From an optimization exercise on the open Yosys and OpenROAD flow, aimed at small area, a short achievable clock period and few clock cycles per item; shortcuts taken in it are not production practice.
Where RTL was checked, it was by simulation tests only, not by an equivalence proof against the original.
The series may have gaps, and a smaller design here may also do less where the tests do not look.
The RTL of runs 2 to 6 was laid out without a check of its function.

==> run.sh <==
#!/bin/bash
# synth_recipe.tcl (not shown) runs the flow's synth.tcl, then flattens the netlist and writes it again
# the make line also repeats each setting of config.mk as NAME=value (left out here)
make -C /OpenROAD-flow-scripts/flow DESIGN_CONFIG=/design/flow/config.mk WORK_HOME=/design/flow/orfs CLKGATE_MAP_FILE= SYNTH_SCRIPT=/design/flow/synth_recipe.tcl finish
==> design.v <==
`timescale 1ns/1ps
package dsp_mapping_pkg;
    typedef enum logic [1:0] {
        INTERLEAVED_MAP = 2'b00,
        BLOCKED_MAP     = 2'b01,
        BANK_CONS_MAP   = 2'b10,
        ADAPTIVE_MAP    = 2'b11
    } mapping_mode_t;
    typedef struct packed {
        logic [15:0] block_id;
        logic [7:0]  memory_bank;
        logic [7:0]  cache_line;
        logic [31:0] base_address;
        logic        valid;
    } block_mapping_t;
    typedef struct packed {
        logic [7:0]  num_memory_banks;
        logic [7:0]  cache_lines_per_bank;
        logic [15:0] block_size_bytes;
        logic [15:0] max_blocks;
    } system_config_t;
endpackage
module dsp_block_mapping #(
    parameter NUM_BANKS         = 8,
    parameter CACHE_LINES       = 16,
    parameter BLOCK_SIZE_BYTES  = 64,
    parameter ADDR_WIDTH        = 32,
    parameter BLOCK_ID_WIDTH    = 16
)(
    input  logic                         clk,
    input  logic                         rst_n,
    input  logic [1:0]                   map_mode,
    input  logic [47:0]                  sys_config,
    input  logic                         map_req_valid,
    input  logic [BLOCK_ID_WIDTH-1:0]    block_id,
    input  logic [ADDR_WIDTH-1:0]        base_addr,
    output logic                         map_ready,
    output logic [64:0]                  mapping_result,
    output logic                         map_result_valid,
    input  logic                         map_result_ready,
    output logic [31:0]                  bank_conflict_count,
    output logic [31:0]                  cache_miss_count
);
    dsp_mapping_pkg::system_config_t cfg;
    dsp_mapping_pkg::block_mapping_t result_q;
    assign cfg = sys_config;
    assign mapping_result = result_q;
    logic [7:0] calculated_bank;
    logic [7:0] calculated_cache_line;
    logic [ADDR_WIDTH-1:0] calculated_addr;
    logic mapping_valid;
    logic [NUM_BANKS-1:0] bank_access_history;
    logic bank_conflict_detected;
    logic [CACHE_LINES-1:0] cache_line_history;
    logic cache_miss_detected;
    function automatic logic [7:0] interleaved_mapping(
        input logic [BLOCK_ID_WIDTH-1:0] block_id,
        input logic [7:0] num_banks
    );
        interleaved_mapping = block_id % num_banks;
    endfunction
    function automatic logic [7:0] blocked_mapping(
        input logic [BLOCK_ID_WIDTH-1:0] block_id,
        input logic [7:0] num_banks,
        input logic [15:0] block_stride
    );
        logic [15:0] block_group;
        block_group = block_id / block_stride;
        blocked_mapping = block_group % num_banks;
    endfunction
    function automatic logic [7:0] calculate_cache_line(
        input logic [BLOCK_ID_WIDTH-1:0] block_id,
        input logic [ADDR_WIDTH-1:0] base_addr,
        input logic [15:0] block_size
    );
        logic [ADDR_WIDTH-1:0] block_addr;
        block_addr = base_addr + (block_id * block_size);
        calculate_cache_line = block_addr[7:0] % CACHE_LINES;  
    endfunction
    function automatic logic [ADDR_WIDTH-1:0] calculate_base_address(
        input logic [BLOCK_ID_WIDTH-1:0] block_id,
        input logic [ADDR_WIDTH-1:0] system_base,
        input logic [15:0] block_size
    );
        calculate_base_address = system_base + (block_id * block_size);
    endfunction
    typedef enum logic [2:0] {
        IDLE        = 3'b000,
        CALC_BANK   = 3'b001,
        CALC_CACHE  = 3'b010,
        CHECK_CONF  = 3'b011,
        OUTPUT_MAP  = 3'b100,
        WAIT_READY  = 3'b101
    } mapping_state_t;
    mapping_state_t current_state, next_state;
    always_ff @(posedge clk or negedge rst_n) begin
        if (!rst_n) begin
            current_state <= IDLE;
        end else begin
            current_state <= next_state;
        end
    end
    always_comb begin
        next_state = current_state;
        case (current_state)
            IDLE: begin
                if (map_req_valid && map_ready) begin
                    next_state = CALC_BANK;
                end
            end
            CALC_BANK: begin
                next_state = CALC_CACHE;
            end
            CALC_CACHE: begin
                next_state = CHECK_CONF;
            end
            CHECK_CONF: begin
                next_state = OUTPUT_MAP;
            end
            OUTPUT_MAP: begin
                next_state = WAIT_READY;
            end
            WAIT_READY: begin
                if (map_result_ready) begin
                    next_state = IDLE;
                end
            end
            default: next_state = IDLE;
        endcase
    end
    assign map_ready = (current_state == IDLE);
    always_ff @(posedge clk or negedge rst_n) begin
        if (!rst_n) begin
            calculated_bank      <= '0;
            calculated_cache_line <= '0;
            calculated_addr      <= '0;
            mapping_valid        <= '0;
            result_q             <= '0;
        end else begin
            case (current_state)
                CALC_BANK: begin
                    case (map_mode)
                        dsp_mapping_pkg::INTERLEAVED_MAP: begin
                            calculated_bank <= interleaved_mapping(
                                block_id, cfg.num_memory_banks
                            );
                        end
                        dsp_mapping_pkg::BLOCKED_MAP: begin
                            calculated_bank <= blocked_mapping(
                                block_id, 
                                cfg.num_memory_banks,
                                cfg.block_size_bytes
                            );
                        end
                        default: begin
                            calculated_bank <= interleaved_mapping(
                                block_id, cfg.num_memory_banks
                            );
                        end
                    endcase
                    calculated_addr <= calculate_base_address(
                        block_id, base_addr, cfg.block_size_bytes
                    );
                end
                CALC_CACHE: begin
                    calculated_cache_line <= calculate_cache_line(
                        block_id, calculated_addr, cfg.block_size_bytes
                    );
                end
                OUTPUT_MAP: begin
                    result_q.block_id      <= block_id;
                    result_q.memory_bank   <= calculated_bank;
                    result_q.cache_line    <= calculated_cache_line;
                    result_q.base_address  <= calculated_addr;
                    result_q.valid         <= 1'b1;
                    mapping_valid <= 1'b1;
                end
                WAIT_READY: begin
                    if (map_result_ready) begin
                        mapping_valid <= 1'b0;
                        result_q.valid <= 1'b0;
                    end
                end
                default: begin
                    mapping_valid <= 1'b0;
                    result_q.valid <= 1'b0;
                end
            endcase
        end
    end
    assign map_result_valid = mapping_valid;
    always_ff @(posedge clk or negedge rst_n) begin
        if (!rst_n) begin
            bank_access_history <= '0;
            bank_conflict_count <= '0;
        end else if (map_result_valid && map_result_ready) begin
            bank_conflict_detected = bank_access_history[calculated_bank];
            bank_access_history <= (1 << calculated_bank);
            if (bank_conflict_detected) begin
                bank_conflict_count <= bank_conflict_count + 1;
            end
        end
    end
    always_ff @(posedge clk or negedge rst_n) begin
        if (!rst_n) begin
            cache_line_history <= '0;
            cache_miss_count   <= '0;
        end else if (map_result_valid && map_result_ready) begin
            cache_miss_detected = ~cache_line_history[calculated_cache_line];
            cache_line_history[calculated_cache_line] <= 1'b1;
            if (cache_miss_detected) begin
                cache_miss_count <= cache_miss_count + 1;
            end
        end
    end
endmodule
==> config.mk <==
export PLATFORM = sky130hd
export DESIGN_NAME = dsp_block_mapping
export DESIGN_NICKNAME = dsp_block_mapping
export VERILOG_FILES = /design/flow/design.v
export SDC_FILE = /design/flow/constraint.sdc
export NUM_CORES = 4
export LEC_CHECK = 0
export CAP_MARGIN = 20
export CORE_MARGIN = 2
export CORE_UTILIZATION = 40
export SLEW_MARGIN = 20
==> constraint.sdc <==
create_clock -name core_clock -period 55.0 [get_ports {clk}]
set_input_delay 11.0000 -clock core_clock [delete_from_list [all_inputs] [get_ports {clk}]]
set_output_delay 11.0000 -clock core_clock [all_outputs]
set_load 0.01 [all_outputs]
==> qor.txt, run 1 <==
synthesized area: 29,000 um^2
drt drc: 0
reg-to-reg endpoint: cache_miss_count[31]
CP max FO: 25
clk sinks: 196
Iteration-0 DRC Markers: 1,295
Arr. time, crit path: 52.60 ns
register area share after synthesis: 0.169
placed insts: 4,522
most common cell after layout, fill and taps aside: nand2_1
Post-Route WL: 74,800 um
EDFF count, synth: 0
core box area: 71,600 um^2
Clock Path Buffers: 2
Num CTS Buffers: 17
Slew HR: 0.343
Critical Path Start Type: input port
grt peak-use layer: met2
status: finished clean
worst hold slack: 0.454 ns
I/O pin count: 233
wire per inst: 16.4 um
clk_skew: 0.0164 ns
latest clock arrival within the worst-skew pair: 0.45 ns
die height: 273 um
YS warnings: 1
Finished Layout Cells: 4,564
Area growth, synth to finish: 15.5%
Hold EP: cache_line_history[15]
Bufs and invs on worst path: 15
ant diodes: 0
Hold Buf Count CTS: 0
Placer Congestion: 0.854
Hold Path Class: flop to flop
Pre-Repair DR Iteration Count: 5
crit-path max cell delay: 0.60 ns
met2 Resource Use GR: 0.342
grt met3 use: 0.0175
ys async rst share: 1.00
Slew Limit Fails: 0
nets: 4,285
vias in the first global route: 23,700
R2R depth: 12
Critical Path Start: sys_config[31]
share of post-route cells with drive strength above 1: 0.107
final count of hold timing violations: 0
via count: 24,500
Crit path top cell by count: o21a_1
crit path capture type: flop
Die X: 273 um
Top FF cell, synth: dfrtp_1
htree depth: 4
largest net degree at the start of global routing: 98
hold path cells: 1
clock-pin slew on the worst setup and hold paths: 0.08 ns
final period utilization: 0.951
Required @ worst endpoint: 55.31 ns
delay-heaviest family, CP: compound AO/OA/AOI/OAI gates
root buffer cell: clkbuf_16
initial core utilization: 0.405
Testbench counts for the RTL of run 1, summed over its fixed seeds: cycles 72,000, items 12,000.
-- run 1: cells in the mapped netlist, drive strengths merged (28+ instances only) --
master	n	share of area
nand3	59	0.010
mux2	136	0.053
nor2	247	0.032
ha	385	0.17
xnor2	126	0.038
inv	307	0.040
o21ai	154	0.027
dfrtp	196	0.17
clkbuf	100	0.013
o21a	114	0.030
o31ai	53	0.014
and2	83	0.018
a21oi	135	0.024
fa	197	0.14
xor2	72	0.022
nor3	123	0.022
a21o	76	0.020
nand2b	28	0.0060
nand2	398	0.051
-- run 1: cell families after synthesis --
| kind of cell | share of synthesized area |
|---|---|
| and+or+nand+nor | 0.179 |
| AOI/OAI and AO/OA | 0.167 |
| adders and majority gates | 0.302 |
| buffers and inverters | 0.0567 |
| xor gates and xnor gates | 0.0597 |
| DFF | 0.169 |
| muxes | 0.0672 |
| other | 0.000129 |
-- run 1: cell type report --
type / count / area, um^2
Multi-Input combinational cell: 2760 / 22700
Tap cell: 950 / 1190
Clock buffer: 17 / 425
Sequential cell: 196 / 4900
Clock inverter: 15 / 188
Timing Repair Buffer: 319 / 2950
Fill cell: 7090 / 38100
Inverter: 307 / 1150
-- run 1: worst max path at each step --
stage	slack, ns	cells past startpoint	to
floorplan	1.41	209	calculated_bank[0]
finish	2.71	215	calculated_bank[3]
global placement	0.45	209	calculated_bank[3]
CTS	0.41	210	calculated_bank[3]
detailed placement	0.16	210	calculated_bank[3]
global route	-0.16	217	calculated_bank[6]
-- run 1: what timing repair did --
action | CTS | global route
setup buffers | 0 | 10
endpoints found under the setup margin | 0 | 8
gates resized for setup | 0 | 54
-- run 1: routing by layer --
layer / vias up / part of all wire
li1: 12200 / -
met1: 11800 / 0.48
met2: 414 / 0.47
met3: 58 / 0.034
met4: 6 / 0.014
met5: - / 0.00048
-- run 1: flip-flops by register name, summed over array words and instances (netlist names) --
| name | cells |
|---|---|
| result_q | 61 |
| cache_miss_count | 32 |
| cache_line_history | 16 |
| bank_access_history | 8 |
| calculated_addr | 32 |
| calculated_bank | 8 |
| bank_conflict_count | 32 |
| calculated_cache_line | 4 |
| current_state | 3 |
-- run 1: stage by stage --
| stage | area (um^2) | setup WS [ns] |
|---|---|---|
| 6_report | 33500 | 2.71 |
| 5_1_grt | 33500 | -0.158 |
| 4_1_cts | 33200 | 0.413 |
| 3_5_place_dp | 32600 | 0.157 |
| 3_3_place_gp | 32600 | 0.452 |
| 2_1_floorplan | 29000 | 1.41 |
**Run 1: nets reached from selected ports**

(2 px per um)
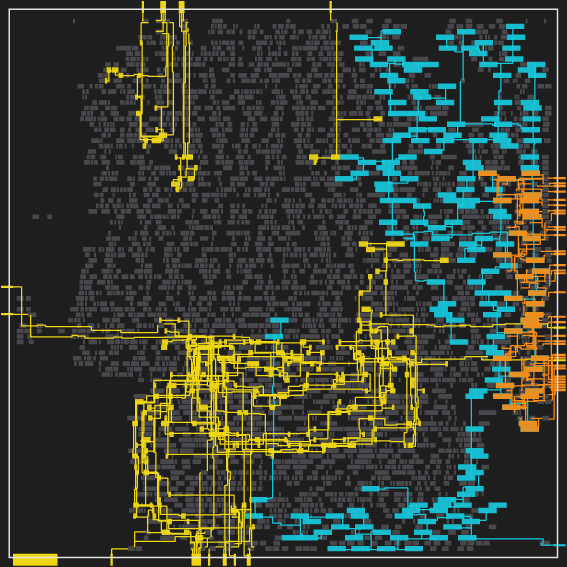
colour	port	bits	direction	edge	end cells	buffers	wire
orange	bank_conflict_count	32	output	east	32	32	1,190 um
yellow	sys_config	48	input	36 south, 8 north, 2 east, 2 west	291	40	6,340 um
cyan	rst_n	1	input	east	196	3	1,720 um

**Run 1: met1 routing**

(1.5 px per um) Supply wires on this layer in grey.
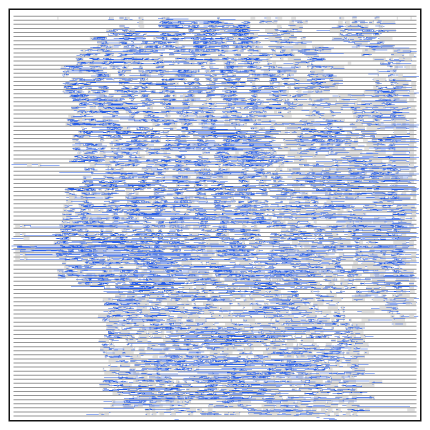
main direction	horizontal
share of all routed wire	48%
nets with wire on the layer	3,941
wire length on this layer	35.8 mm

**Run 1: where the registers sit**

(1.5 px per um) Other sequential cells in the stronger grey, the rest of the logic in the fainter grey.
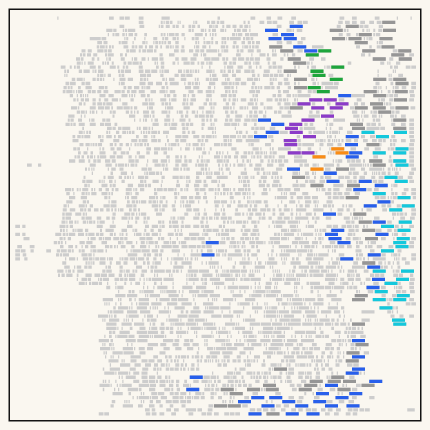
colour	netlist name	sequential cells
purple	cache_line_history	16
orange	calculated_cache_line	4
cyan	bank_conflict_count	32
green	bank_access_history	8
blue	result_q	61
sequential cell area share: 0.146
Finished Core Util: 0.468
register area: 4900 um^2

**Run 1: finished layout with every layer on**

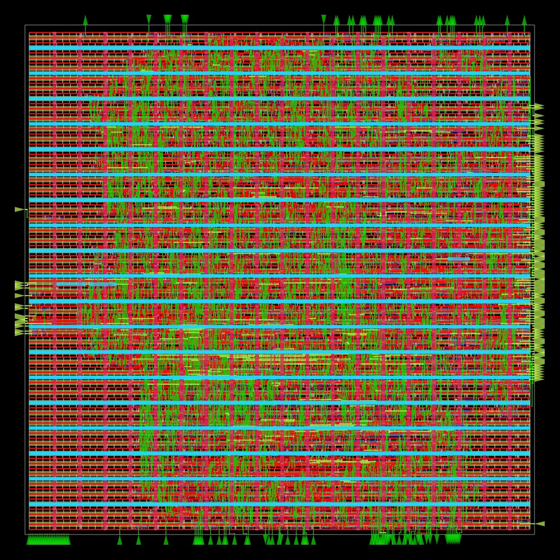

==> run 2: changes to the inputs <==
==> design.v (replaced) <==
`timescale 1ns/1ps
module dsp_block_mapping #(
    parameter NUM_BANKS         = 8,
    parameter CACHE_LINES       = 16,
    parameter BLOCK_SIZE_BYTES  = 64,
    parameter ADDR_WIDTH        = 32,
    parameter BLOCK_ID_WIDTH    = 16
)(
    input  logic                         clk,
    input  logic                         rst_n,
    input  logic [1:0]                   map_mode,
    input  logic [47:0]                  sys_config,
    input  logic                         map_req_valid,
    input  logic [BLOCK_ID_WIDTH-1:0]    block_id,
    input  logic [ADDR_WIDTH-1:0]        base_addr,
    output logic                         map_ready,
    output logic [64:0]                  mapping_result,
    output logic                         map_result_valid,
    input  logic                         map_result_ready,
    output logic [31:0]                  bank_conflict_count,
    output logic [31:0]                  cache_miss_count
);
    localparam int SPLIT = 10;   
    logic [15:0] bs;
    logic [2:0]  bank_mask;
    logic        blocked;
    assign bs        = sys_config[31:16];
    assign bank_mask = {sys_config[43], sys_config[43] | sys_config[42],
                        sys_config[43] | sys_config[42] | sys_config[41]};
    assign blocked   = (map_mode == 2'b01);
    logic vld_q, busy_q;
    logic req_hs, res_hs;
    assign map_ready = ~(vld_q | busy_q);
    assign req_hs    = map_req_valid & map_ready;
    assign res_hs    = vld_q & map_result_ready;
    logic [15:0] id_q;
    logic [2:0]  bank_q;
    logic [3:0]  line_q;
    logic [31:0] addr_q;
    assign mapping_result   = {id_q, 5'd0, bank_q, 4'd0, line_q, addr_q, vld_q};
    assign map_result_valid = vld_q;
    logic [31:0] prod, addr_d;
    logic [3:0]  line_d;
    assign prod   = block_id * bs;
    assign addr_d = base_addr + prod;
    assign line_d = addr_d[3:0] + prod[3:0];
    logic [15:0] r0 [16:0];    
    assign r0[16] = '0;
    genvar j;
    generate
        for (j = 15; j >= SPLIT; j--) begin : g_hi
            localparam int W = 16 - j;
            logic [W-1:0] t;
            logic [W:0]   d;
            logic         ge;
            if (W == 1) begin : g_w1
                assign t = block_id[j];
            end else begin : g_wn
                assign t = {r0[j+1][W-2:0], block_id[j]};
            end
            assign d  = {1'b0, t} - {1'b0, bs[W-1:0]};
            if (W < 16) begin : g_hz
                assign ge = ~d[W] & ~|bs[15:W];
            end else begin : g_nhz
                assign ge = ~d[W];
            end
            assign r0[j] = {{(16-W){1'b0}}, ge ? d[W-1:0] : t};
        end
    endgenerate
    logic [15:0] bs_q;
    logic [16-SPLIT-1:0] rem_q;
    logic [15:0] r1 [SPLIT:0];
    logic [2:0]  q1;
    assign r1[SPLIT] = {{SPLIT{1'b0}}, rem_q};
    generate
        for (j = SPLIT-1; j >= 0; j--) begin : g_lo
            localparam int W = 16 - j;
            logic [W-1:0] t;
            logic [W:0]   d;
            logic         ge;
            assign t = {r1[j+1][W-2:0], id_q[j]};
            assign d = {1'b0, t} - {1'b0, bs_q[W-1:0]};
            if (W < 16) begin : g_hz
                assign ge = ~d[W] & ~|bs_q[15:W];
            end else begin : g_nhz
                assign ge = ~d[W];
            end
            assign r1[j] = {{(16-W){1'b0}}, ge ? d[W-1:0] : t};
            if (j < 3) begin : g_q
                assign q1[j] = ge;
            end
        end
    endgenerate
    always_ff @(posedge clk or negedge rst_n) begin
        if (!rst_n) begin
            vld_q  <= 1'b0;
            busy_q <= 1'b0;
        end else begin
            if (req_hs) begin
                busy_q <= blocked;
                vld_q  <= ~blocked;
            end else if (busy_q) begin
                busy_q <= 1'b0;
                vld_q  <= 1'b1;
            end else if (res_hs) begin
                vld_q  <= 1'b0;
            end
        end
    end
    always_ff @(posedge clk) begin
        id_q   <= block_id;
        addr_q <= addr_d;
        line_q <= line_d;
        bs_q   <= bs;
        rem_q  <= r0[SPLIT][16-SPLIT-1:0];
        bank_q <= blocked ? (q1 & bank_mask) : (block_id[2:0] & bank_mask);
    end
    logic [2:0]  last_bank_q;
    logic        have_last_q;
    logic [15:0] seen_q;
    logic [4:0]  miss_q;
    logic [31:0] conf_q;
    always_ff @(posedge clk or negedge rst_n) begin
        if (!rst_n) begin
            last_bank_q <= '0;
            have_last_q <= 1'b0;
            seen_q      <= '0;
            miss_q      <= '0;
            conf_q      <= '0;
        end else if (res_hs) begin
            last_bank_q <= bank_q;
            have_last_q <= 1'b1;
            if (have_last_q && last_bank_q == bank_q)
                conf_q <= conf_q + 32'd1;
            if (!seen_q[line_q])
                miss_q <= miss_q + 5'd1;
            seen_q[line_q] <= 1'b1;
        end
    end
    assign bank_conflict_count = conf_q;
    assign cache_miss_count    = {27'd0, miss_q};
endmodule
**Run 2: finished layout with every layer on**

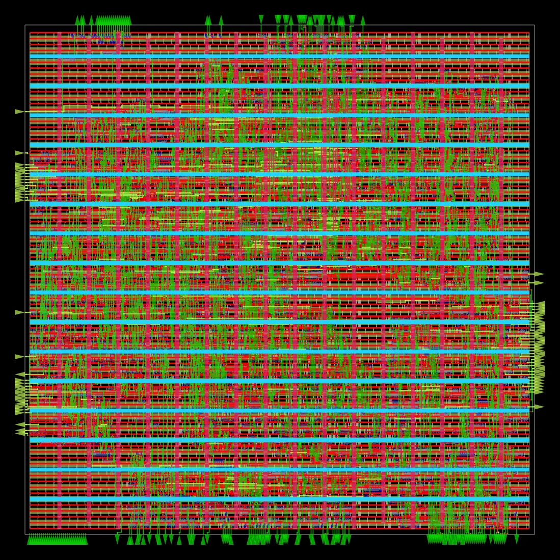
die area: 55,100 um^2
I/O pin count: 233
final instance area: 24,300 um^2
# rows: 84

**Run 2: where the registers sit**

(1.5 px per um) Other sequential cells in the stronger grey, the rest of the logic in the fainter grey.
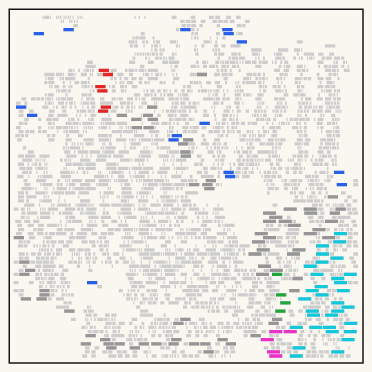
colour	netlist name	sequential cells
magenta	miss_q	5
red	rem_q	6
blue	id_q	16
cyan	conf_q	32
green	line_q	4
not coloured	73

**Run 2: floorplan with the power grid**

(2 px per um) Pins as bars on the die edge. Tap cells in grey.
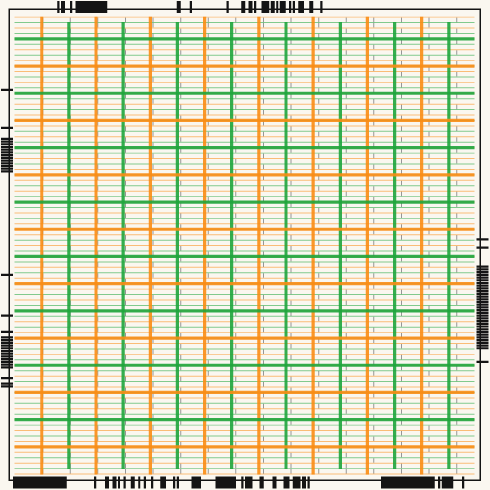
colour	net
green	VDD
orange	VSS
met4 straps	16
met5 straps	16
met1 rails	85
rows	84
tap cells	688
die height: 235 um

==> run 2 against run 1 <==
Against the previous run: critical endpoint is now bank_q[0]; final area down 27%; global-route usage increased by 1.3 points; non-clock buffer count shrank 118.
==> qor.txt, run 2 <==
status: finished clean
wire per inst: 17.2 um
Num CTS Buffers: 17
Fin Setup TNS: 0 ns
CP max FO: 17
share of post-route cells with drive strength above 1: 0.0492
Slew HR: 0.228
htree depth: 4
Crit path top cell by count: ha_1
Placer Congestion: 0.927
Synth top cells by count: inv_1 (320), ha_1 (284), nand2_1 (282)
GRT overflow: 0
delay-heaviest family, CP: compound AO/OA/AOI/OAI gates
EDFF count, synth: 0
Post-Route WL: 57,500 um
initial core utilization: 0.405
Pre-Repair DR Iteration Count: 5
largest net degree at the start of global routing: 60
Max Clock Freq: 44.2 MHz
core box area: 52,600 um^2
hold path cells: 1
crit-path max cell delay: 0.70 ns
Iteration-0 DRC Markers: 905
most common cell after layout, fill and taps aside: inv_1
Clock Path Buffers: 2
Top FF cell, synth: dfxtp_1
WP depth: 85
clk_skew: 0.0164 ns
top flop regs: addr_q x32, conf_q x32
area post-placement: 23,700 um^2
Post-Place Worst Slack: 32.77 ns
synthesized area: 21,300 um^2
Hold Path Class: flop to flop
root buffer cell: clkbuf_16
vias in the first global route: 18,300
most common cell in the netlist: inv_1
ys async rst share: 0.434
Bufs and invs on worst path: 7
Hold Buf Count CTS: 0
post-route setup slack: 32.35 ns
Die X: 235 um
crit path capture type: flop
Critical Path Start Type: flop
register area share after synthesis: 0.142
final count of hold timing violations: 0
nets: 3,243
Required @ worst endpoint: 55.35 ns
Slew Limit Fails: 0
clk sinks: 136
Area growth, synth to finish: 14.2%
YS warnings: 3
area leader, netlist: fa_1
via count: 17,800
reg-to-reg endpoint: bank_q[0]
Hold EP: seen_q[14]
commonest non-fill, non-tap cells in the layout: inv_1 (320), ha_1 (284), nand2_1 (282), fa_1 (210), clkdlybuf4s50_1 (166)
drt drc: 0
Arr. time, crit path: 23.00 ns
R2R depth: 85
Yosys top cell area share: 0.197
[run 2: cell types whose count changed after synthesis, sizes merged, moves of 18 or more]
cell,delta
nor3,-87
dfrtp,-137
o21ai,-54
a21oi,-18
nor2,-97
dfxtp,+77
buf,+21
o31ai,-43
ha,-101
nand2,-116
mux2,-103
o21a,-79
clkbuf,-40
[run 2: worst max path at each step]
stage	startpoint	endpoint	slack, ns
6_report	bs_q[2]	bank_q[0]	32.35
4_1_cts	bs_q[2]	bank_q[0]	32.64
2_1_floorplan	bs_q[1]	bank_q[0]	35.74
3_5_place_dp	bs_q[2]	bank_q[0]	32.77
5_1_grt	bs_q[2]	bank_q[0]	30.69
3_3_place_gp	bs_q[2]	bank_q[0]	33.06
[run 2: cells by family (layout without fill, tap and decap cells)]
kind of cell,Yosys count,after routing,share of synthesized area
flops,136,136,0.142
mux,48,48,0.0274
xor+xnor,175,175,0.0720
simple gates,739,739,0.164
other cells,1,40,0.000176
fa+ha+maj,494,494,0.364
buf+inv,423,553,0.0815
compound gates,479,479,0.149
[run 2: final cells by class]
cell class,count,area [um^2]
Sequential cell,136,3020
Timing Repair Buffer,201,1920
Antenna cell,4,10.0
Clock inverter,15,194
Inverter,320,1200
Fill cell,5175,28200
Clock buffer,17,425
Multi-Input combinational cell,1971,16700
Tap cell,688,861
[run 2: per-layer routing]
layer | track usage | up-vias | share of wire
met5 | 0 | - | 0
met4 | 0.0736 | 0 | 0.026
met3 | 0.0350 | 86 | 0.044
met2 | 0.363 | 393 | 0.49
met1 | 0.269 | 8750 | 0.44
li1 | - | 8606 | -
[run 2: per-stage QoR]
stage,cells,util,hold WS (ns)
floorplan,2530,-,0.423
global placement,3316,0.451,0.433
detailed placement,3316,0.451,0.440
CTS,3348,0.462,0.455
global route,3352,0.463,0.470
finish,3352,0.463,0.455
**Run 2: nets reached from selected ports**

(3 px per um)
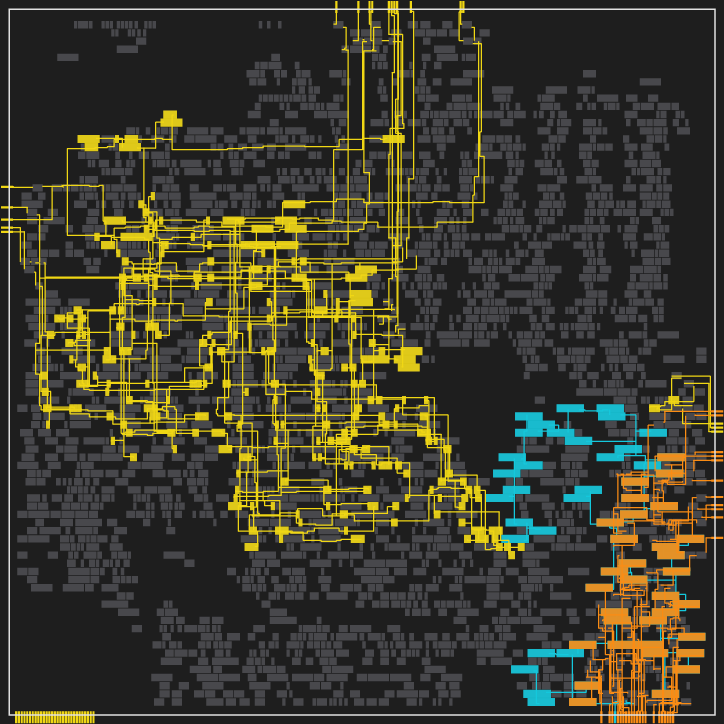

==> run 3: a larger rewrite; changed files in full <==
==> design.v <==
`timescale 1ns/1ps
module dsp_block_mapping #(
    parameter NUM_BANKS         = 8,
    parameter CACHE_LINES       = 16,
    parameter BLOCK_SIZE_BYTES  = 64,
    parameter ADDR_WIDTH        = 32,
    parameter BLOCK_ID_WIDTH    = 16
)(
    input  logic                         clk,
    input  logic                         rst_n,
    input  logic [1:0]                   map_mode,
    input  logic [47:0]                  sys_config,
    input  logic                         map_req_valid,
    input  logic [BLOCK_ID_WIDTH-1:0]    block_id,
    input  logic [ADDR_WIDTH-1:0]        base_addr,
    output logic                         map_ready,
    output logic [64:0]                  mapping_result,
    output logic                         map_result_valid,
    input  logic                         map_result_ready,
    output logic [31:0]                  bank_conflict_count,
    output logic [31:0]                  cache_miss_count
);
    localparam int DIV_ROWS = 4;               
    localparam int NGRP     = 16 / DIV_ROWS;   
    localparam int GW       = $clog2(NGRP);
    logic [15:0] bs;
    logic [2:0]  bank_mask;
    logic        blocked;
    assign bs        = sys_config[31:16];
    assign bank_mask = {sys_config[43], sys_config[43] | sys_config[42],
                        sys_config[43] | sys_config[42] | sys_config[41]};
    assign blocked   = (map_mode == 2'b01);
    logic vld_q, busy_q;
    logic req_hs, res_hs;
    assign map_ready = ~(vld_q | busy_q);
    assign req_hs    = map_req_valid & map_ready;
    assign res_hs    = vld_q & map_result_ready;
    logic [31:0] l0 [0:16];
    logic [31:0] l1 [0:11];
    logic [31:0] l2 [0:7];
    logic [31:0] l3 [0:5];
    logic [31:0] l4 [0:3];
    logic [31:0] l5 [0:2];
    logic [31:0] l6 [0:1];
    always_comb begin
        for (int i = 0; i < 16; i++) l0[i] = bs[i] ? ({16'd0, block_id} << i) : 32'd0;
        l0[16] = base_addr;
        for (int i = 0; i < 5; i++) begin l1[2*i] = l0[3*i] ^ l0[3*i+1] ^ l0[3*i+2]; l1[2*i+1] = ((l0[3*i] & l0[3*i+1]) | (l0[3*i] & l0[3*i+2]) | (l0[3*i+1] & l0[3*i+2])) << 1; end
        l1[10] = l0[15]; l1[11] = l0[16];
        for (int i = 0; i < 4; i++) begin l2[2*i] = l1[3*i] ^ l1[3*i+1] ^ l1[3*i+2]; l2[2*i+1] = ((l1[3*i] & l1[3*i+1]) | (l1[3*i] & l1[3*i+2]) | (l1[3*i+1] & l1[3*i+2])) << 1; end
        for (int i = 0; i < 2; i++) begin l3[2*i] = l2[3*i] ^ l2[3*i+1] ^ l2[3*i+2]; l3[2*i+1] = ((l2[3*i] & l2[3*i+1]) | (l2[3*i] & l2[3*i+2]) | (l2[3*i+1] & l2[3*i+2])) << 1; end
        l3[4] = l2[6]; l3[5] = l2[7];
        for (int i = 0; i < 2; i++) begin l4[2*i] = l3[3*i] ^ l3[3*i+1] ^ l3[3*i+2]; l4[2*i+1] = ((l3[3*i] & l3[3*i+1]) | (l3[3*i] & l3[3*i+2]) | (l3[3*i+1] & l3[3*i+2])) << 1; end
        l5[0] = l4[0] ^ l4[1] ^ l4[2]; l5[0+1] = ((l4[0] & l4[1]) | (l4[0] & l4[2]) | (l4[1] & l4[2])) << 1; l5[2] = l4[3];
        l6[0] = l5[0] ^ l5[1] ^ l5[2]; l6[0+1] = ((l5[0] & l5[1]) | (l5[0] & l5[2]) | (l5[1] & l5[2])) << 1;
    end
    logic [2:0] prod_lo;
    logic [3:0] line_d;
    assign prod_lo = block_id[2:0] * bs[2:0];
    assign line_d  = base_addr[3:0] + {prod_lo, 1'b0};
    logic [31:0] sum_q;
    logic [30:0] car_q;
    logic [15:0] id_q;
    logic [3:0]  line_q;
    logic [2:0]  bank_q;
    logic [GW-1:0] g0;
    logic [15:0]   r_init;
    always_comb begin
        g0     = '0;
        r_init = {4'd0, block_id[15:4]};
        for (int g = 1; g < NGRP; g++) begin
            if ((bs >> (16 - DIV_ROWS*g)) == 16'd0) begin
                g0     = GW'(g);
                r_init = block_id >> (DIV_ROWS*g + DIV_ROWS);
            end
        end
    end
    logic [15:0]   r_q;
    logic [GW-1:0] g_q;
    logic [15:0]   bs_q;
    logic [15:0]   r_row [0:DIV_ROWS];
    logic [DIV_ROWS-1:0] id_bits;
    logic [DIV_ROWS-1:0] q_bits;
    assign id_bits = id_q[DIV_ROWS*g_q +: DIV_ROWS];
    assign r_row[0] = r_q;
    genvar k;
    generate
        for (k = 0; k < DIV_ROWS; k++) begin : g_row
            logic [16:0] t, d;
            assign t = {r_row[k], id_bits[DIV_ROWS-1-k]};
            assign d = t - {1'b0, bs_q};
            assign q_bits[DIV_ROWS-1-k] = ~d[16];
            assign r_row[k+1] = d[16] ? t[15:0] : d[15:0];
        end
    endgenerate
    always_ff @(posedge clk or negedge rst_n) begin
        if (!rst_n) begin
            vld_q  <= 1'b0;
            busy_q <= 1'b0;
        end else begin
            if (req_hs) begin
                busy_q <= blocked;
                vld_q  <= ~blocked;
            end else if (busy_q) begin
                if (g_q == '0) begin
                    busy_q <= 1'b0;
                    vld_q  <= 1'b1;
                end
            end else if (res_hs) begin
                vld_q  <= 1'b0;
            end
        end
    end
    always_ff @(posedge clk) begin
        sum_q  <= l6[0];
        car_q  <= l6[1][31:1];
        id_q   <= block_id;
        line_q <= line_d;
        bs_q   <= bs;
        r_q    <= busy_q ? r_row[DIV_ROWS] : r_init;
        g_q    <= busy_q ? g_q - GW'(1) : g0;
        if (!blocked)
            bank_q <= block_id[2:0] & bank_mask;
        else if (busy_q && g_q == '0)
            bank_q <= q_bits[2:0] & bank_mask;
    end
    logic [31:0] addr;
    assign addr = sum_q + {car_q, 1'b0};
    assign mapping_result   = {id_q, 5'd0, bank_q, 4'd0, line_q, addr, vld_q};
    assign map_result_valid = vld_q;
    logic [2:0]  last_bank_q;
    logic        have_last_q;
    logic [15:0] seen_q;
    logic [4:0]  miss_q;
    logic [31:0] conf_q;
    always_ff @(posedge clk or negedge rst_n) begin
        if (!rst_n) begin
            last_bank_q <= '0;
            have_last_q <= 1'b0;
            seen_q      <= '0;
            miss_q      <= '0;
            conf_q      <= '0;
        end else if (res_hs) begin
            last_bank_q <= bank_q;
            have_last_q <= 1'b1;
            if (have_last_q && last_bank_q == bank_q)
                conf_q <= conf_q + 32'd1;
            if (!seen_q[line_q])
                miss_q <= miss_q + 5'd1;
            seen_q[line_q] <= 1'b1;
        end
    end
    assign bank_conflict_count = conf_q;
    assign cache_miss_count    = {27'd0, miss_q};
endmodule
**Run 3: nets reached from selected ports**

(3 px per um)
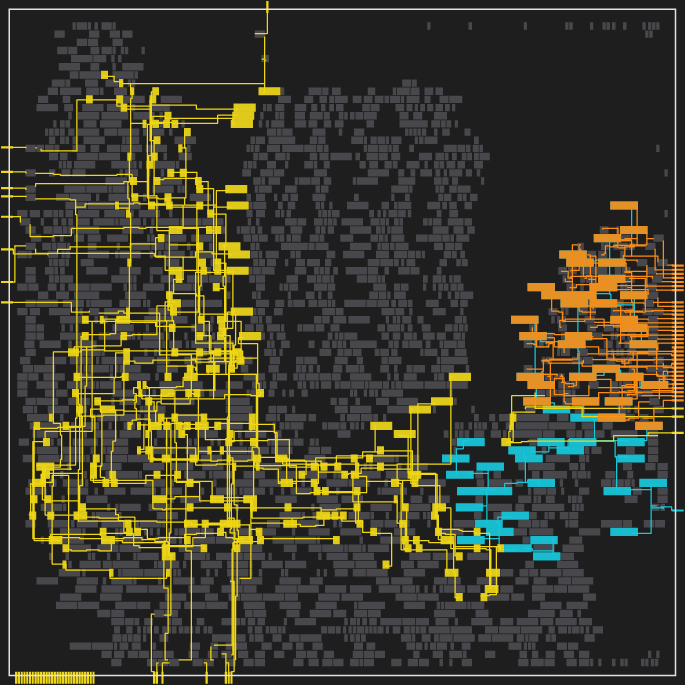
colour	port	bits	direction	edge	end cells	buffers	wire
orange	bank_conflict_count	32	output	east	32	32	1,310 um
cyan	rst_n	1	input	east	59	2	438 um
yellow	sys_config	48	input	36 south, 8 west, 3 east, 1 north	279	22	6,050 um

**Run 3: finished layout with every layer on**

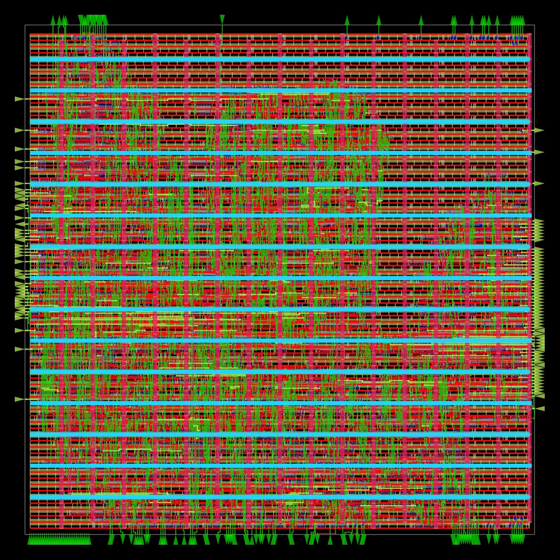
Post-Route WL: 46,500 um
Finished Core Util: 0.464
Die X: 222 um
# rows: 79
die area: 49,100 um^2

**Run 3: met1 routing**

(2 px per um) Supply wires on this layer in grey.
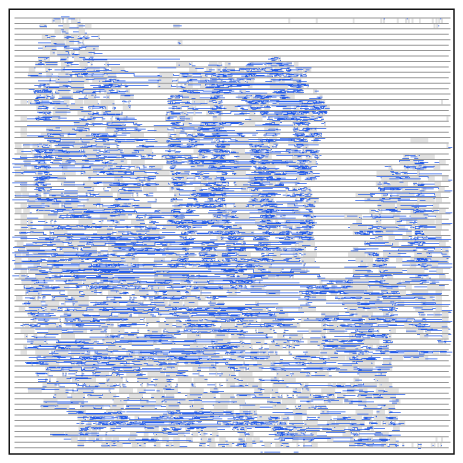
nets with wire on the layer	2,394
share of all routed wire	45%
wire length on this layer	20.7 mm

==> run 3 against run 2 <==
Against the previous run: worst setup slack better by 7.2 ns; global-route usage shrank 1.3 points; utilization increased by 0.18 points.
==> qor.txt, run 3 <==
status: finished clean
synthesized area: 18,900 um^2
Worst-Margin Slew: 1.02 ns
initial core utilization: 0.406
root buffer cell: clkbuf_16
via/cell ratio: 5.09
Slew HR: 0.317
share of post-route cells with drive strength above 1: 0.0477
Area contributors post-synth: fa_1 (24%), dfxtp_1 (12%), ha_1 (11%), dfrtp_1 (7.8%), and2_1 (7.0%)
worst hold slack: 0.457 ns
Yosys top cell area share: 0.243
Hold Path Class: flop to flop
R2R depth: 47
EDFF count, synth: 3
Hold EP: seen_q[10]
Clock Path Buffers: 2
CP Cell Sequence: ha_1 > inv_1 > fa_1 > nor2b_1 > o21ai_0 > a21boi_0 > o21ai_0 > a21oi_1 > a21o_1 > a21o_1 > a21oi_1 > a21oi_1 > a21o_1 > a21oi_1 > xnor2_1 > clkdlybuf4s50_1
Post-CTS Setup Bufs: 0
DP Wirelength: 36,400 um
latest clock arrival within the worst-skew pair: 0.49 ns
Synth Instances: 2,029
core box area: 46,700 um^2
syn avg cell area: 9.33 um^2
Pre-Repair DR Iteration Count: 25
top flop regs: conf_q x32, sum_q x32, car_q x30
Fin Setup TNS: 0 ns
Filler Cell Count: 4,484
RSZ-0062 raised after global routing: no
wire per inst: 16.7 um
final period utilization: 0.281
commonest non-fill, non-tap cells in the layout: inv_1 (318), fa_1 (230), and2_1 (212), clkdlybuf4s50_1 (166), ha_1 (162)
Area growth, synth to finish: 14.5%
Max Cap Viol: 0
nets: 2,662
register area share after synthesis: 0.205
area leader, netlist: fa_1
most common cell in the netlist: inv_1
clk_skew: 0.0148 ns
clock-pin slew on the worst setup and hold paths: 0.07 ns
Top FF cell, synth: dfxtp_1
Routed Antenna Nets: 0
Max Clock Freq: 64.6 MHz
most common cell after layout, fill and taps aside: inv_1
largest net degree at the start of global routing: 60
Reg2Reg Setup Slack: 40.88 ns
placed insts: 2,756
drt drc: 0
Arr. time, crit path: 4.48 ns
crit path capture type: output port
I/O pin count: 233
CTS resizes: 0
ys async rst share: 0.331
Synth top cells by count: inv_1 (318), fa_1 (230), and2_1 (212)
Final setup violation count: 0
Placer Congestion: 0.896
Iteration-0 DRC Markers: 678
crit-path max cell delay: 0.59 ns
flops & latches, synth: 178
GRT overflow: 0
gr usage total: 0.199
hold path cells: 1
Required @ worst endpoint: 44.00 ns
post-route setup slack: 39.52 ns
CP max FO: 3
Hold Buf Count CTS: 0
Bufs and invs on worst path: 2
YS warnings: 9
fin crit period: 15.48 ns
min-delay src: seen_q[10]
htree depth: 4
Slew Limit Fails: 0
Post-Place Worst Slack: 39.11 ns
initial antenna violation count: 0
Crit path top cell by count: a21oi_1
Num CTS Buffers: 17
Finished Layout Cells: 2,789
startpoint of the worst register-to-register path: g_q[1]
final count of hold timing violations: 0
Critical Path Start Type: flop
CP max-delay cell: clkdlybuf4s50_1
Port Buffers: 167
global-route wire length before repair: 77,200 um
Setup Crit Path Kind: flop to output port
Unique masters post-synth: 76
reg-to-reg endpoint: r_q[0]
via count: 14,200
CTS tree: yes
clk sinks: 178
vias in the first global route: 14,800
delay-heaviest family, CP: compound AO/OA/AOI/OAI gates
-- run 3: cell families after synthesis --
family | share of synthesized area
DFF | 0.205
adders and majority gates | 0.350
and+or+nand+nor | 0.156
xor gates and xnor gates | 0.0559
AOI/OAI and AO/OA | 0.106
other | 0.000198
muxes | 0.0356
buffers and inverters | 0.0902
-- run 3: worst max path at each step --
stage                            start            endpoint  slack, ns  depth (start not counted)
after floorplan           block_id[12]           sum_q[17]      40.12                         12
after global placement     block_id[9]           sum_q[20]      39.18                         12
after detailed placement   block_id[9]           sum_q[20]      39.11                         12
after CTS                     sum_q[2]  mapping_result[31]      39.48                         16
after global routing          sum_q[2]  mapping_result[29]      39.15                         16
final                         sum_q[2]  mapping_result[29]      39.52                         16
-- run 3: metal layers --
layer,up-vias,global-route usage,part of all wire
met5,-,0,0
met4,0,0.0617,0.020
met3,49,0.0378,0.051
met2,309,0.332,0.48
met1,7089,0.261,0.45
li1,6756,-,-
-- run 3: area by class of cell --
type                       count  area (um^2)  share of cell area
antenna                        1         2.50            0.000115
clock buffer                  17          425              0.0196
clock inverter                15          164             0.00756
tap                          607          759              0.0350
multi-input combinational   1473        13500               0.622
sequential                   178         3890               0.179
timing repair buffer         179         1760              0.0811
inverter                     319         1200              0.0553
-- run 3: metrics by stage --
stage | cell area (um^2) | utilization
after CTS | 21700 | 0.464
final | 21700 | 0.464
after floorplan | 19100 | -
after global placement | 21100 | 0.452
after global routing | 21700 | 0.464
after detailed placement | 21100 | 0.452
**Run 3: where the registers sit**

(1.5 px per um) Other sequential cells in the stronger grey, the rest of the logic in the fainter grey.
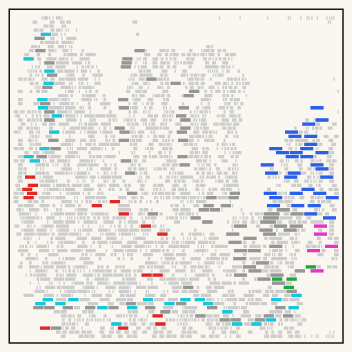

==> run 4: changes to the inputs <==
--- a/design.v
+++ b/design.v
@@ -21,5 +21,5 @@
     output logic [31:0]                  cache_miss_count
 );
-    localparam int DIV_ROWS = 4;               
+    localparam int DIV_ROWS = 8;               
     localparam int NGRP     = 16 / DIV_ROWS;   
     localparam int GW       = $clog2(NGRP);
@@ -68,5 +68,5 @@
     always_comb begin
         g0     = '0;
-        r_init = {4'd0, block_id[15:4]};
+        r_init = block_id >> DIV_ROWS;
         for (int g = 1; g < NGRP; g++) begin
             if ((bs >> (16 - DIV_ROWS*g)) == 16'd0) begin
**Run 4: where the registers sit**

(1.5 px per um) Other sequential cells in the stronger grey, the rest of the logic in the fainter grey.
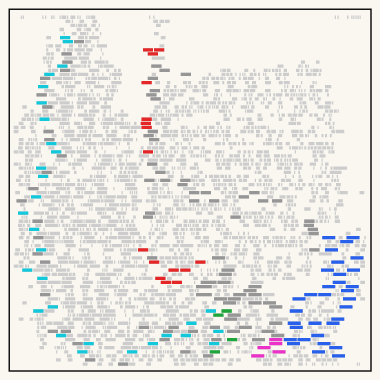
colour	netlist name	sequential cells
blue	conf_q	32
magenta	miss_q	5
cyan	car_q	30
green	line_q	4
red	id_q	16
not coloured	90

**Run 4: met1 routing**

(2 px per um) Supply wires on this layer in grey.
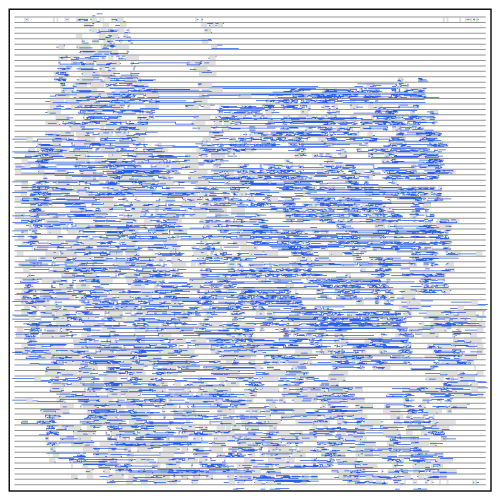
share of all routed wire	45%
main direction	horizontal
wire length on this layer	25.5 mm
nets with wire on the layer	2,930

**Run 4: nets reached from selected ports**

(3 px per um)
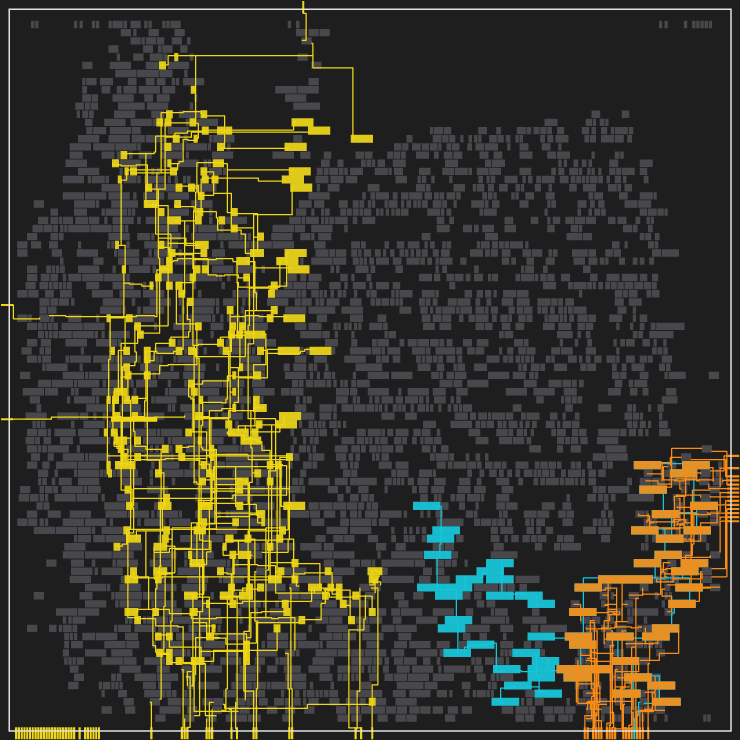
colour	port	bits	direction	edge	end cells	buffers	wire
cyan	rst_n	1	input	south	59	2	420 um
orange	bank_conflict_count	32	output	18 south, 14 east	32	32	1,520 um
yellow	sys_config	48	input	45 south, 2 west, 1 north	277	20	5,530 um
Port Buffers: 167

==> run 4 against run 3 <==
Against the previous run: global-route usage is 0.94 points higher; maximum frequency fell by 46%; first-iteration DRC count rose by 33%; sequential share of layout area shrank 2.6 points; final cell count is 22% higher; critical path type is now flop to flop; largest cell class unchanged; highest routed layer is now met5.
==> qor.txt, run 4 <==
status: finished clean
CTS resizes: 0
Num CTS Buffers: 17
core box area: 55,100 um^2
reg-to-reg endpoint: r_q[0]
Post-Route WL: 57,000 um
Max Cap Viol: 0
synthesized area: 22,300 um^2
via/cell ratio: 5.15
CP max FO: 21
final period utilization: 0.518
top flop regs: conf_q x32, sum_q x32, car_q x30
Worst-Margin Slew: 0.956 ns
Critical Path Start: bs_q[1]
most common cell in the netlist: inv_1
Max Clock Freq: 35.1 MHz
drt drc: 0
routed wl met2: 28,200 um
met1 WL: 25,500 um
initial antenna violation count: 2
DP Wirelength: 45,900 um
CP max-delay cell: a21oi_2
Iteration-0 DRC Markers: 905
final instance area: 25,200 um^2
Synth top cells by count: inv_1 (347), fa_1 (234), ha_1 (225)
Reg2Reg Setup Slack: 26.49 ns
Routed Antenna Nets: 0
I/O pin count: 233
Setup Crit Path Kind: flop to flop
Arr. time, crit path: 28.88 ns
Fin Setup TNS: 0 ns
gr usage total: 0.208
crit-path max cell delay: 0.71 ns
initial core utilization: 0.405
die area: 57,700 um^2
largest net degree at the start of global routing: 60
area leader, netlist: fa_1
htree depth: 4
RSZ-0062 raised after global routing: no
crit path capture type: flop
commonest non-fill, non-tap cells in the layout: inv_1 (347), fa_1 (234), ha_1 (225), and2_1 (221), nand2_1 (188)
die height: 240 um
final count of hold timing violations: 0
Clock Path Buffers: 2
register area: 3870 um^2
post-route setup slack: 26.49 ns
flops & latches, synth: 177
nets: 3,197
Post-Place Worst Slack: 26.99 ns
Unique masters post-synth: 93
Hold Path Class: flop to flop
top layer in use: met5
syn avg cell area: 8.92 um^2
area post-placement: 24,600 um^2
metal3 WL: 1990 um
Yosys top cell area share: 0.210
CTS tree: yes
global-route wire length before repair: 94,800 um
Slew Limit Fails: 0
clock-pin slew on the worst setup and hold paths: 0.08 ns
Placer Congestion: 0.877
-- run 4: cell types whose count changed after synthesis, moves of 10 or more --
cell      delta
a21boi_0    +23
a21oi_1     +17
ha_1        +63
inv_1       +29
mux2_2      +31
nand2_1     +57
nand3_1     +16
nor2_1      +30
nor3_1      +17
nor3b_1     +10
o21ai_0     +53
xnor2_1     +22
-- run 4: routing by layer --
metal | GRT usage | vias up
met4 | 0.0627 | 4
li1 | - | 8508
met3 | 0.0310 | 80
met2 | 0.360 | 325
met1 | 0.268 | 8584
met5 | 0 | -
-- run 4: cell families after synthesis --
family                   share of synthesized area
XOR/XNOR                                    0.0552
buffers and inverters                       0.0826
flip-flops                                   0.173
AO/OA/AOI/OAI                                0.136
other                                     0.000168
adder cells (fa/ha/maj)                      0.336
multiplexers                                0.0450
AND/OR/NAND/NOR                              0.172
-- run 4: critical path, delay by kind of cell (launching register included) --
family                   cells  cell delay (ns)
flip-flops                   1             0.68
buffers and inverters        6             1.59
multiplexers                 5             1.74
AND/OR/NAND/NOR             19             4.20
adder cells (fa/ha/maj)      8             3.33
AO/OA/AOI/OAI               67            16.74
-- run 4: metrics by stage --
step | cells | hold WS, ns
floorplan | 2534 | 0.423
global placement | 3365 | 0.433
detailed placement | 3365 | 0.441
CTS | 3397 | 0.458
global route | 3397 | 0.464
finish | 3397 | 0.457
-- run 4: cell type report --
cell class | instances | share of cell area
multi-input combinational | 1912 | 0.664
sequential | 177 | 0.154
timing repair buffer | 180 | 0.0701
inverter | 348 | 0.0519
tap | 748 | 0.0372
clock buffer | 17 | 0.0169
clock inverter | 15 | 0.00572
-- run 4: worst max-delay path by stage --
stage	endpoint	slack, ns	depth (start not counted)
2_1_floorplan	bank_q[0]	31.47	112
3_3_place_gp	r_q[0]	27.38	105
3_5_place_dp	r_q[0]	26.99	105
4_1_cts	r_q[0]	26.77	105
5_1_grt	r_q[0]	24.19	105
6_report	r_q[0]	26.49	105
**Run 4: finished layout with every layer on**

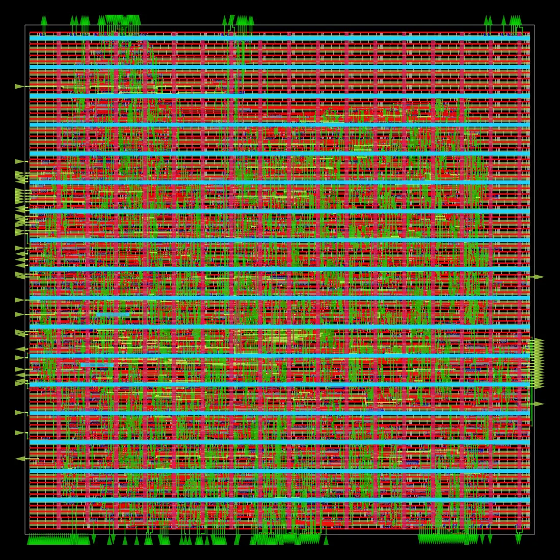

==> run 5: changes to the inputs <==
--- a/design.v
+++ b/design.v
@@ -21,5 +21,5 @@
     output logic [31:0]                  cache_miss_count
 );
-    localparam int DIV_ROWS = 8;               
+    localparam int DIV_ROWS = 4;               
     localparam int NGRP     = 16 / DIV_ROWS;   
     localparam int GW       = $clog2(NGRP);
==> flow/run.sh (new file) <==
#!/bin/bash
# Own layout flow: the standard ORFS flow (standard synthesis unchanged),
# with timing repair asked for extra setup slack at the design's clock period
# and plain buffers on the ports. Each tool's output goes to a log in this folder.
set -euo pipefail
export SETUP_SLACK_MARGIN=40
export BUFFER_PORTS_ARGS="-buffer_cell sky130_fd_sc_hd__buf_2"
bash standard.sh > standard_flow.log 2>&1
==> standard.sh (new file) <==
#!/bin/bash
# synth_recipe.tcl (not shown) runs the flow's synth.tcl, then flattens the netlist and writes it again
# the make line also repeats each setting of config.mk as NAME=value (left out here)
make -C /OpenROAD-flow-scripts/flow DESIGN_CONFIG=/design/flow/config.mk WORK_HOME=/design/flow/orfs CLKGATE_MAP_FILE= SYNTH_SCRIPT=/design/flow/synth_recipe.tcl "${@:-finish}"
removed: run.sh
**Run 5: finished layout with every layer on**

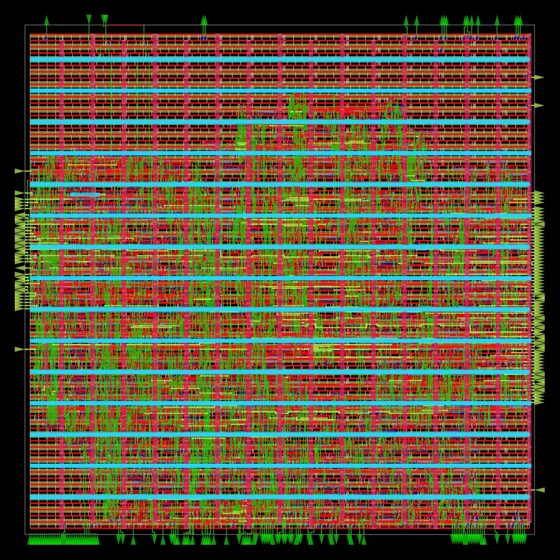
Die X: 222 um
final instance area: 21,000 um^2
Post-Route WL: 47,500 um
Finished Layout Cells: 2,771

**Run 5: floorplan with the power grid**

(2 px per um) Pins as bars on the die edge. Tap cells in grey.
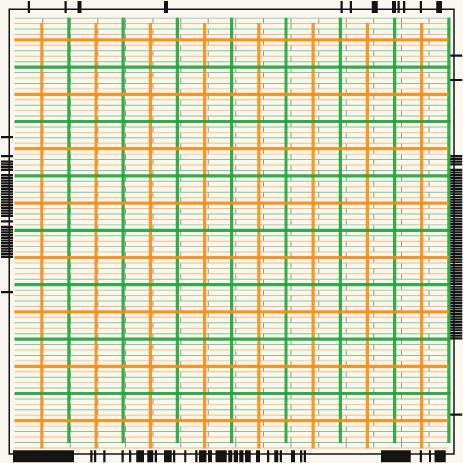
colour	net
green	VDD
orange	VSS
met1 rails	80
met4 straps	16
met5 straps	15
die height: 222 um
core box area: 46,700 um^2

**Run 5: where the registers sit**

(1.5 px per um) Other sequential cells in the stronger grey, the rest of the logic in the fainter grey.
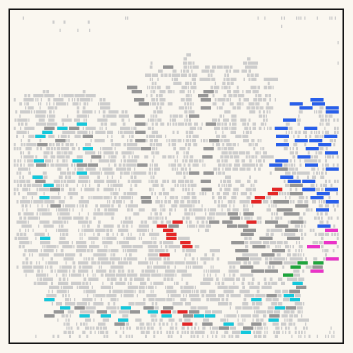
colour	netlist name	sequential cells
magenta	miss_q	5
blue	conf_q	32
cyan	car_q	30
green	line_q	4
red	id_q	16
not coloured	91

==> run 5 against run 4 <==
Against the previous run: global-route usage is 1.0 points lower; maximum frequency is 92% higher.
==> qor.txt, run 5 <==
Pre-Repair DR Iteration Count: 18
Synth Instances: 2,012
root buffer cell: clkbuf_16
die area: 49,100 um^2
clock-pin slew on the worst setup and hold paths: 0.07 ns
Hold Buf Count CTS: 0
Synth top cells by count: inv_1 (312), fa_1 (230), and2_1 (213)
Num CTS Buffers: 17
area leader, netlist: fa_1
placed insts: 2,729
share of post-route cells with drive strength above 1: 0.136
CP Cell Sequence: ha_2 > inv_1 > fa_2 > nor2b_2 > o21ai_2 > a21boi_2 > o21ai_2 > a21boi_2 > o21ai_4 > a211oi_4 > o2111ai_2 > a31oi_1 > buf_4 > nor2_2 > o41ai_2 > xnor2_1 > buf_2
initial core utilization: 0.406
Slew HR: 0.372
Setup Crit Path Kind: flop to output port
critical path endpoint: mapping_result[29]
startpoint of the worst register-to-register path: g_q[0]
Hold Path Class: flop to flop
worst hold slack: 0.456 ns
Reg2Reg Setup Slack: 41.84 ns
Max Cap Viol: 0
via count: 14,300
largest net degree at the start of global routing: 60
Fin Setup TNS: 0 ns
status: finished clean
reg-to-reg endpoint: r_q[8]
ys async rst share: 0.331
ant diodes: 0
DP Wirelength: 37,100 um
# rows: 79
CP max FO: 4
clk sinks: 178
Arr. time, crit path: 3.86 ns
Area growth, synth to finish: 10.7%
Critical Path Start Type: flop
RSZ-0062 raised after global routing: yes
commonest non-fill, non-tap cells in the layout: inv_1 (312), fa_1 (229), and2_1 (213), buf_2 (167), ha_1 (161)
crit path capture type: output port
GRT overflow: 0
fin crit period: 14.86 ns
Worst-Margin Slew: 0.916 ns
run 5: changes by cell type in the layout (fill, tap and decap cells not counted), moves of 24 or more:
cell             delta
a21boi_0           -24
a21oi_1            -30
buf_2             +166
clkdlybuf4s50_1   -166
ha_1               -64
inv_1              -35
mux2_2             -28
nand2_1            -64
nor2_1             -43
o21ai_0            -59
xnor2_1            -25
run 5: cell type report:
| type | instances | area, um^2 | area share |
|---|---|---|---|
| flip-flops and latches | 178 | 3890 | 0.185 |
| clock buffers | 18 | 429 | 0.0205 |
| well taps | 607 | 759 | 0.0362 |
| inverters | 312 | 1170 | 0.0558 |
| repair buffers | 181 | 941 | 0.0449 |
| multi-input cells | 1461 | 13600 | 0.650 |
| clock inverters | 14 | 149 | 0.00710 |
run 5: cells by family after synthesis:
family	Yosys count	synth area share
buffers and inverters	408	0.0893
AND/OR/NAND/NOR	567	0.160
flip-flops	178	0.205
multiplexers	56	0.0366
AO/OA/AOI/OAI	293	0.104
XOR/XNOR	117	0.0545
other	1	0.000198
adder cells (fa/ha/maj)	392	0.350
run 5: critical path: cells and delay by family, from the launching register on:
family	cells	cell delay [ns]
simple gates	2	0.20
buf+inv	3	0.40
compound gates	9	1.77
fa+ha+maj	2	0.53
xor+xnor	1	0.19
flops	1	0.33
run 5: what timing repair did:
action,4_1_cts,5_1_grt
resized for setup,14,16
pin swaps,4,11
buffers inserted,6,4
endpoints found under the setup margin,10,10
run 5: how the worst min path moves through the flow:
stage | startpoint | to | slack [ns] | depth (start not counted)
final | seen_q[2] | seen_q[2] | 0.46 | 1
after global routing | seen_q[13] | seen_q[13] | 0.47 | 1
after CTS | seen_q[2] | seen_q[2] | 0.46 | 1
after global placement | seen_q[14] | seen_q[14] | 0.43 | 1
after detailed placement | seen_q[2] | seen_q[2] | 0.44 | 1
after floorplan | seen_q[10] | seen_q[10] | 0.42 | 1
run 5: metal layers:
metal	vias up	part of all wire	track usage
li1	6731	-	-
met1	7191	0.44	0.270
met2	355	0.49	0.334
met3	43	0.057	0.0296
met4	2	0.015	0.0432
met5	-	0.00023	0
run 5: stage by stage:
step	utilization
floorplan	-
global placement	0.433
detailed placement	0.433
CTS	0.448
global route	0.450
finish	0.450
**Run 5: nets reached from selected ports**

(3 px per um)
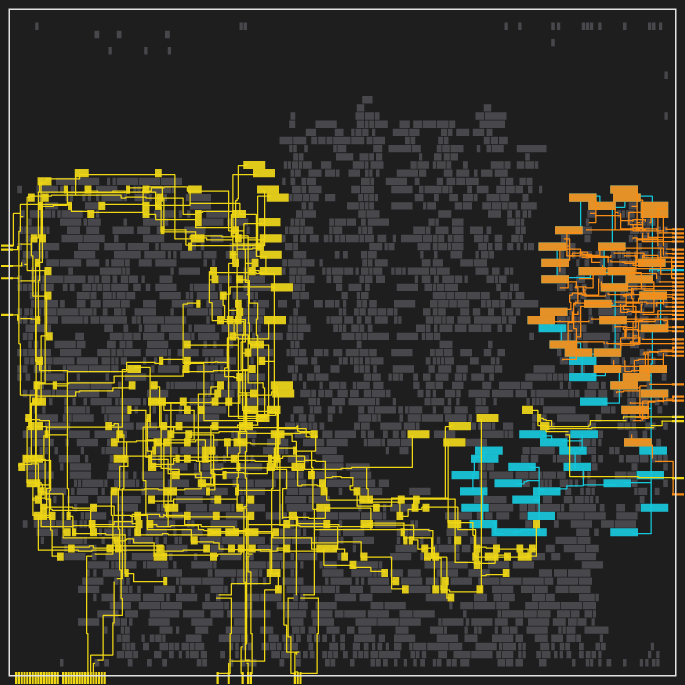

==> run 6: changes to the inputs <==
--- a/design.v
+++ b/design.v
@@ -64,4 +64,27 @@
     logic [3:0]  line_q;
     logic [2:0]  bank_q;
+    logic [15:0] bs_onehot_any, bs_onehot_many;
+    logic        bs_pow2;
+    logic [2:0]  q_pow2;
+    logic        q_small_ok, q_small;
+    logic        fast_ok;
+    logic [2:0]  fast_q;
+    always_comb begin
+        bs_onehot_any[0]  = bs[0];
+        bs_onehot_many[0] = 1'b0;
+        for (int i = 1; i < 16; i++) begin
+            bs_onehot_many[i] = bs_onehot_many[i-1] | (bs_onehot_any[i-1] & bs[i]);
+            bs_onehot_any[i]  = bs_onehot_any[i-1] | bs[i];
+        end
+        bs_pow2 = bs_onehot_any[15] & ~bs_onehot_many[15];
+        q_pow2 = '0;
+        for (int s = 0; s < 16; s++) begin
+            if (bs[s]) q_pow2 = q_pow2 | 3'((block_id >> s) & 16'd7);
+        end
+    end
+    assign q_small_ok = {1'b0, block_id[15:1]} < bs;    
+    assign q_small    = block_id >= bs;
+    assign fast_ok    = bs_pow2 | q_small_ok;
+    assign fast_q     = bs_pow2 ? q_pow2 : {2'b00, q_small};
     logic [GW-1:0] g0;
     logic [15:0]   r_init;
@@ -100,6 +123,6 @@
         end else begin
             if (req_hs) begin
-                busy_q <= blocked;
-                vld_q  <= ~blocked;
+                busy_q <= blocked & ~fast_ok;
+                vld_q  <= ~blocked | fast_ok;
             end else if (busy_q) begin
                 if (g_q == '0) begin
@@ -122,4 +145,6 @@
         if (!blocked)
             bank_q <= block_id[2:0] & bank_mask;
+        else if (!busy_q && fast_ok)
+            bank_q <= fast_q & bank_mask;
         else if (busy_q && g_q == '0)
             bank_q <= q_bits[2:0] & bank_mask;
**Run 6: nets reached from selected ports**

(3 px per um)
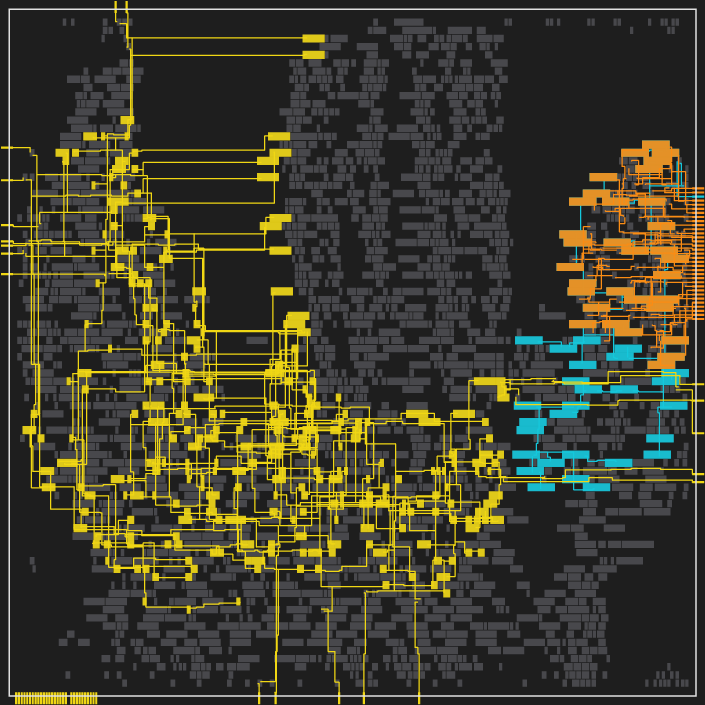
colour	port	bits	direction	edge	end cells	buffers	wire
orange	bank_conflict_count	32	output	east	32	32	1,230 um
cyan	rst_n	1	input	east	59	2	465 um
yellow	sys_config	48	input	34 south, 7 west, 5 east, 2 north	312	19	7,280 um

**Run 6: met1 routing**

(2 px per um) Supply wires on this layer in grey.
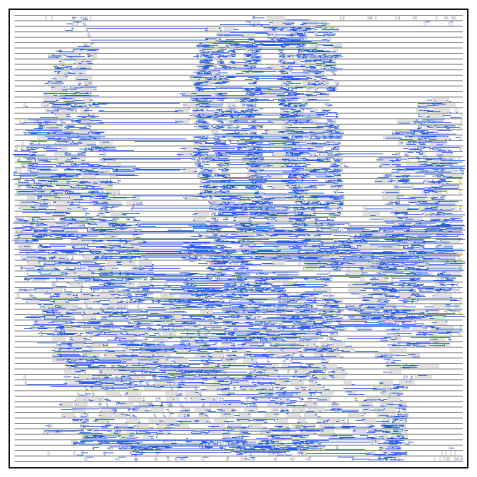
wire length on this layer	24.0 mm
longest straight run	60.2 um
main direction	horizontal
nets with wire on the layer	2,556
share of all routed wire	45%

**Run 6: finished layout with every layer on**

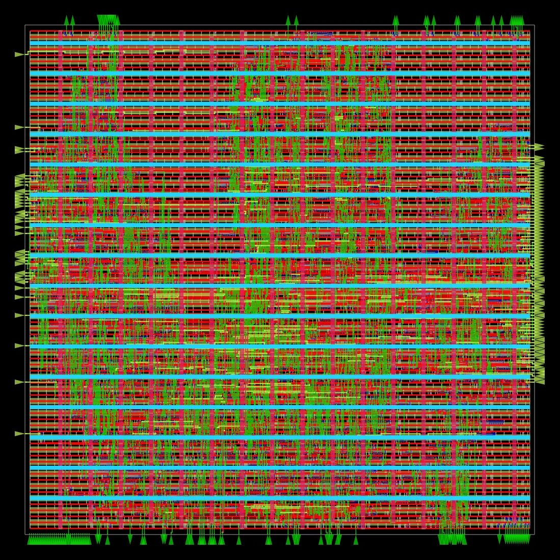
die height: 228 um
Post-Route WL: 53,100 um
# rows: 82
Die X: 228 um

==> run 6 against run 5 <==
Against the previous run: critical path type unchanged; critical endpoint is now mapping_result[7]; utilization decreased by 0.40 points; critical path depth grew 9; die area grew 6.2%; global-route usage grew 1.2 points; maximum frequency fell by 0.37%.
==> qor.txt, run 6 <==
status: finished clean
nets: 2,854
initial core utilization: 0.403
Area growth, synth to finish: 10.5%
Filler Cell Count: 4,858
Crit path top cell by count: buf_4
Port Buffers: 167
DP Wirelength: 40,000 um
final period utilization: 0.271
Required @ worst endpoint: 44.00 ns
share of post-route cells with drive strength above 1: 0.132
crit-path max cell delay: 0.33 ns
Top FF cell, synth: dfxtp_1
Max Cap Viol: 0
register area share after synthesis: 0.193
RSZ-0062 raised after global routing: yes
initial antenna violation count: 1
Slew Limit Fails: 0
largest net degree at the start of global routing: 60
EDFF count, synth: 3
clk sinks: 178
gr usage total: 0.210
wire per inst: 17.8 um
Area contributors post-synth: fa_1 (23%), ha_1 (14%), dfxtp_1 (12%), dfrtp_1 (7.3%), inv_1 (6.2%)
Clock Path Buffers: 2
via count: 15,500
Hold Path Class: flop to flop
Routed Antenna Nets: 0
htree depth: 4
global-route wire length before repair: 86,200 um
root buffer cell: clkbuf_16
die area: 52,200 um^2
Pre-Repair DR Iteration Count: 6
Num CTS Buffers: 17
clk_skew: 0.00584 ns
final count of hold timing violations: 0
latest clock arrival within the worst-skew pair: 0.49 ns
synthesized area: 20,200 um^2
top flop regs: conf_q x32, sum_q x32, car_q x30
vias in the first global route: 16,200
syn avg cell area: 9.31 um^2
Max Clock Freq: 67.0 MHz
Slew HR: 0.386
core box area: 50,000 um^2
Fin Setup TNS: 0 ns
Yosys top cell area share: 0.228
Post-Place Worst Slack: 39.81 ns
Setup Crit Path Kind: flop to output port
Synth Instances: 2,165
CTS tree: yes
I/O pin count: 233
fin crit period: 14.92 ns
commonest non-fill, non-tap cells in the layout: inv_1 (333), fa_1 (229), ha_1 (220), and2_1 (168), buf_2 (167)
flops & latches, synth: 178
CP max FO: 2
clock-pin slew on the worst setup and hold paths: 0.08 ns
crit path capture type: output port
Worst-Margin Slew: 0.914 ns
Iteration-0 DRC Markers: 1,081
YS warnings: 9
Unique masters post-synth: 87
Hold Buf Count CTS: 0
drt drc: 0
Arr. time, crit path: 3.92 ns
Finished Core Util: 0.446
most common cell after layout, fill and taps aside: inv_1
Critical Path Start Type: flop
area leader, netlist: fa_1
## run 6: changes by cell type after synthesis, moves of 15 or more
| cell | delta |
|---|---|
| ha_1 | +60 |
| and2_1 | -45 |
| nand2_1 | +33 |
| inv_1 | +22 |
| nand3_1 | +20 |
| clkbuf_1 | +15 |
## run 6: final cells by class
| type | instances | area, um^2 | share of cell area |
|---|---|---|---|
| diodes | 2 | 5.00 | 0.000225 |
| clock buffers | 18 | 439 | 0.0197 |
| clock inverters | 14 | 166 | 0.00747 |
| inverters | 334 | 1250 | 0.0563 |
| multi-input cells | 1574 | 14600 | 0.657 |
| flip-flops and latches | 178 | 3890 | 0.175 |
| well taps | 672 | 841 | 0.0378 |
| repair buffers | 195 | 1050 | 0.0472 |
## run 6: cells by family after synthesis
logic type	synth area share
other	0.000186
AND/OR/NAND/NOR	0.146
AO/OA/AOI/OAI	0.114
flip-flops	0.193
multiplexers	0.0330
XOR/XNOR	0.0552
adder cells (fa/ha/maj)	0.366
buffers and inverters	0.0928
## run 6: critical path: cells and delay by family, from the launching register on
kind                       cells  cell delay (ns)
and+or+nand+nor                2             0.11
buffers and inverters         20             2.36
DFF                            1             0.33
adders and majority gates      2             0.37
AOI/OAI and AO/OA              2             0.25
## run 6: timing repair
action | CTS | global route
setup endpoints to repair | 4 | 4
setup buffers | 20 | 1
gates resized for setup | 10 | 16
pin swaps | 7 | 7
## run 6: metal layers
layer | global-route usage | share of wire
met1 | 0.282 | 0.45
met2 | 0.343 | 0.47
met3 | 0.0430 | 0.058
met4 | 0.0625 | 0.020
met5 | 0 | 0
## run 6: worst paths after layout
check	startpoint	cells past startpoint	slack [ns]	end
max	car_q[1]	26	40.08	mapping_result[7]
min	seen_q[10]	1	0.45	seen_q[10]
max reg2reg	g_q[0]	48	41.80	r_q[4]
min reg2reg	seen_q[10]	1	0.45	seen_q[10]
max in group asynchronous	rst_n	2	43.83	seen_q[3]
min in group asynchronous	rst_n	2	10.66	conf_q[26]
## run 6: through the flow
stage	hold WS (ns)	cells	area (um^2)
4_1_cts	0.457	2984	22200
5_1_grt	0.476	2986	22300
3_3_place_gp	0.434	2932	21400
6_report	0.455	2987	22300
2_1_floorplan	0.423	2200	20300
3_5_place_dp	0.439	2932	21400
==> run 7: changes to the inputs <==
--- a/design.v
+++ b/design.v
@@ -23,5 +23,5 @@
     localparam int DIV_ROWS = 4;               
     localparam int NGRP     = 16 / DIV_ROWS;   
-    localparam int GW       = $clog2(NGRP);
+    localparam int GW       = (NGRP <= 2) ? 1 : (NGRP <= 4) ? 2 : (NGRP <= 8) ? 3 : 4;
     logic [15:0] bs;
     logic [2:0]  bank_mask;
**Run 7: where the registers sit**

(1.5 px per um) Other sequential cells in the stronger grey, the rest of the logic in the fainter grey.
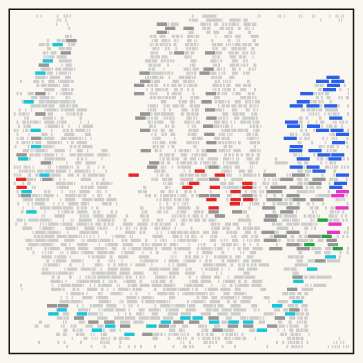
colour	netlist name	sequential cells
magenta	miss_q	5
blue	conf_q	32
red	id_q	16
green	line_q	4
cyan	car_q	30
not coloured	91
Finished Core Util: 0.446
sequential cell area share: 0.175

==> run 7 against run 6 <==
Against the previous run: global-route usage is the same; via count unchanged; highest routed layer unchanged.
==> qor.txt, run 7 <==
Reg2Reg Setup Slack: 41.80 ns
final count of hold timing violations: 0
Final setup violation count: 0
RSZ-0062 raised after global routing: yes
Area contributors post-synth: fa_1 (23%), ha_1 (14%), dfxtp_1 (12%), dfrtp_1 (7.3%), inv_1 (6.2%)
worst hold slack: 0.455 ns
routed wl met2: 24,900 um
area post-placement: 21,400 um^2
flops & latches, synth: 178
synthesized area: 20,200 um^2
CP max FO: 2
Slew Limit Fails: 0
Unique masters post-synth: 87
Arr. time, crit path: 3.92 ns
Hold EP: seen_q[10]
Required @ worst endpoint: 44.00 ns
drt drc: 0
latest clock arrival within the worst-skew pair: 0.49 ns
DP Wirelength: 40,000 um
Setup Crit Path Kind: flop to output port
initial antenna violation count: 1
vias in the first global route: 16,200
top layer in use: met4
most common cell in the netlist: inv_1
Die X: 228 um
Critical Path Start Type: flop
ys async rst share: 0.331
YS warnings: 9
die area: 52,200 um^2
largest net degree at the start of global routing: 60
Worst-Margin Slew: 0.914 ns
# rows: 82
EDFF count, synth: 3
final period utilization: 0.271
Routed Antenna Nets: 0
via/cell ratio: 5.17
reg-to-reg endpoint: r_q[4]
final instance area: 22,300 um^2
Synth top cells by count: inv_1 (334), fa_1 (230), ha_1 (222)
Fin Setup TNS: 0 ns
syn avg cell area: 9.31 um^2
Placer Congestion: 0.847
startpoint of the worst register-to-register path: g_q[0]
Top FF cell, synth: dfxtp_1
Iteration-0 DRC Markers: 1,081
hold path cells: 1
register area share after synthesis: 0.193
Num CTS Buffers: 17
initial core utilization: 0.403
crit path capture type: output port
status: finished clean
I/O pin count: 233
Yosys top cell area share: 0.228
min-delay src: seen_q[10]
most common cell after layout, fill and taps aside: inv_1
via count: 15,500
clock-pin slew on the worst setup and hold paths: 0.08 ns
Max Clock Freq: 67.0 MHz
GRT overflow: 0
area leader, netlist: fa_1
nets: 2,854
commonest non-fill, non-tap cells in the layout: inv_1 (333), fa_1 (229), ha_1 (220), and2_1 (168), buf_2 (167)
top flop regs: conf_q x32, sum_q x32, car_q x30
Pre-Repair DR Iteration Count: 6
Port Buffers: 167
Post-Route WL: 53,100 um
htree depth: 4
CTS tree: yes
wire per inst: 17.8 um
Max Cap Viol: 0
share of post-route cells with drive strength above 1: 0.132
die height: 228 um
Area growth, synth to finish: 10.5%
R2R depth: 48
global-route wire length before repair: 86,200 um
root buffer cell: clkbuf_16
met1 WL: 24,000 um
metal3 WL: 3100 um
fin crit period: 14.92 ns
clk_skew: 0.00584 ns
Slew HR: 0.386
clk sinks: 178
Clock Path Buffers: 2
gr usage total: 0.210
Hold Path Class: flop to flop
Synth Instances: 2,165
Testbench counts for the RTL of run 7, summed over its fixed seeds: cycles 25,619, items 12,000.
**Run 7: floorplan with the power grid**

(2 px per um) Pins as bars on the die edge. Tap cells in grey.
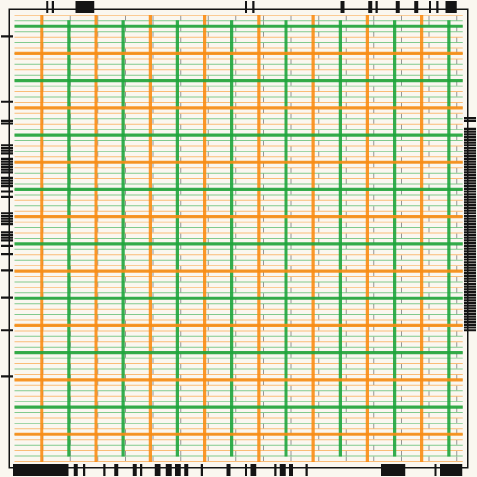
colour	net
orange	VSS
green	VDD
met4 straps	16
met5 straps	16
rows	82
tap cells	672
core box area: 50,000 um^2

[run 7: logic make-up after synthesis]
logic type	after synthesis	share of synthesized area
and+or+nand+nor	576	0.146
adders and majority gates	452	0.366
buffers and inverters	448	0.0928
AOI/OAI and AO/OA	335	0.114
DFF	178	0.193
xor gates and xnor gates	124	0.0552
muxes	51	0.0330
other	1	0.000186
[run 7: final cells by class]
cell class              instances  area [um^2]
fillers                      4858        27700
multi-input cells            1574        14600
flip-flops and latches        178         3890
inverters                     334         1250
repair buffers                195         1050
well taps                     672          841
clock buffers                  18          439
clock inverters                14          166
diodes                          2         5.00
[run 7: worst max-delay path, cell delays in order (launching register included)]
cell and delay [ns]:
dfxtp_2 0.33, ha_4 0.16, inv_2 0.05, fa_2 0.21
nor2b_2 0.05, o21ai_2 0.17, a21boi_2 0.08, buf_4 0.13
buf_4 0.12, buf_4 0.12, buf_4 0.13, buf_4 0.13
buf_4 0.12, buf_4 0.12, buf_4 0.12, buf_4 0.12
buf_4 0.12, buf_4 0.12, buf_4 0.12, buf_4 0.12
buf_4 0.12, buf_4 0.12, buf_4 0.12, buf_4 0.12
buf_4 0.12, nor2_2 0.06, buf_2 0.12
[run 7: how the worst max path moves through the flow]
stage / startpoint / endpoint / cells after the start / slack (ns)
2_1_floorplan: sys_config[19] / sum_q[17] / 12 / 40.14
3_3_place_gp: sys_config[26] / sum_q[21] / 12 / 39.83
3_5_place_dp: sys_config[26] / sum_q[20] / 12 / 39.81
4_1_cts: sum_q[2] / mapping_result[7] / 26 / 39.98
5_1_grt: car_q[1] / mapping_result[7] / 26 / 39.93
6_report: car_q[1] / mapping_result[7] / 26 / 40.08
[run 7: through the flow]
stage / setup WS, ns / instances
after CTS: 39.98 / 2984
after global placement: 39.83 / 2932
after floorplan: 40.14 / 2200
final: 40.08 / 2987
after global routing: 39.93 / 2986
after detailed placement: 39.81 / 2932
[run 7: layer usage]
| layer | global-route usage | vias up |
|---|---|---|
| met1 | 0.282 | 7709 |
| li1 | - | 7240 |
| met2 | 0.343 | 441 |
| met3 | 0.0430 | 65 |
| met5 | 0 | - |
| met4 | 0.0625 | 0 |
[run 7: repair_timing]
item | in CTS | in global routing
gates resized for setup | 10 | 16
setup endpoints to repair | 4 | 4
hold buffers | 0 | 0
buffers inserted | 20 | 1
pin swaps | 7 | 7
==> run 8: changes to the inputs <==
--- a/flow/run.sh
+++ b/flow/run.sh
@@ -4,5 +4,5 @@
 # and plain buffers on the ports. Each tool's output goes to a log in this folder.
 set -euo pipefail
-export SETUP_SLACK_MARGIN=40
+export SETUP_SLACK_MARGIN=42
 export BUFFER_PORTS_ARGS="-buffer_cell sky130_fd_sc_hd__buf_2"
 bash standard.sh > standard_flow.log 2>&1
**Run 8: met1 routing**

(2 px per um) Supply wires on this layer in grey.
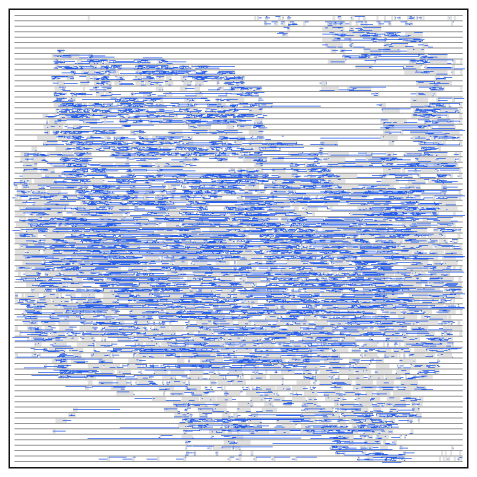
longest straight run	80.5 um
main direction	horizontal

**Run 8: nets reached from selected ports**

(3 px per um)
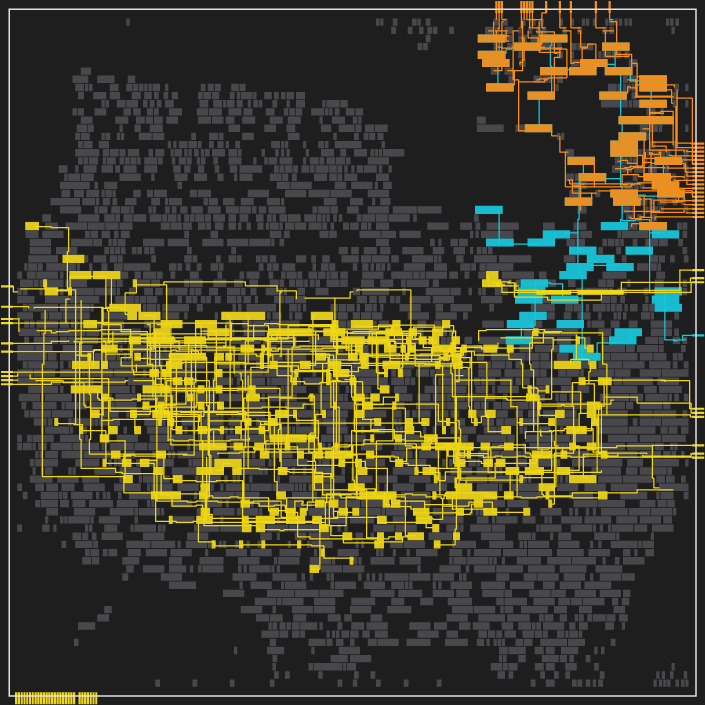
colour	port	bits	direction	edge	end cells	buffers	wire
orange	bank_conflict_count	32	output	19 east, 13 north	32	32	1,190 um
yellow	sys_config	48	input	29 south, 10 west, 9 east	312	57	8,800 um
cyan	rst_n	1	input	east	59	2	457 um

==> run 8 against run 7 <==
Against the previous run: sequential cell count unchanged; global-route usage up 1.9 points; hold slack better by 0.0023 ns; wire length up 13%; final cell count up 3.2%; die area unchanged; largest cell class unchanged.
==> qor.txt, run 8 <==
most common cell after layout, fill and taps aside: inv_1
Filler Cell Count: 4,449
Synth top cells by count: inv_1 (334), fa_1 (230), ha_1 (222)
Placer Congestion: 0.871
wire per inst: 19.4 um
DP Wirelength: 39,600 um
commonest non-fill, non-tap cells in the layout: inv_1 (262), fa_1 (168), ha_1 (168), nand2_1 (148), buf_2 (136)
CP max FO: 2
fin crit period: 14.62 ns
largest net degree at the start of global routing: 60
syn avg cell area: 9.31 um^2
Synth Instances: 2,165
status: finished clean
CP Cell Sequence: ha_4 > inv_2 > fa_2 > nor2b_2 > o21ai_2 > a21boi_2 > o21a_1 > o21ai_2 > a211oi_4 > o221ai_4 > a21oi_4 > a211oi_4 > o31ai_4 > a21oi_2 > xnor2_1 > buf_2
clk_skew: 0.0154 ns
crit path capture type: output port
via count: 16,300
Top FF cell, synth: dfxtp_1
GRT overflow: 0
YS warnings: 9
crit-path max cell delay: 0.34 ns
delay-heaviest family, CP: compound AO/OA/AOI/OAI gates
Setup Crit Path Kind: flop to output port
I/O pin count: 233
Arr. time, crit path: 3.62 ns
Required @ worst endpoint: 44.00 ns
latest clock arrival within the worst-skew pair: 0.50 ns
placed insts: 2,931
Unique masters post-synth: 87
htree depth: 4
RSZ-0062 raised after global routing: yes
Final setup violation count: 0
Max Clock Freq: 68.4 MHz
clock-pin slew on the worst setup and hold paths: 0.08 ns
share of post-route cells with drive strength above 1: 0.312
Pre-Repair DR Iteration Count: 6
Num CTS Buffers: 17
ant diodes: 0
Routed Antenna Nets: 0
gr usage total: 0.229
synthesized area: 20,200 um^2
drt drc: 0
Clock Path Buffers: 2
clk sinks: 178
CP max-delay cell: dfxtp_2
**Run 8: finished layout with every layer on**

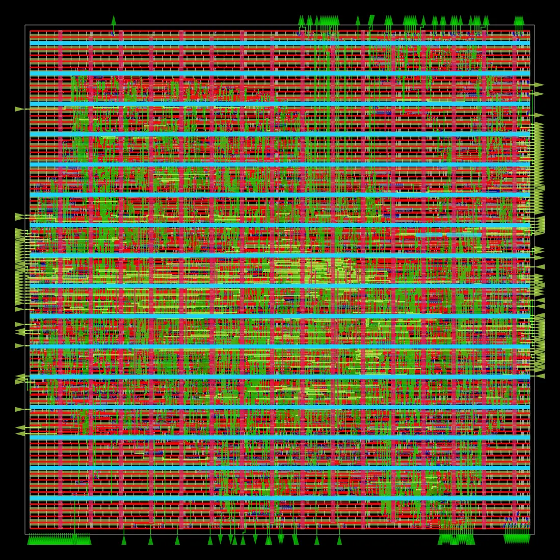
Post-Route WL: 59,900 um
final instance area: 26,000 um^2
Finished Layout Cells: 3,083
Finished Core Util: 0.520

run 8: repair_timing:
action / in CTS / in global routing
resized for setup: 343 / 163
setup buffers: 45 / 41
hold buffers: 0 / 0
pin swaps: 181 / 144
endpoints found under the setup margin: 89 / 109
gates cloned: 29 / 5
run 8: final timing paths:
check,end,startpoint,cells past startpoint,slack [ns]
worst min-delay path,seen_q[6],seen_q[6],1,0.46
worst min register to register,seen_q[6],seen_q[6],1,0.46
worst max register to register,bank_q[0],g_q[0],48,42.71
min in group asynchronous,miss_q[2],rst_n,2,10.65
max in group asynchronous,seen_q[8],rst_n,2,43.85
worst max-delay path,mapping_result[31],car_q[1],16,40.38
run 8: logic make-up (layout without fill, tap and decap cells):
kind of cell | count (synthesis) | after routing | synth area share
AOI/OAI and AO/OA | 335 | 335 | 0.114
xor gates and xnor gates | 124 | 124 | 0.0552
adders and majority gates | 452 | 452 | 0.366
buffers and inverters | 448 | 659 | 0.0928
DFF | 178 | 178 | 0.193
muxes | 51 | 51 | 0.0330
other | 1 | 36 | 0.000186
and+or+nand+nor | 576 | 576 | 0.146
run 8: per-stage QoR:
stage	utilization	area, um^2	hold WS, ns	setup slack, ns
2_1_floorplan	-	21300	0.423	40.41
3_3_place_gp	0.438	21900	0.434	40.05
3_5_place_dp	0.438	21900	0.438	40.01
4_1_cts	0.500	25000	0.458	40.24
5_1_grt	0.520	26000	0.485	40.17
6_report	0.520	26000	0.457	40.38
run 8: metal layers:
metal	up-vias	part of all wire	GRT usage
met1	8203	0.42	0.304
met2	536	0.49	0.382
met5	-	0.00038	0
met3	78	0.076	0.0513
li1	7494	-	-
met4	4	0.014	0.0502
run 8: worst reg2reg max path, delay by kind of cell, from the launching register on:
family | cells | cell delay [ns]
buffers and inverters | 5 | 0.85
AOI/OAI and AO/OA | 24 | 5.64
and+or+nand+nor | 9 | 1.92
xor gates and xnor gates | 2 | 0.42
DFF | 1 | 0.41
adders and majority gates | 5 | 1.70
muxes | 3 | 1.19
run 8: area by class of cell:
cell class / instances / area [um^2] / area share
Timing Repair Buffer: 293 / 3300 / 0.127
Inverter: 334 / 1260 / 0.0485
Multi-Input combinational cell: 1574 / 16100 / 0.619
Sequential cell: 178 / 3900 / 0.150
Clock inverter: 14 / 185 / 0.00712
Clock buffer: 18 / 429 / 0.0165
Tap cell: 672 / 841 / 0.0323
**Run 8: floorplan with the power grid**

(2 px per um) Pins as bars on the die edge. Tap cells in grey.
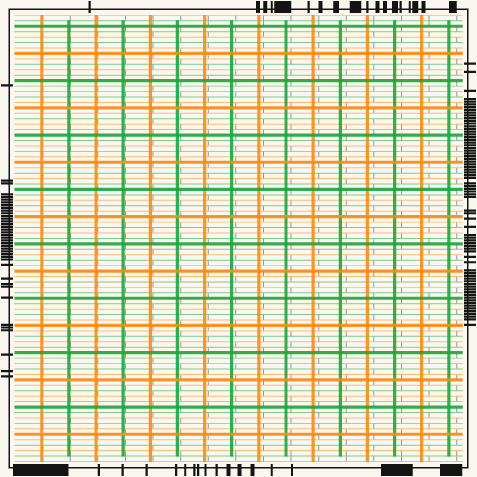

==> run 9: changes to the inputs <==
--- a/flow/run.sh
+++ b/flow/run.sh
@@ -4,5 +4,5 @@
 # and plain buffers on the ports. Each tool's output goes to a log in this folder.
 set -euo pipefail
-export SETUP_SLACK_MARGIN=42
+export SETUP_SLACK_MARGIN=40
 export BUFFER_PORTS_ARGS="-buffer_cell sky130_fd_sc_hd__buf_2"
 bash standard.sh > standard_flow.log 2>&1
--- a/config.mk
+++ b/config.mk
@@ -8,4 +8,4 @@
 export CAP_MARGIN = 20
 export CORE_MARGIN = 2
-export CORE_UTILIZATION = 40
+export CORE_UTILIZATION = 65
 export SLEW_MARGIN = 20
**Run 9: floorplan with the power grid**

(2 px per um) Pins as bars on the die edge. Tap cells in grey.
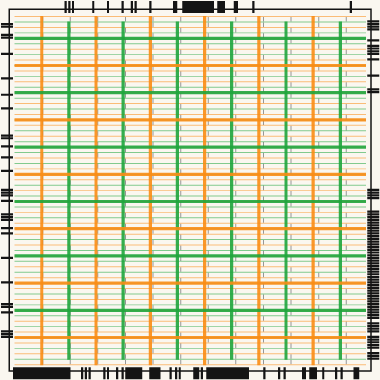
colour	net
orange	VSS
green	VDD
rows	64
met5 straps	12
signal pins	233
tap cells	396
core box area: 30,600 um^2
die height: 180 um
Die X: 180 um

**Run 9: nets reached from selected ports**

(4 px per um)
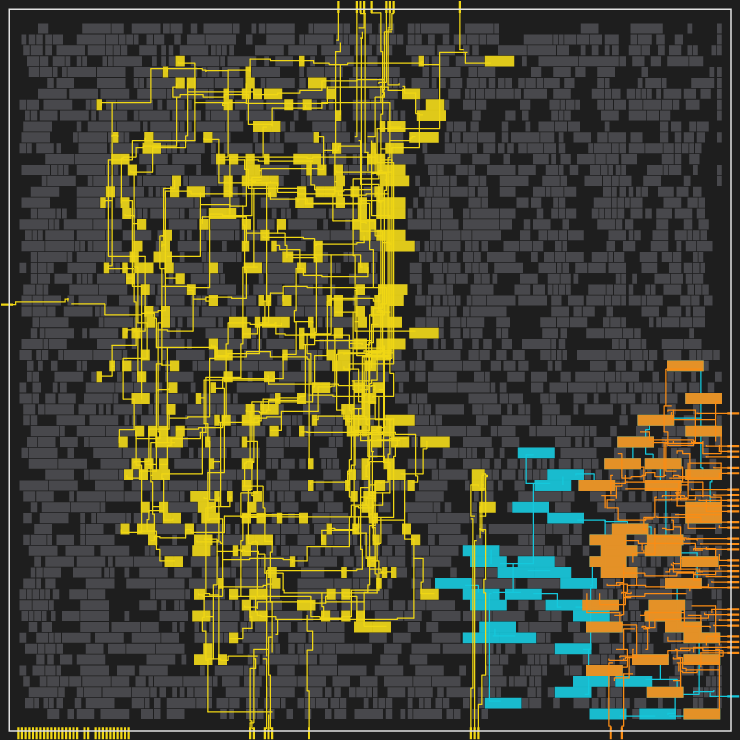
colour	port	bits	direction	edge	end cells	buffers	wire
cyan	rst_n	1	input	east	59	2	417 um
orange	bank_conflict_count	32	output	30 east, 2 south	32	32	1,090 um
yellow	sys_config	48	input	38 south, 9 north, 1 west	312	19	5,660 um

**Run 9: finished layout with every layer on**

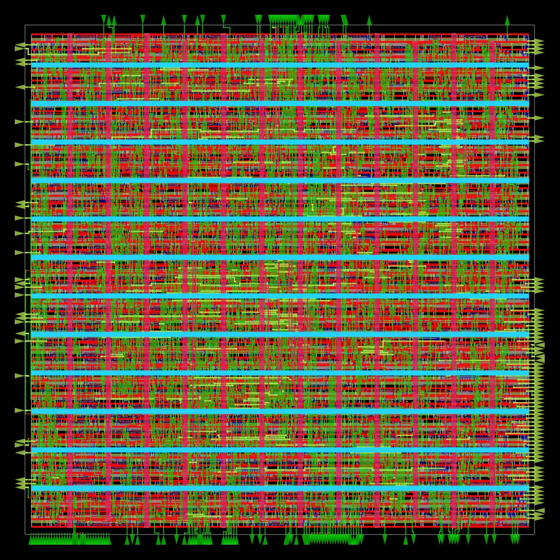
final instance area: 21,800 um^2
Finished Layout Cells: 2,694

==> run 9 against run 8 <==
Against the previous run: sequential share of layout area increased by 2.9 points; global-route usage rose by 8.1 points; final area decreased by 16%; clock-buffer cell count decreased by 1; still clean; utilization up 19 points; via count down 5.9%.
==> qor.txt, run 9 <==
register area share after synthesis: 0.193
Iteration-0 DRC Markers: 853
# rows: 64
startpoint of the worst register-to-register path: g_q[0]
Critical Path Start Type: flop
Synth Area in Simple Gates: 0.146
Compound-Gate Fraction of Synth Area: 0.114
GRT overflow: 0
Required @ worst endpoint: 44.00 ns
Placer Congestion: 0.866
clock-pin slew on the worst setup and hold paths: 0.08 ns
area leader, netlist: fa_1
wire per inst: 17.8 um
Arr. time, crit path: 3.70 ns
CP max-delay cell: o311a_4
CP Cell Sequence: ha_1 > a21o_1 > a21oi_1 > o21ai_1 > a21oi_2 > o21bai_1 > a31o_2 > o41a_1 > nor2_1 > a211o_1 > o311a_4 > a21oi_1 > xnor2_1 > buf_2
Synth Instances: 2,165
Setup Crit Path Kind: flop to output port
multiplexer share of the synthesized area: 0.0330
Hold Buf Count CTS: 0
Hold Path Class: flop to flop
vias in the first global route: 15,900
Crit path top cell by count: a21oi_1
status: finished clean
latest clock arrival within the worst-skew pair: 0.46 ns
initial core utilization: 0.659
syn avg cell area: 9.31 um^2
global-route wire length before repair: 81,000 um
crit path capture type: output port
Synth Area in Adders: 0.366
Routed Antenna Nets: 0
Fin Setup TNS: 0 ns
Yosys top cell area share: 0.228
EDFF count, synth: 3
Finished Core Util: 0.712
Port Buffers: 167
Synth top cells by count: inv_1 (334), fa_1 (230), ha_1 (222)
Slew HR: 0.300
Pre-Repair DR Iteration Count: 7
R2R depth: 48
critical path endpoint: mapping_result[32]
Max Clock Freq: 68.0 MHz
clk_skew: 0.0109 ns
top flop regs: conf_q x32, sum_q x32, car_q x30
most common cell in the netlist: inv_1
initial antenna violation count: 1
RSZ-0062 raised after global routing: no
share of post-route cells with drive strength above 1: 0.121
Final setup violation count: 0
Critical Path Start: sum_q[3]
Post-Place Worst Slack: 39.91 ns
-- run 9: cell counts after synthesis --
No cell type changed its count.
-- run 9: worst max-delay path: cells and delay by family, from the launching register on --
kind | cells | cell delay (ns)
compound gates | 10 | 2.26
fa+ha+maj | 1 | 0.27
buf+inv | 1 | 0.14
xor+xnor | 1 | 0.14
simple gates | 1 | 0.08
flops | 1 | 0.33
-- run 9: through the flow --
step	std cells	hold slack, ns
floorplan	2200	0.423
global placement	2655	0.433
detailed placement	2655	0.439
CTS	2688	0.457
global route	2694	0.469
finish	2694	0.457
-- run 9: repair_timing --
action	4_1_cts	5_1_grt
buffers inserted	1	5
setup endpoints to repair	4	6
resized for setup	5	12
endpoints found under the hold margin	0	0
pin swaps	2	8
-- run 9: area by class of cell --
class | count | area [um^2]
Multi-Input combinational cell | 1574 | 14600
Fill cell | 2400 | 8800
Sequential cell | 178 | 3890
Inverter | 334 | 1250
Timing Repair Buffer | 179 | 926
Tap cell | 396 | 495
Clock buffer | 17 | 425
Clock inverter | 15 | 190
Antenna cell | 1 | 2.50
-- run 9: kinds of logic after synthesis --
logic type                 count (synthesis)
DFF                                      178
buffers and inverters                    448
xor gates and xnor gates                 124
and+or+nand+nor                          576
AOI/OAI and AO/OA                        335
adders and majority gates                452
other                                      1
muxes                                     51
-- run 9: how the worst min path moves through the flow --
stage	start	to	slack, ns	cells after the start
finish	seen_q[15]	seen_q[15]	0.46	1
floorplan	seen_q[10]	seen_q[10]	0.42	1
global route	seen_q[2]	seen_q[2]	0.47	1
detailed placement	seen_q[11]	seen_q[11]	0.44	1
global placement	seen_q[9]	seen_q[9]	0.43	1
CTS	seen_q[11]	seen_q[11]	0.46	1
-- run 9: routing by layer --
metal  global-route usage  part of all wire
met1                0.422              0.44
met2                0.527              0.49
met3               0.0439             0.049
met4               0.0777             0.020
met5                    0                 0
**Run 9: met1 routing**

(2 px per um) Supply wires on this layer in grey.
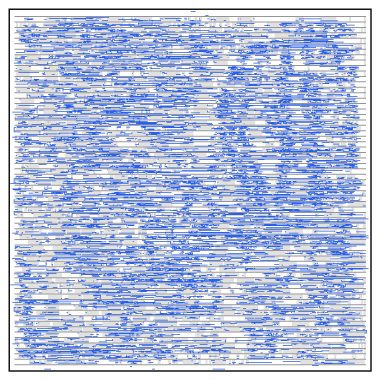

==> run 10: changes to the inputs <==
==> flow/run.sh (replaced) <==
#!/bin/bash
# Own layout flow: the standard ORFS flow with three changes:
#  - synthesis runs without the generic ABC pass inside Yosys's synth command
#    (SYNTH_ARGS=-noabc), so full adders are extracted from the design's own
#    XOR/majority structure; the registers are the standard synthesis's;
#  - timing repair aims for extra setup slack at the design's clock period;
#  - the ports get plain buffers.
# Each tool's output goes to a log in this folder (ORFS's per-step logs stay
# under orfs/logs).
set -euo pipefail
export SYNTH_ARGS=-noabc
export SETUP_SLACK_MARGIN=40
export BUFFER_PORTS_ARGS="-buffer_cell sky130_fd_sc_hd__buf_2"
bash standard.sh > standard_flow.log 2>&1
**Run 10: met1 routing**

(3 px per um) Supply wires on this layer in grey.
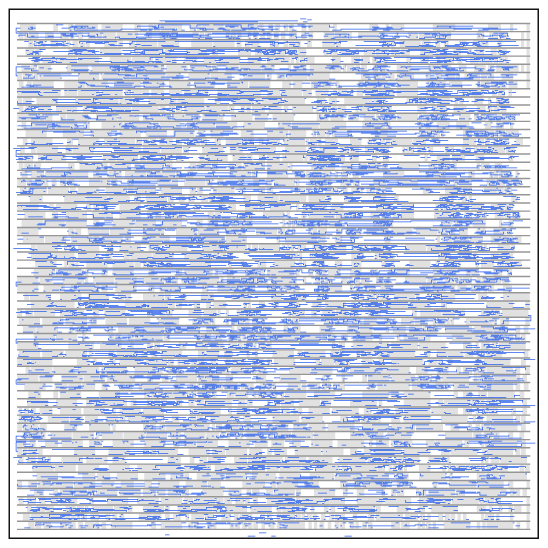
main direction	horizontal
wire length on this layer	20,000 um
share of all routed wire	42%
longest straight run	54.3 um
nets with wire on the layer	2,296

**Run 10: finished layout with every layer on**

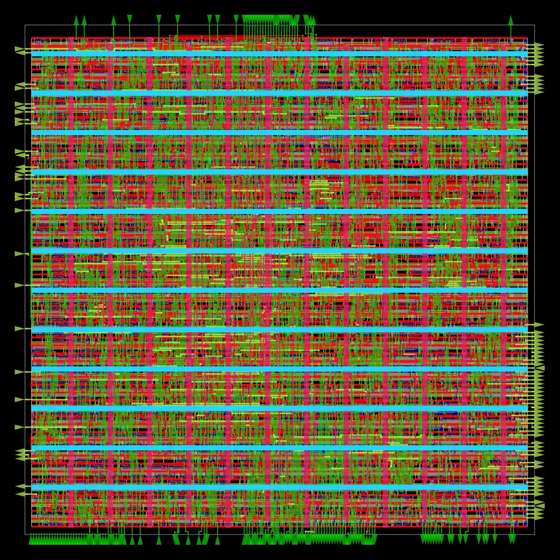
Post-Route WL: 47,700 um
# rows: 62

==> run 10 against run 9 <==
Against the previous run: wire length shrank 0.33%; hold slack gained 0.0013 ns; via count decreased by 4.1%; sequential share of layout area is 0.78 points higher; non-clock buffer count down 4; maximum frequency shrank 1.3%; first-iteration DRC count rose by 25%; final area decreased by 4.2%; final cell count fell by 8.5%; clock skew up 0.0032 ns.
==> qor.txt, run 10 <==
status: finished clean
post-route setup slack: 40.11 ns
Hold Path Class: flop to flop
wire per inst: 19.4 um
Unique masters post-synth: 87
largest net degree at the start of global routing: 60
synthesized area: 19,200 um^2
CP max FO: 3
area leader, netlist: fa_1
drt drc: 0
final count of hold timing violations: 0
top flop regs: conf_q x32, sum_q x32, car_q x30
GRT overflow: 0
Pre-Repair DR Iteration Count: 5
Required @ worst endpoint: 44.00 ns
DP Wirelength: 37,000 um
Reg2Reg Setup Slack: 41.33 ns
clock-pin slew on the worst setup and hold paths: 0.07 ns
placed insts: 2,425
Arr. time, crit path: 3.89 ns
die height: 176 um
commonest non-fill, non-tap cells in the layout: fa_1 (229), and2_1 (227), ha_1 (198), buf_2 (167), nor2_1 (124)
initial antenna violation count: 1
die area: 30,900 um^2
clk_skew: 0.0140 ns
latest clock arrival within the worst-skew pair: 0.44 ns
Worst-Margin Slew: 0.949 ns
Top FF cell, synth: dfxtp_1
startpoint of the worst register-to-register path: g_q[0]
via count: 14,700
fin crit period: 14.89 ns
Port Buffers: 167
Area growth, synth to finish: 8.79%
Max Clock Freq: 67.1 MHz
Max Cap Viol: 0
initial core utilization: 0.665
register area share after synthesis: 0.203
flops & latches, synth: 178
R2R depth: 42
Routed Antenna Nets: 0
Yosys top cell area share: 0.240
CTS tree: yes
reg-to-reg endpoint: r_q[1]
YS warnings: 9
Num CTS Buffers: 17
most common cell after layout, fill and taps aside: fa_1
EDFF count, synth: 3
Synth top cells by count: fa_1 (230), and2_1 (227), ha_1 (199)
critical path endpoint: mapping_result[29]
vias in the first global route: 15,400
root buffer cell: clkbuf_16
Clock Path Buffers: 2
nets: 2,596
Slew HR: 0.362
final period utilization: 0.271
ys async rst share: 0.331
Final setup violation count: 0
Post-Place Worst Slack: 39.97 ns
Placer Congestion: 0.909
via/cell ratio: 5.97
Critical Path Start Type: flop
Iteration-0 DRC Markers: 1,065
Area contributors post-synth: fa_1 (24%), ha_1 (13%), dfxtp_1 (12%), dfrtp_1 (7.7%), and2_1 (7.4%)
RSZ-0062 raised after global routing: yes
I/O pin count: 233
Die X: 176 um
Setup Crit Path Kind: flop to output port
Finished Layout Cells: 2,464
most common cell in the netlist: fa_1
Critical Path Start: sum_q[2]
clk sinks: 178
gr usage total: 0.324
core box area: 28,900 um^2
Synth Instances: 1,937
share of post-route cells with drive strength above 1: 0.133
Finished Core Util: 0.724
Fin Setup TNS: 0 ns
syn avg cell area: 9.91 um^2
Slew Limit Fails: 0
htree depth: 4
crit path capture type: output port
global-route wire length before repair: 79,200 um
**Run 10: nets reached from selected ports**

(4 px per um)
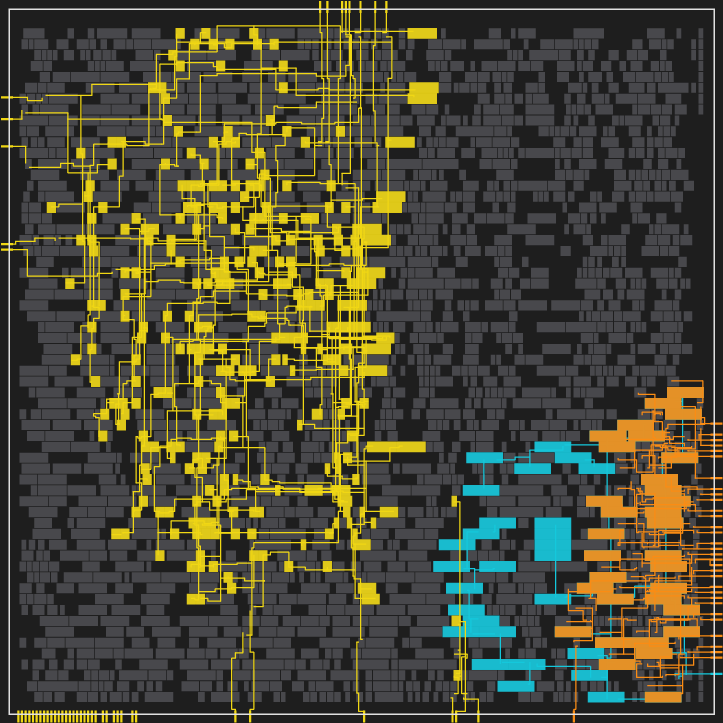
colour	port	bits	direction	edge	end cells	buffers	wire
orange	bank_conflict_count	32	output	31 east, 1 south	32	32	1,070 um
cyan	rst_n	1	input	east	59	2	373 um
yellow	sys_config	48	input	35 south, 8 north, 5 west	283	19	5,250 um

run 10: cell count changes in the layout (fill, tap and decap cells not counted), sizes merged, moves of 10 or more:
cell,delta
and2,+59
ha,-23
inv,-268
mux2,-10
nand2,-36
nand3,-15
nor2,+44
o21a,+14
o21ai,+11
or4,+11
run 10: cells by family after synthesis:
family / Yosys count / share of synthesized area
mux: 37 / 0.0259
compound gates: 352 / 0.124
flops: 178 / 0.203
simple gates: 641 / 0.176
xor+xnor: 127 / 0.0579
fa+ha+maj: 430 / 0.370
other cells: 1 / 0.000195
buf+inv: 171 / 0.0428
run 10: repair_timing:
item / CTS / global route
pin swaps: 8 / 4
hold buffers: 0 / 0
gates resized for setup: 5 / 13
setup endpoints to repair: 4 / 5
setup buffers: 1 / 4
run 10: worst min-delay path by stage:
stage / start / end / slack [ns] / cells past startpoint
after global routing: seen_q[6] / seen_q[6] / 0.46 / 1
after global placement: seen_q[11] / seen_q[11] / 0.43 / 1
after CTS: seen_q[6] / seen_q[6] / 0.46 / 1
final: seen_q[6] / seen_q[6] / 0.46 / 1
after floorplan: seen_q[10] / seen_q[10] / 0.42 / 1
after detailed placement: seen_q[6] / seen_q[6] / 0.44 / 1
run 10: worst max-delay path: stages, from the launching register on:
cell,delay (ns)
dfxtp_2,0.33
ha_4,0.16
fa_2,0.34
a21o_1,0.18
a21oi_2,0.17
o21bai_1,0.09
a21o_1,0.22
a2111oi_4,0.31
nor2_2,0.10
o31a_1,0.39
a31o_2,0.25
o21a_4,0.21
a41o_4,0.25
a31oi_4,0.18
xnor2_1,0.13
buf_2,0.15
run 10: layer usage:
layer,GRT usage,wire length [um],vias up
li1,-,-,6842
met1,0.424,20000,7290
met2,0.557,23800,474
met3,0.0394,2230,104
met4,0.119,1690,0
met5,0,0,-
run 10: cell type report:
class | count | area (um^2)
multi-input cells | 1623 | 14700
fillers | 2169 | 7980
flip-flops and latches | 178 | 3890
repair buffers | 175 | 896
well taps | 384 | 480
clock buffers | 17 | 425
inverters | 70 | 263
clock inverters | 15 | 213
diodes | 2 | 5.00
run 10: metrics by stage:
stage	hold slack, ns	cell area [um^2]
after floorplan	0.423	19300
after global placement	0.434	20100
after detailed placement	0.442	20100
after CTS	0.457	20800
after global routing	0.462	20900
final	0.458	20900
**Run 10: where the registers sit**

(2 px per um) Other sequential cells in the stronger grey, the rest of the logic in the fainter grey.
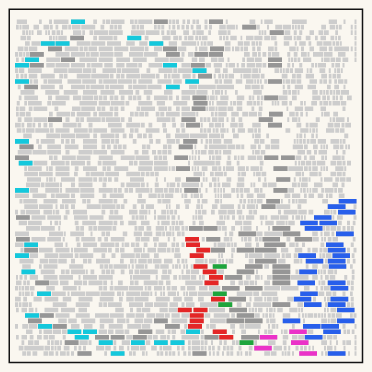

==> run 11: changes to the inputs <==
--- a/config.mk
+++ b/config.mk
@@ -9,3 +9,4 @@
 export CORE_MARGIN = 2
 export CORE_UTILIZATION = 65
+export CTS_BUF_LIST = sky130_fd_sc_hd__clkbuf_8
 export SLEW_MARGIN = 20
**Run 11: where the registers sit**

(2 px per um) Other sequential cells in the stronger grey, the rest of the logic in the fainter grey.
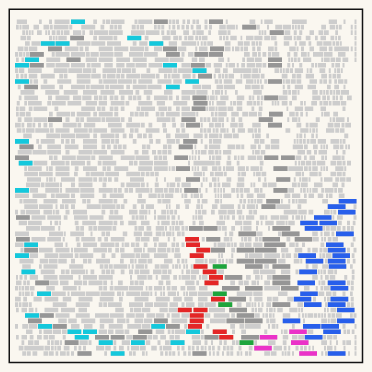
colour	netlist name	sequential cells
green	line_q	4
red	id_q	16
blue	conf_q	32
magenta	miss_q	5
cyan	car_q	30

**Run 11: nets reached from selected ports**

(4 px per um)
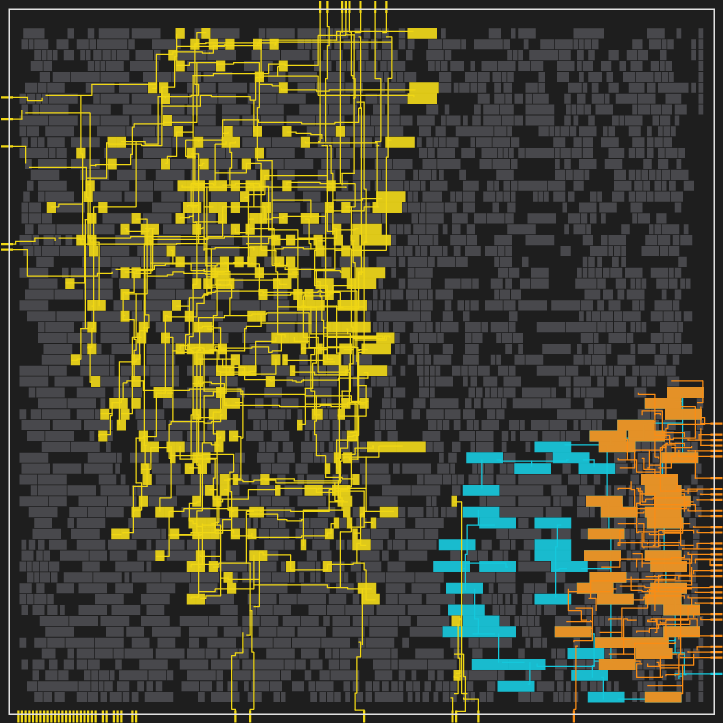
colour	port	bits	direction	edge	end cells	buffers	wire
cyan	rst_n	1	input	east	59	2	381 um
yellow	sys_config	48	input	35 south, 8 north, 5 west	283	19	5,270 um
orange	bank_conflict_count	32	output	31 east, 1 south	32	32	1,050 um

**Run 11: floorplan with the power grid**

(3 px per um) Pins as bars on the die edge. Tap cells in grey.
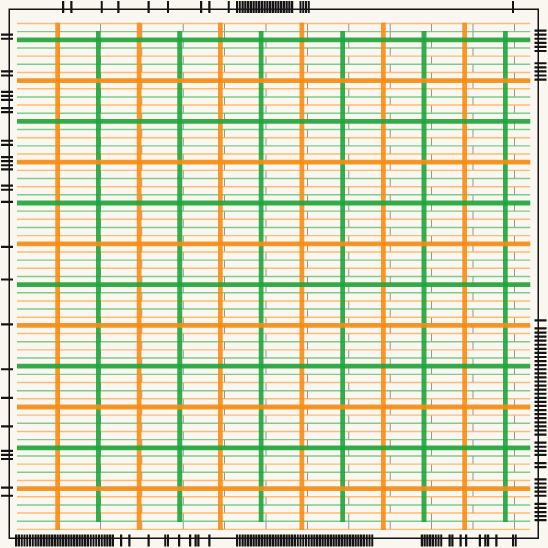
colour	net
orange	VSS
green	VDD
met1 rails	63
tap cells	384
die height: 176 um
Die X: 176 um

==> run 11 against run 10 <==
Against the previous run: register-to-register slack barely moved; hold slack improved by 0.0058 ns; worst setup slack got worse by 0.081 ns; critical path type unchanged; critical endpoint unchanged; largest cell class unchanged.
==> qor.txt, run 11 <==
area post-placement: 20,100 um^2
Hold Path Class: flop to flop
crit-path max cell delay: 0.39 ns
register area share after synthesis: 0.203
Synth top cells by count: fa_1 (230), and2_1 (227), ha_1 (199)
# rows: 62
met2 Resource Use GR: 0.558
Area growth, synth to finish: 7.76%
grt met3 use: 0.0476
crit path capture type: output port
htree depth: 4
Synth Instances: 1,937
wire per inst: 19.3 um
latest clock arrival within the worst-skew pair: 0.49 ns
via count: 14,700
Setup Crit Path Kind: flop to output port
global routing met1 resource utilization: 0.421
Slew HR: 0.348
R2R depth: 42
Clock Path Buffers: 2
final count of hold timing violations: 0
Port Buffers: 167
Hold Buf Count CTS: 0
most common cell in the netlist: fa_1
GRT overflow: 0
CTS tree: yes
Post-Route WL: 47,500 um
Finished Layout Cells: 2,463
Iteration-0 DRC Markers: 1,145
gr usage total: 0.324
area leader, netlist: fa_1
Max Clock Freq: 66.8 MHz
clk sinks: 178
Placer Congestion: 0.909
Yosys top cell area share: 0.240
fin crit period: 14.97 ns
share of post-route cells with drive strength above 1: 0.133
Final setup violation count: 0
Required @ worst endpoint: 44.00 ns
most common cell after layout, fill and taps aside: fa_1
Arr. time, crit path: 3.97 ns
Slew Limit Fails: 0
nets: 2,596
via/cell ratio: 5.99
Fin Setup TNS: 0 ns
flops & latches, synth: 178
drt drc: 0
Critical Path Start Type: flop
Num CTS Buffers: 17
Unique masters post-synth: 87
RSZ-0062 raised after global routing: yes
root buffer cell: clkbuf_8
final period utilization: 0.272
final instance area: 20,700 um^2
placed insts: 2,425
clock-pin slew on the worst setup and hold paths: 0.10 ns
core box area: 28,900 um^2
YS warnings: 9
top flop regs: conf_q x32, sum_q x32, car_q x30
initial core utilization: 0.665
clk_skew: 0.0231 ns
CP max FO: 3
Area contributors post-synth: fa_1 (24%), ha_1 (13%), dfxtp_1 (12%), dfrtp_1 (7.7%), and2_1 (7.4%)
status: finished clean
Max Cap Viol: 0
EDFF count, synth: 3
syn avg cell area: 9.91 um^2
I/O pin count: 233
commonest non-fill, non-tap cells in the layout: fa_1 (229), and2_1 (227), ha_1 (198), buf_2 (167), nor2_1 (124)
Worst-Margin Slew: 0.970 ns
synthesized area: 19,200 um^2
Pre-Repair DR Iteration Count: 6
die area: 30,900 um^2
hold path cells: 1
Top FF cell, synth: dfxtp_1
initial antenna violation count: 0
CP max-delay cell: o31a_1
grt peak-use layer: met2
DP Wirelength: 37,000 um
Crit path top cell by count: a21o_1
vias in the first global route: 15,400
global-route wire length before repair: 79,000 um
Routed Antenna Nets: 0
largest net degree at the start of global routing: 60
ys async rst share: 0.331
CP Cell Sequence: ha_2 > fa_2 > a21o_1 > a21oi_2 > o21bai_1 > a21o_1 > a2111oi_4 > nor2_2 > o31a_1 > a31o_2 > o21a_4 > a41o_4 > a31oi_4 > xnor2_1 > buf_2
==> run 11: layer usage <==
layer | share of wire | routed length, um
met5 | 0 | 0
met4 | 0.032 | 1510
met3 | 0.056 | 2660
met2 | 0.50 | 23600
met1 | 0.42 | 19700
==> run 11: through the flow <==
stage / hold WS [ns] / setup WS (ns) / util
2_1_floorplan: 0.423 / 40.34 / -
3_3_place_gp: 0.434 / 39.97 / 0.697
3_5_place_dp: 0.442 / 39.97 / 0.697
4_1_cts: 0.464 / 40.00 / 0.713
5_1_grt: 0.469 / 39.87 / 0.717
6_report: 0.464 / 40.03 / 0.717
==> run 11: final cells by class <==
| type | instances | area [um^2] |
|---|---|---|
| Sequential cell | 178 | 3890 |
| Clock buffer | 17 | 234 |
| Tap cell | 384 | 480 |
| Timing Repair Buffer | 175 | 896 |
| Inverter | 70 | 263 |
| Antenna cell | 1 | 2.50 |
| Multi-Input combinational cell | 1623 | 14700 |
| Clock inverter | 15 | 213 |
| Fill cell | 2199 | 8170 |
==> run 11: final timing paths <==
path / startpoint / endpoint / slack, ns
setup / recovery: sum_q[2] / mapping_result[29] / 40.03
hold / removal: seen_q[6] / seen_q[6] / 0.46
setup reg to reg: g_q[0] / r_q[1] / 41.33
hold reg to reg: seen_q[6] / seen_q[6] / 0.46
max in group asynchronous: rst_n / seen_q[6] / 43.87
min in group asynchronous: rst_n / conf_q[5] / 10.65
==> run 11: kinds of logic after synthesis <==
logic type,count (synthesis),share of synthesized area
xor+xnor,127,0.0579
other cells,1,0.000195
fa+ha+maj,430,0.370
mux,37,0.0259
flops,178,0.203
compound gates,352,0.124
buf+inv,171,0.0428
simple gates,641,0.176
==> run 11: timing repair <==
action | CTS | global route
buffers inserted | 1 | 4
gates cloned | 0 | 0
setup endpoints to repair | 5 | 7
pin swaps | 9 | 5
gates resized for setup | 7 | 10
==> run 11: critical path, delay by kind of cell, from the launching register on <==
kind / cells / cell delay (ns)
buf+inv: 1 / 0.15
xor+xnor: 1 / 0.13
simple gates: 1 / 0.09
flops: 1 / 0.32
compound gates: 10 / 2.24
fa+ha+maj: 2 / 0.55
==> run 12: changes to the inputs <==
--- a/config.mk
+++ b/config.mk
@@ -10,3 +10,5 @@
 export CORE_UTILIZATION = 65
 export CTS_BUF_LIST = sky130_fd_sc_hd__clkbuf_8
+export CTS_CLUSTER_DIAMETER = 100
+export CTS_CLUSTER_SIZE = 40
 export SLEW_MARGIN = 20
**Run 12: finished layout with every layer on**

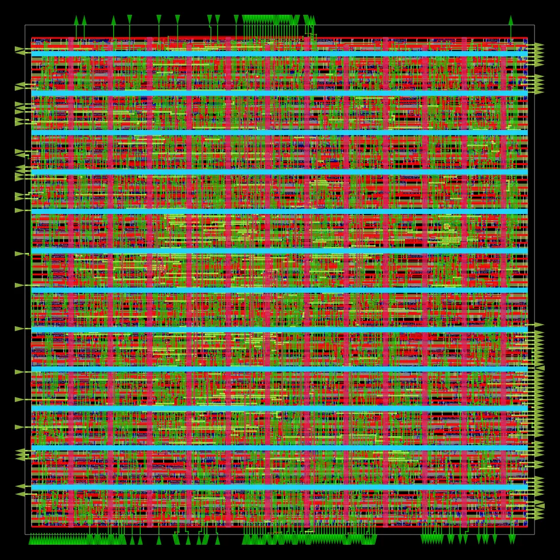
final instance area: 20,700 um^2
die area: 30,900 um^2

**Run 12: met1 routing**

(3 px per um) Supply wires on this layer in grey.
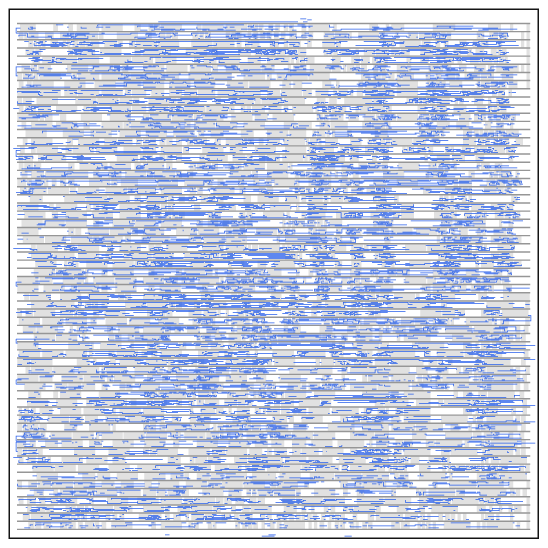
wire length on this layer	19,700 um
share of all routed wire	42%
nets with wire on the layer	2,300
longest straight run	48.8 um

==> run 12 against run 11 <==
Against the previous run: still clean; first-iteration DRC count is the same; sequential share of layout area unchanged; register-to-register slack barely moved; final area stayed put; utilization is the same; clock skew stayed put.
==> qor.txt, run 12 <==
Clock Path Buffers: 2
Post-Route WL: 47,500 um
initial antenna violation count: 0
Pre-Repair DR Iteration Count: 6
via/cell ratio: 5.99
Hold Path Class: flop to flop
crit path capture type: output port
wire per inst: 19.3 um
YS warnings: 9
syn avg cell area: 9.91 um^2
commonest non-fill, non-tap cells in the layout: fa_1 (229), and2_1 (227), ha_1 (198), buf_2 (167), nor2_1 (124)
area leader, netlist: fa_1
most common cell after layout, fill and taps aside: fa_1
final period utilization: 0.272
latest clock arrival within the worst-skew pair: 0.49 ns
top flop regs: conf_q x32, sum_q x32, car_q x30
CTS tree: yes
vias in the first global route: 15,400
Slew HR: 0.348
flops & latches, synth: 178
Port Buffers: 167
EDFF count, synth: 3
Fin Setup TNS: 0 ns
core box area: 28,900 um^2
Bufs and invs on worst path: 1
CP Cell Sequence: ha_2 > fa_2 > a21o_1 > a21oi_2 > o21bai_1 > a21o_1 > a2111oi_4 > nor2_2 > o31a_1 > a31o_2 > o21a_4 > a41o_4 > a31oi_4 > xnor2_1 > buf_2
Die X: 176 um
hold path cells: 1
largest net degree at the start of global routing: 60
via count: 14,700
Area contributors post-synth: fa_1 (24%), ha_1 (13%), dfxtp_1 (12%), dfrtp_1 (7.7%), and2_1 (7.4%)
nets: 2,596
Top FF cell, synth: dfxtp_1
# rows: 62
CP max FO: 3
Unique masters post-synth: 87
clock-pin slew on the worst setup and hold paths: 0.10 ns
GRT overflow: 0
crit-path max cell delay: 0.39 ns
RSZ-0062 raised after global routing: yes
register area share after synthesis: 0.203
Setup Crit Path Kind: flop to output port
final count of hold timing violations: 0
Iteration-0 DRC Markers: 1,145
Hold Buf Count CTS: 0
Area growth, synth to finish: 7.76%
gr usage total: 0.324
htree depth: 4
Reg2Reg Setup Slack: 41.33 ns
R2R depth: 42
reg-to-reg endpoint: r_q[1]
share of post-route cells with drive strength above 1: 0.133
Worst-Margin Slew: 0.970 ns
status: finished clean
Synth Instances: 1,937
synthesized area: 19,200 um^2
DP Wirelength: 37,000 um
Hold EP: seen_q[6]
Required @ worst endpoint: 44.00 ns
Arr. time, crit path: 3.97 ns
Crit path top cell by count: a21o_1
Placer Congestion: 0.909
drt drc: 0
die height: 176 um
run 12: cell counts after synthesis:
Identical to the previous run, type by type.
run 12: cells by family (layout without fill, tap and decap cells):
logic type | after synthesis | in the layout | synth area share
buf+inv | 171 | 277 | 0.0428
other cells | 1 | 37 | 0.000195
mux | 37 | 37 | 0.0259
flops | 178 | 178 | 0.203
xor+xnor | 127 | 127 | 0.0579
simple gates | 641 | 641 | 0.176
fa+ha+maj | 430 | 430 | 0.370
compound gates | 352 | 352 | 0.124
run 12: metrics by stage:
step | cells | hold WS, ns | setup WS, ns | utilization
after floorplan | 1972 | 0.423 | 40.34 | -
after global placement | 2425 | 0.434 | 39.97 | 0.697
after detailed placement | 2425 | 0.442 | 39.97 | 0.697
after CTS | 2458 | 0.464 | 40.00 | 0.713
after global routing | 2462 | 0.469 | 39.87 | 0.717
final | 2463 | 0.464 | 40.03 | 0.717
run 12: per-layer routing:
layer  vias to the layer above  track usage  wire length, um
met5                         -            0                0
met4                         0        0.106             1510
met3                       104       0.0476             2660
met2                       525        0.558            23600
met1                      7279        0.421            19700
li1                       6837            -                -
run 12: final cells by class:
| cell class | count | area, um^2 |
|---|---|---|
| Tap cell | 384 | 480 |
| Multi-Input combinational cell | 1623 | 14700 |
| Inverter | 70 | 263 |
| Timing Repair Buffer | 175 | 896 |
| Clock inverter | 15 | 213 |
| Clock buffer | 17 | 234 |
| Sequential cell | 178 | 3890 |
| Fill cell | 2199 | 8170 |
| Antenna cell | 1 | 2.50 |
run 12: worst max-delay path by stage:
| stage | startpoint | end | slack, ns | cells after the start |
|---|---|---|---|---|
| finish | sum_q[2] | mapping_result[29] | 40.03 | 15 |
| global route | sum_q[2] | mapping_result[29] | 39.87 | 15 |
| CTS | sum_q[2] | mapping_result[29] | 40.00 | 15 |
| detailed placement | block_id[1] | sum_q[14] | 39.97 | 9 |
| global placement | block_id[1] | sum_q[12] | 39.97 | 9 |
| floorplan | sys_config[17] | sum_q[14] | 40.34 | 9 |
run 12: repair_timing:
item	CTS	global route
pin swaps	9	5
setup buffers	1	4
gates resized for setup	7	10
endpoints found under the setup margin	5	7
run 12: worst reg2reg max path, delay by kind of cell, from the launching register on:
| family | cells | cell delay [ns] |
|---|---|---|
| mux | 3 | 1.43 |
| fa+ha+maj | 5 | 1.55 |
| flops | 1 | 0.50 |
| buf+inv | 1 | 0.11 |
| compound gates | 23 | 6.66 |
| simple gates | 10 | 3.33 |

[what the ideal ports hide]
Ports are ideal in the flow. The routed layouts listed here were re-timed in OpenROAD. Step 1 assumes that a clkbuf_16 drives the clock port and a buf_2 every other input. Step 2 also shifts input and output timing later by t, the mid clock arrival at the registers, as if the neighbouring blocks saw the same clock. Slacks: ideal ports / drivers / drivers and shift; pairs: ideal ports / drivers.
| run | t (ns) | setup WS [ns] | worst setup path after step 2 |
|---|---|---|---|
| run 1 | 0.498 | 2.707 / 2.731 / 2.233 | input to register |
| run 2 | 0.532 | 32.352 / 32.352 / 32.352 | register to register |
| run 3 | 0.546 | 39.521 / 39.463 / 39.058 | input to register |
| run 4 | 0.540 | 26.489 / 26.489 / 26.489 | register to register |
| run 5 | 0.499 | 40.138 / 40.085 / 39.938 | input to register |
| run 6 | 0.544 | 40.083 / 40.028 / 39.837 | input to register |
| run 7 | 0.544 | 40.083 / 40.028 / 39.837 | input to register |
| run 8 | 0.546 | 40.383 / 40.328 / 40.147 | input to register |
| run 9 | 0.512 | 40.300 / 40.246 / 39.885 | input to register |
| run 10 | 0.493 | 40.106 / 40.051 / 39.937 | input to register |
| run 11 | 0.524 | 40.026 / 39.976 / 39.965 | input to register |
| run 12 | 0.524 | 40.026 / 39.976 / 39.965 | input to register |
After both steps every run listed still meets setup and hold. For run 1, which loses most, drivers alone change the setup slack by +0.024 ns; drivers and shift together by -0.474 ns.
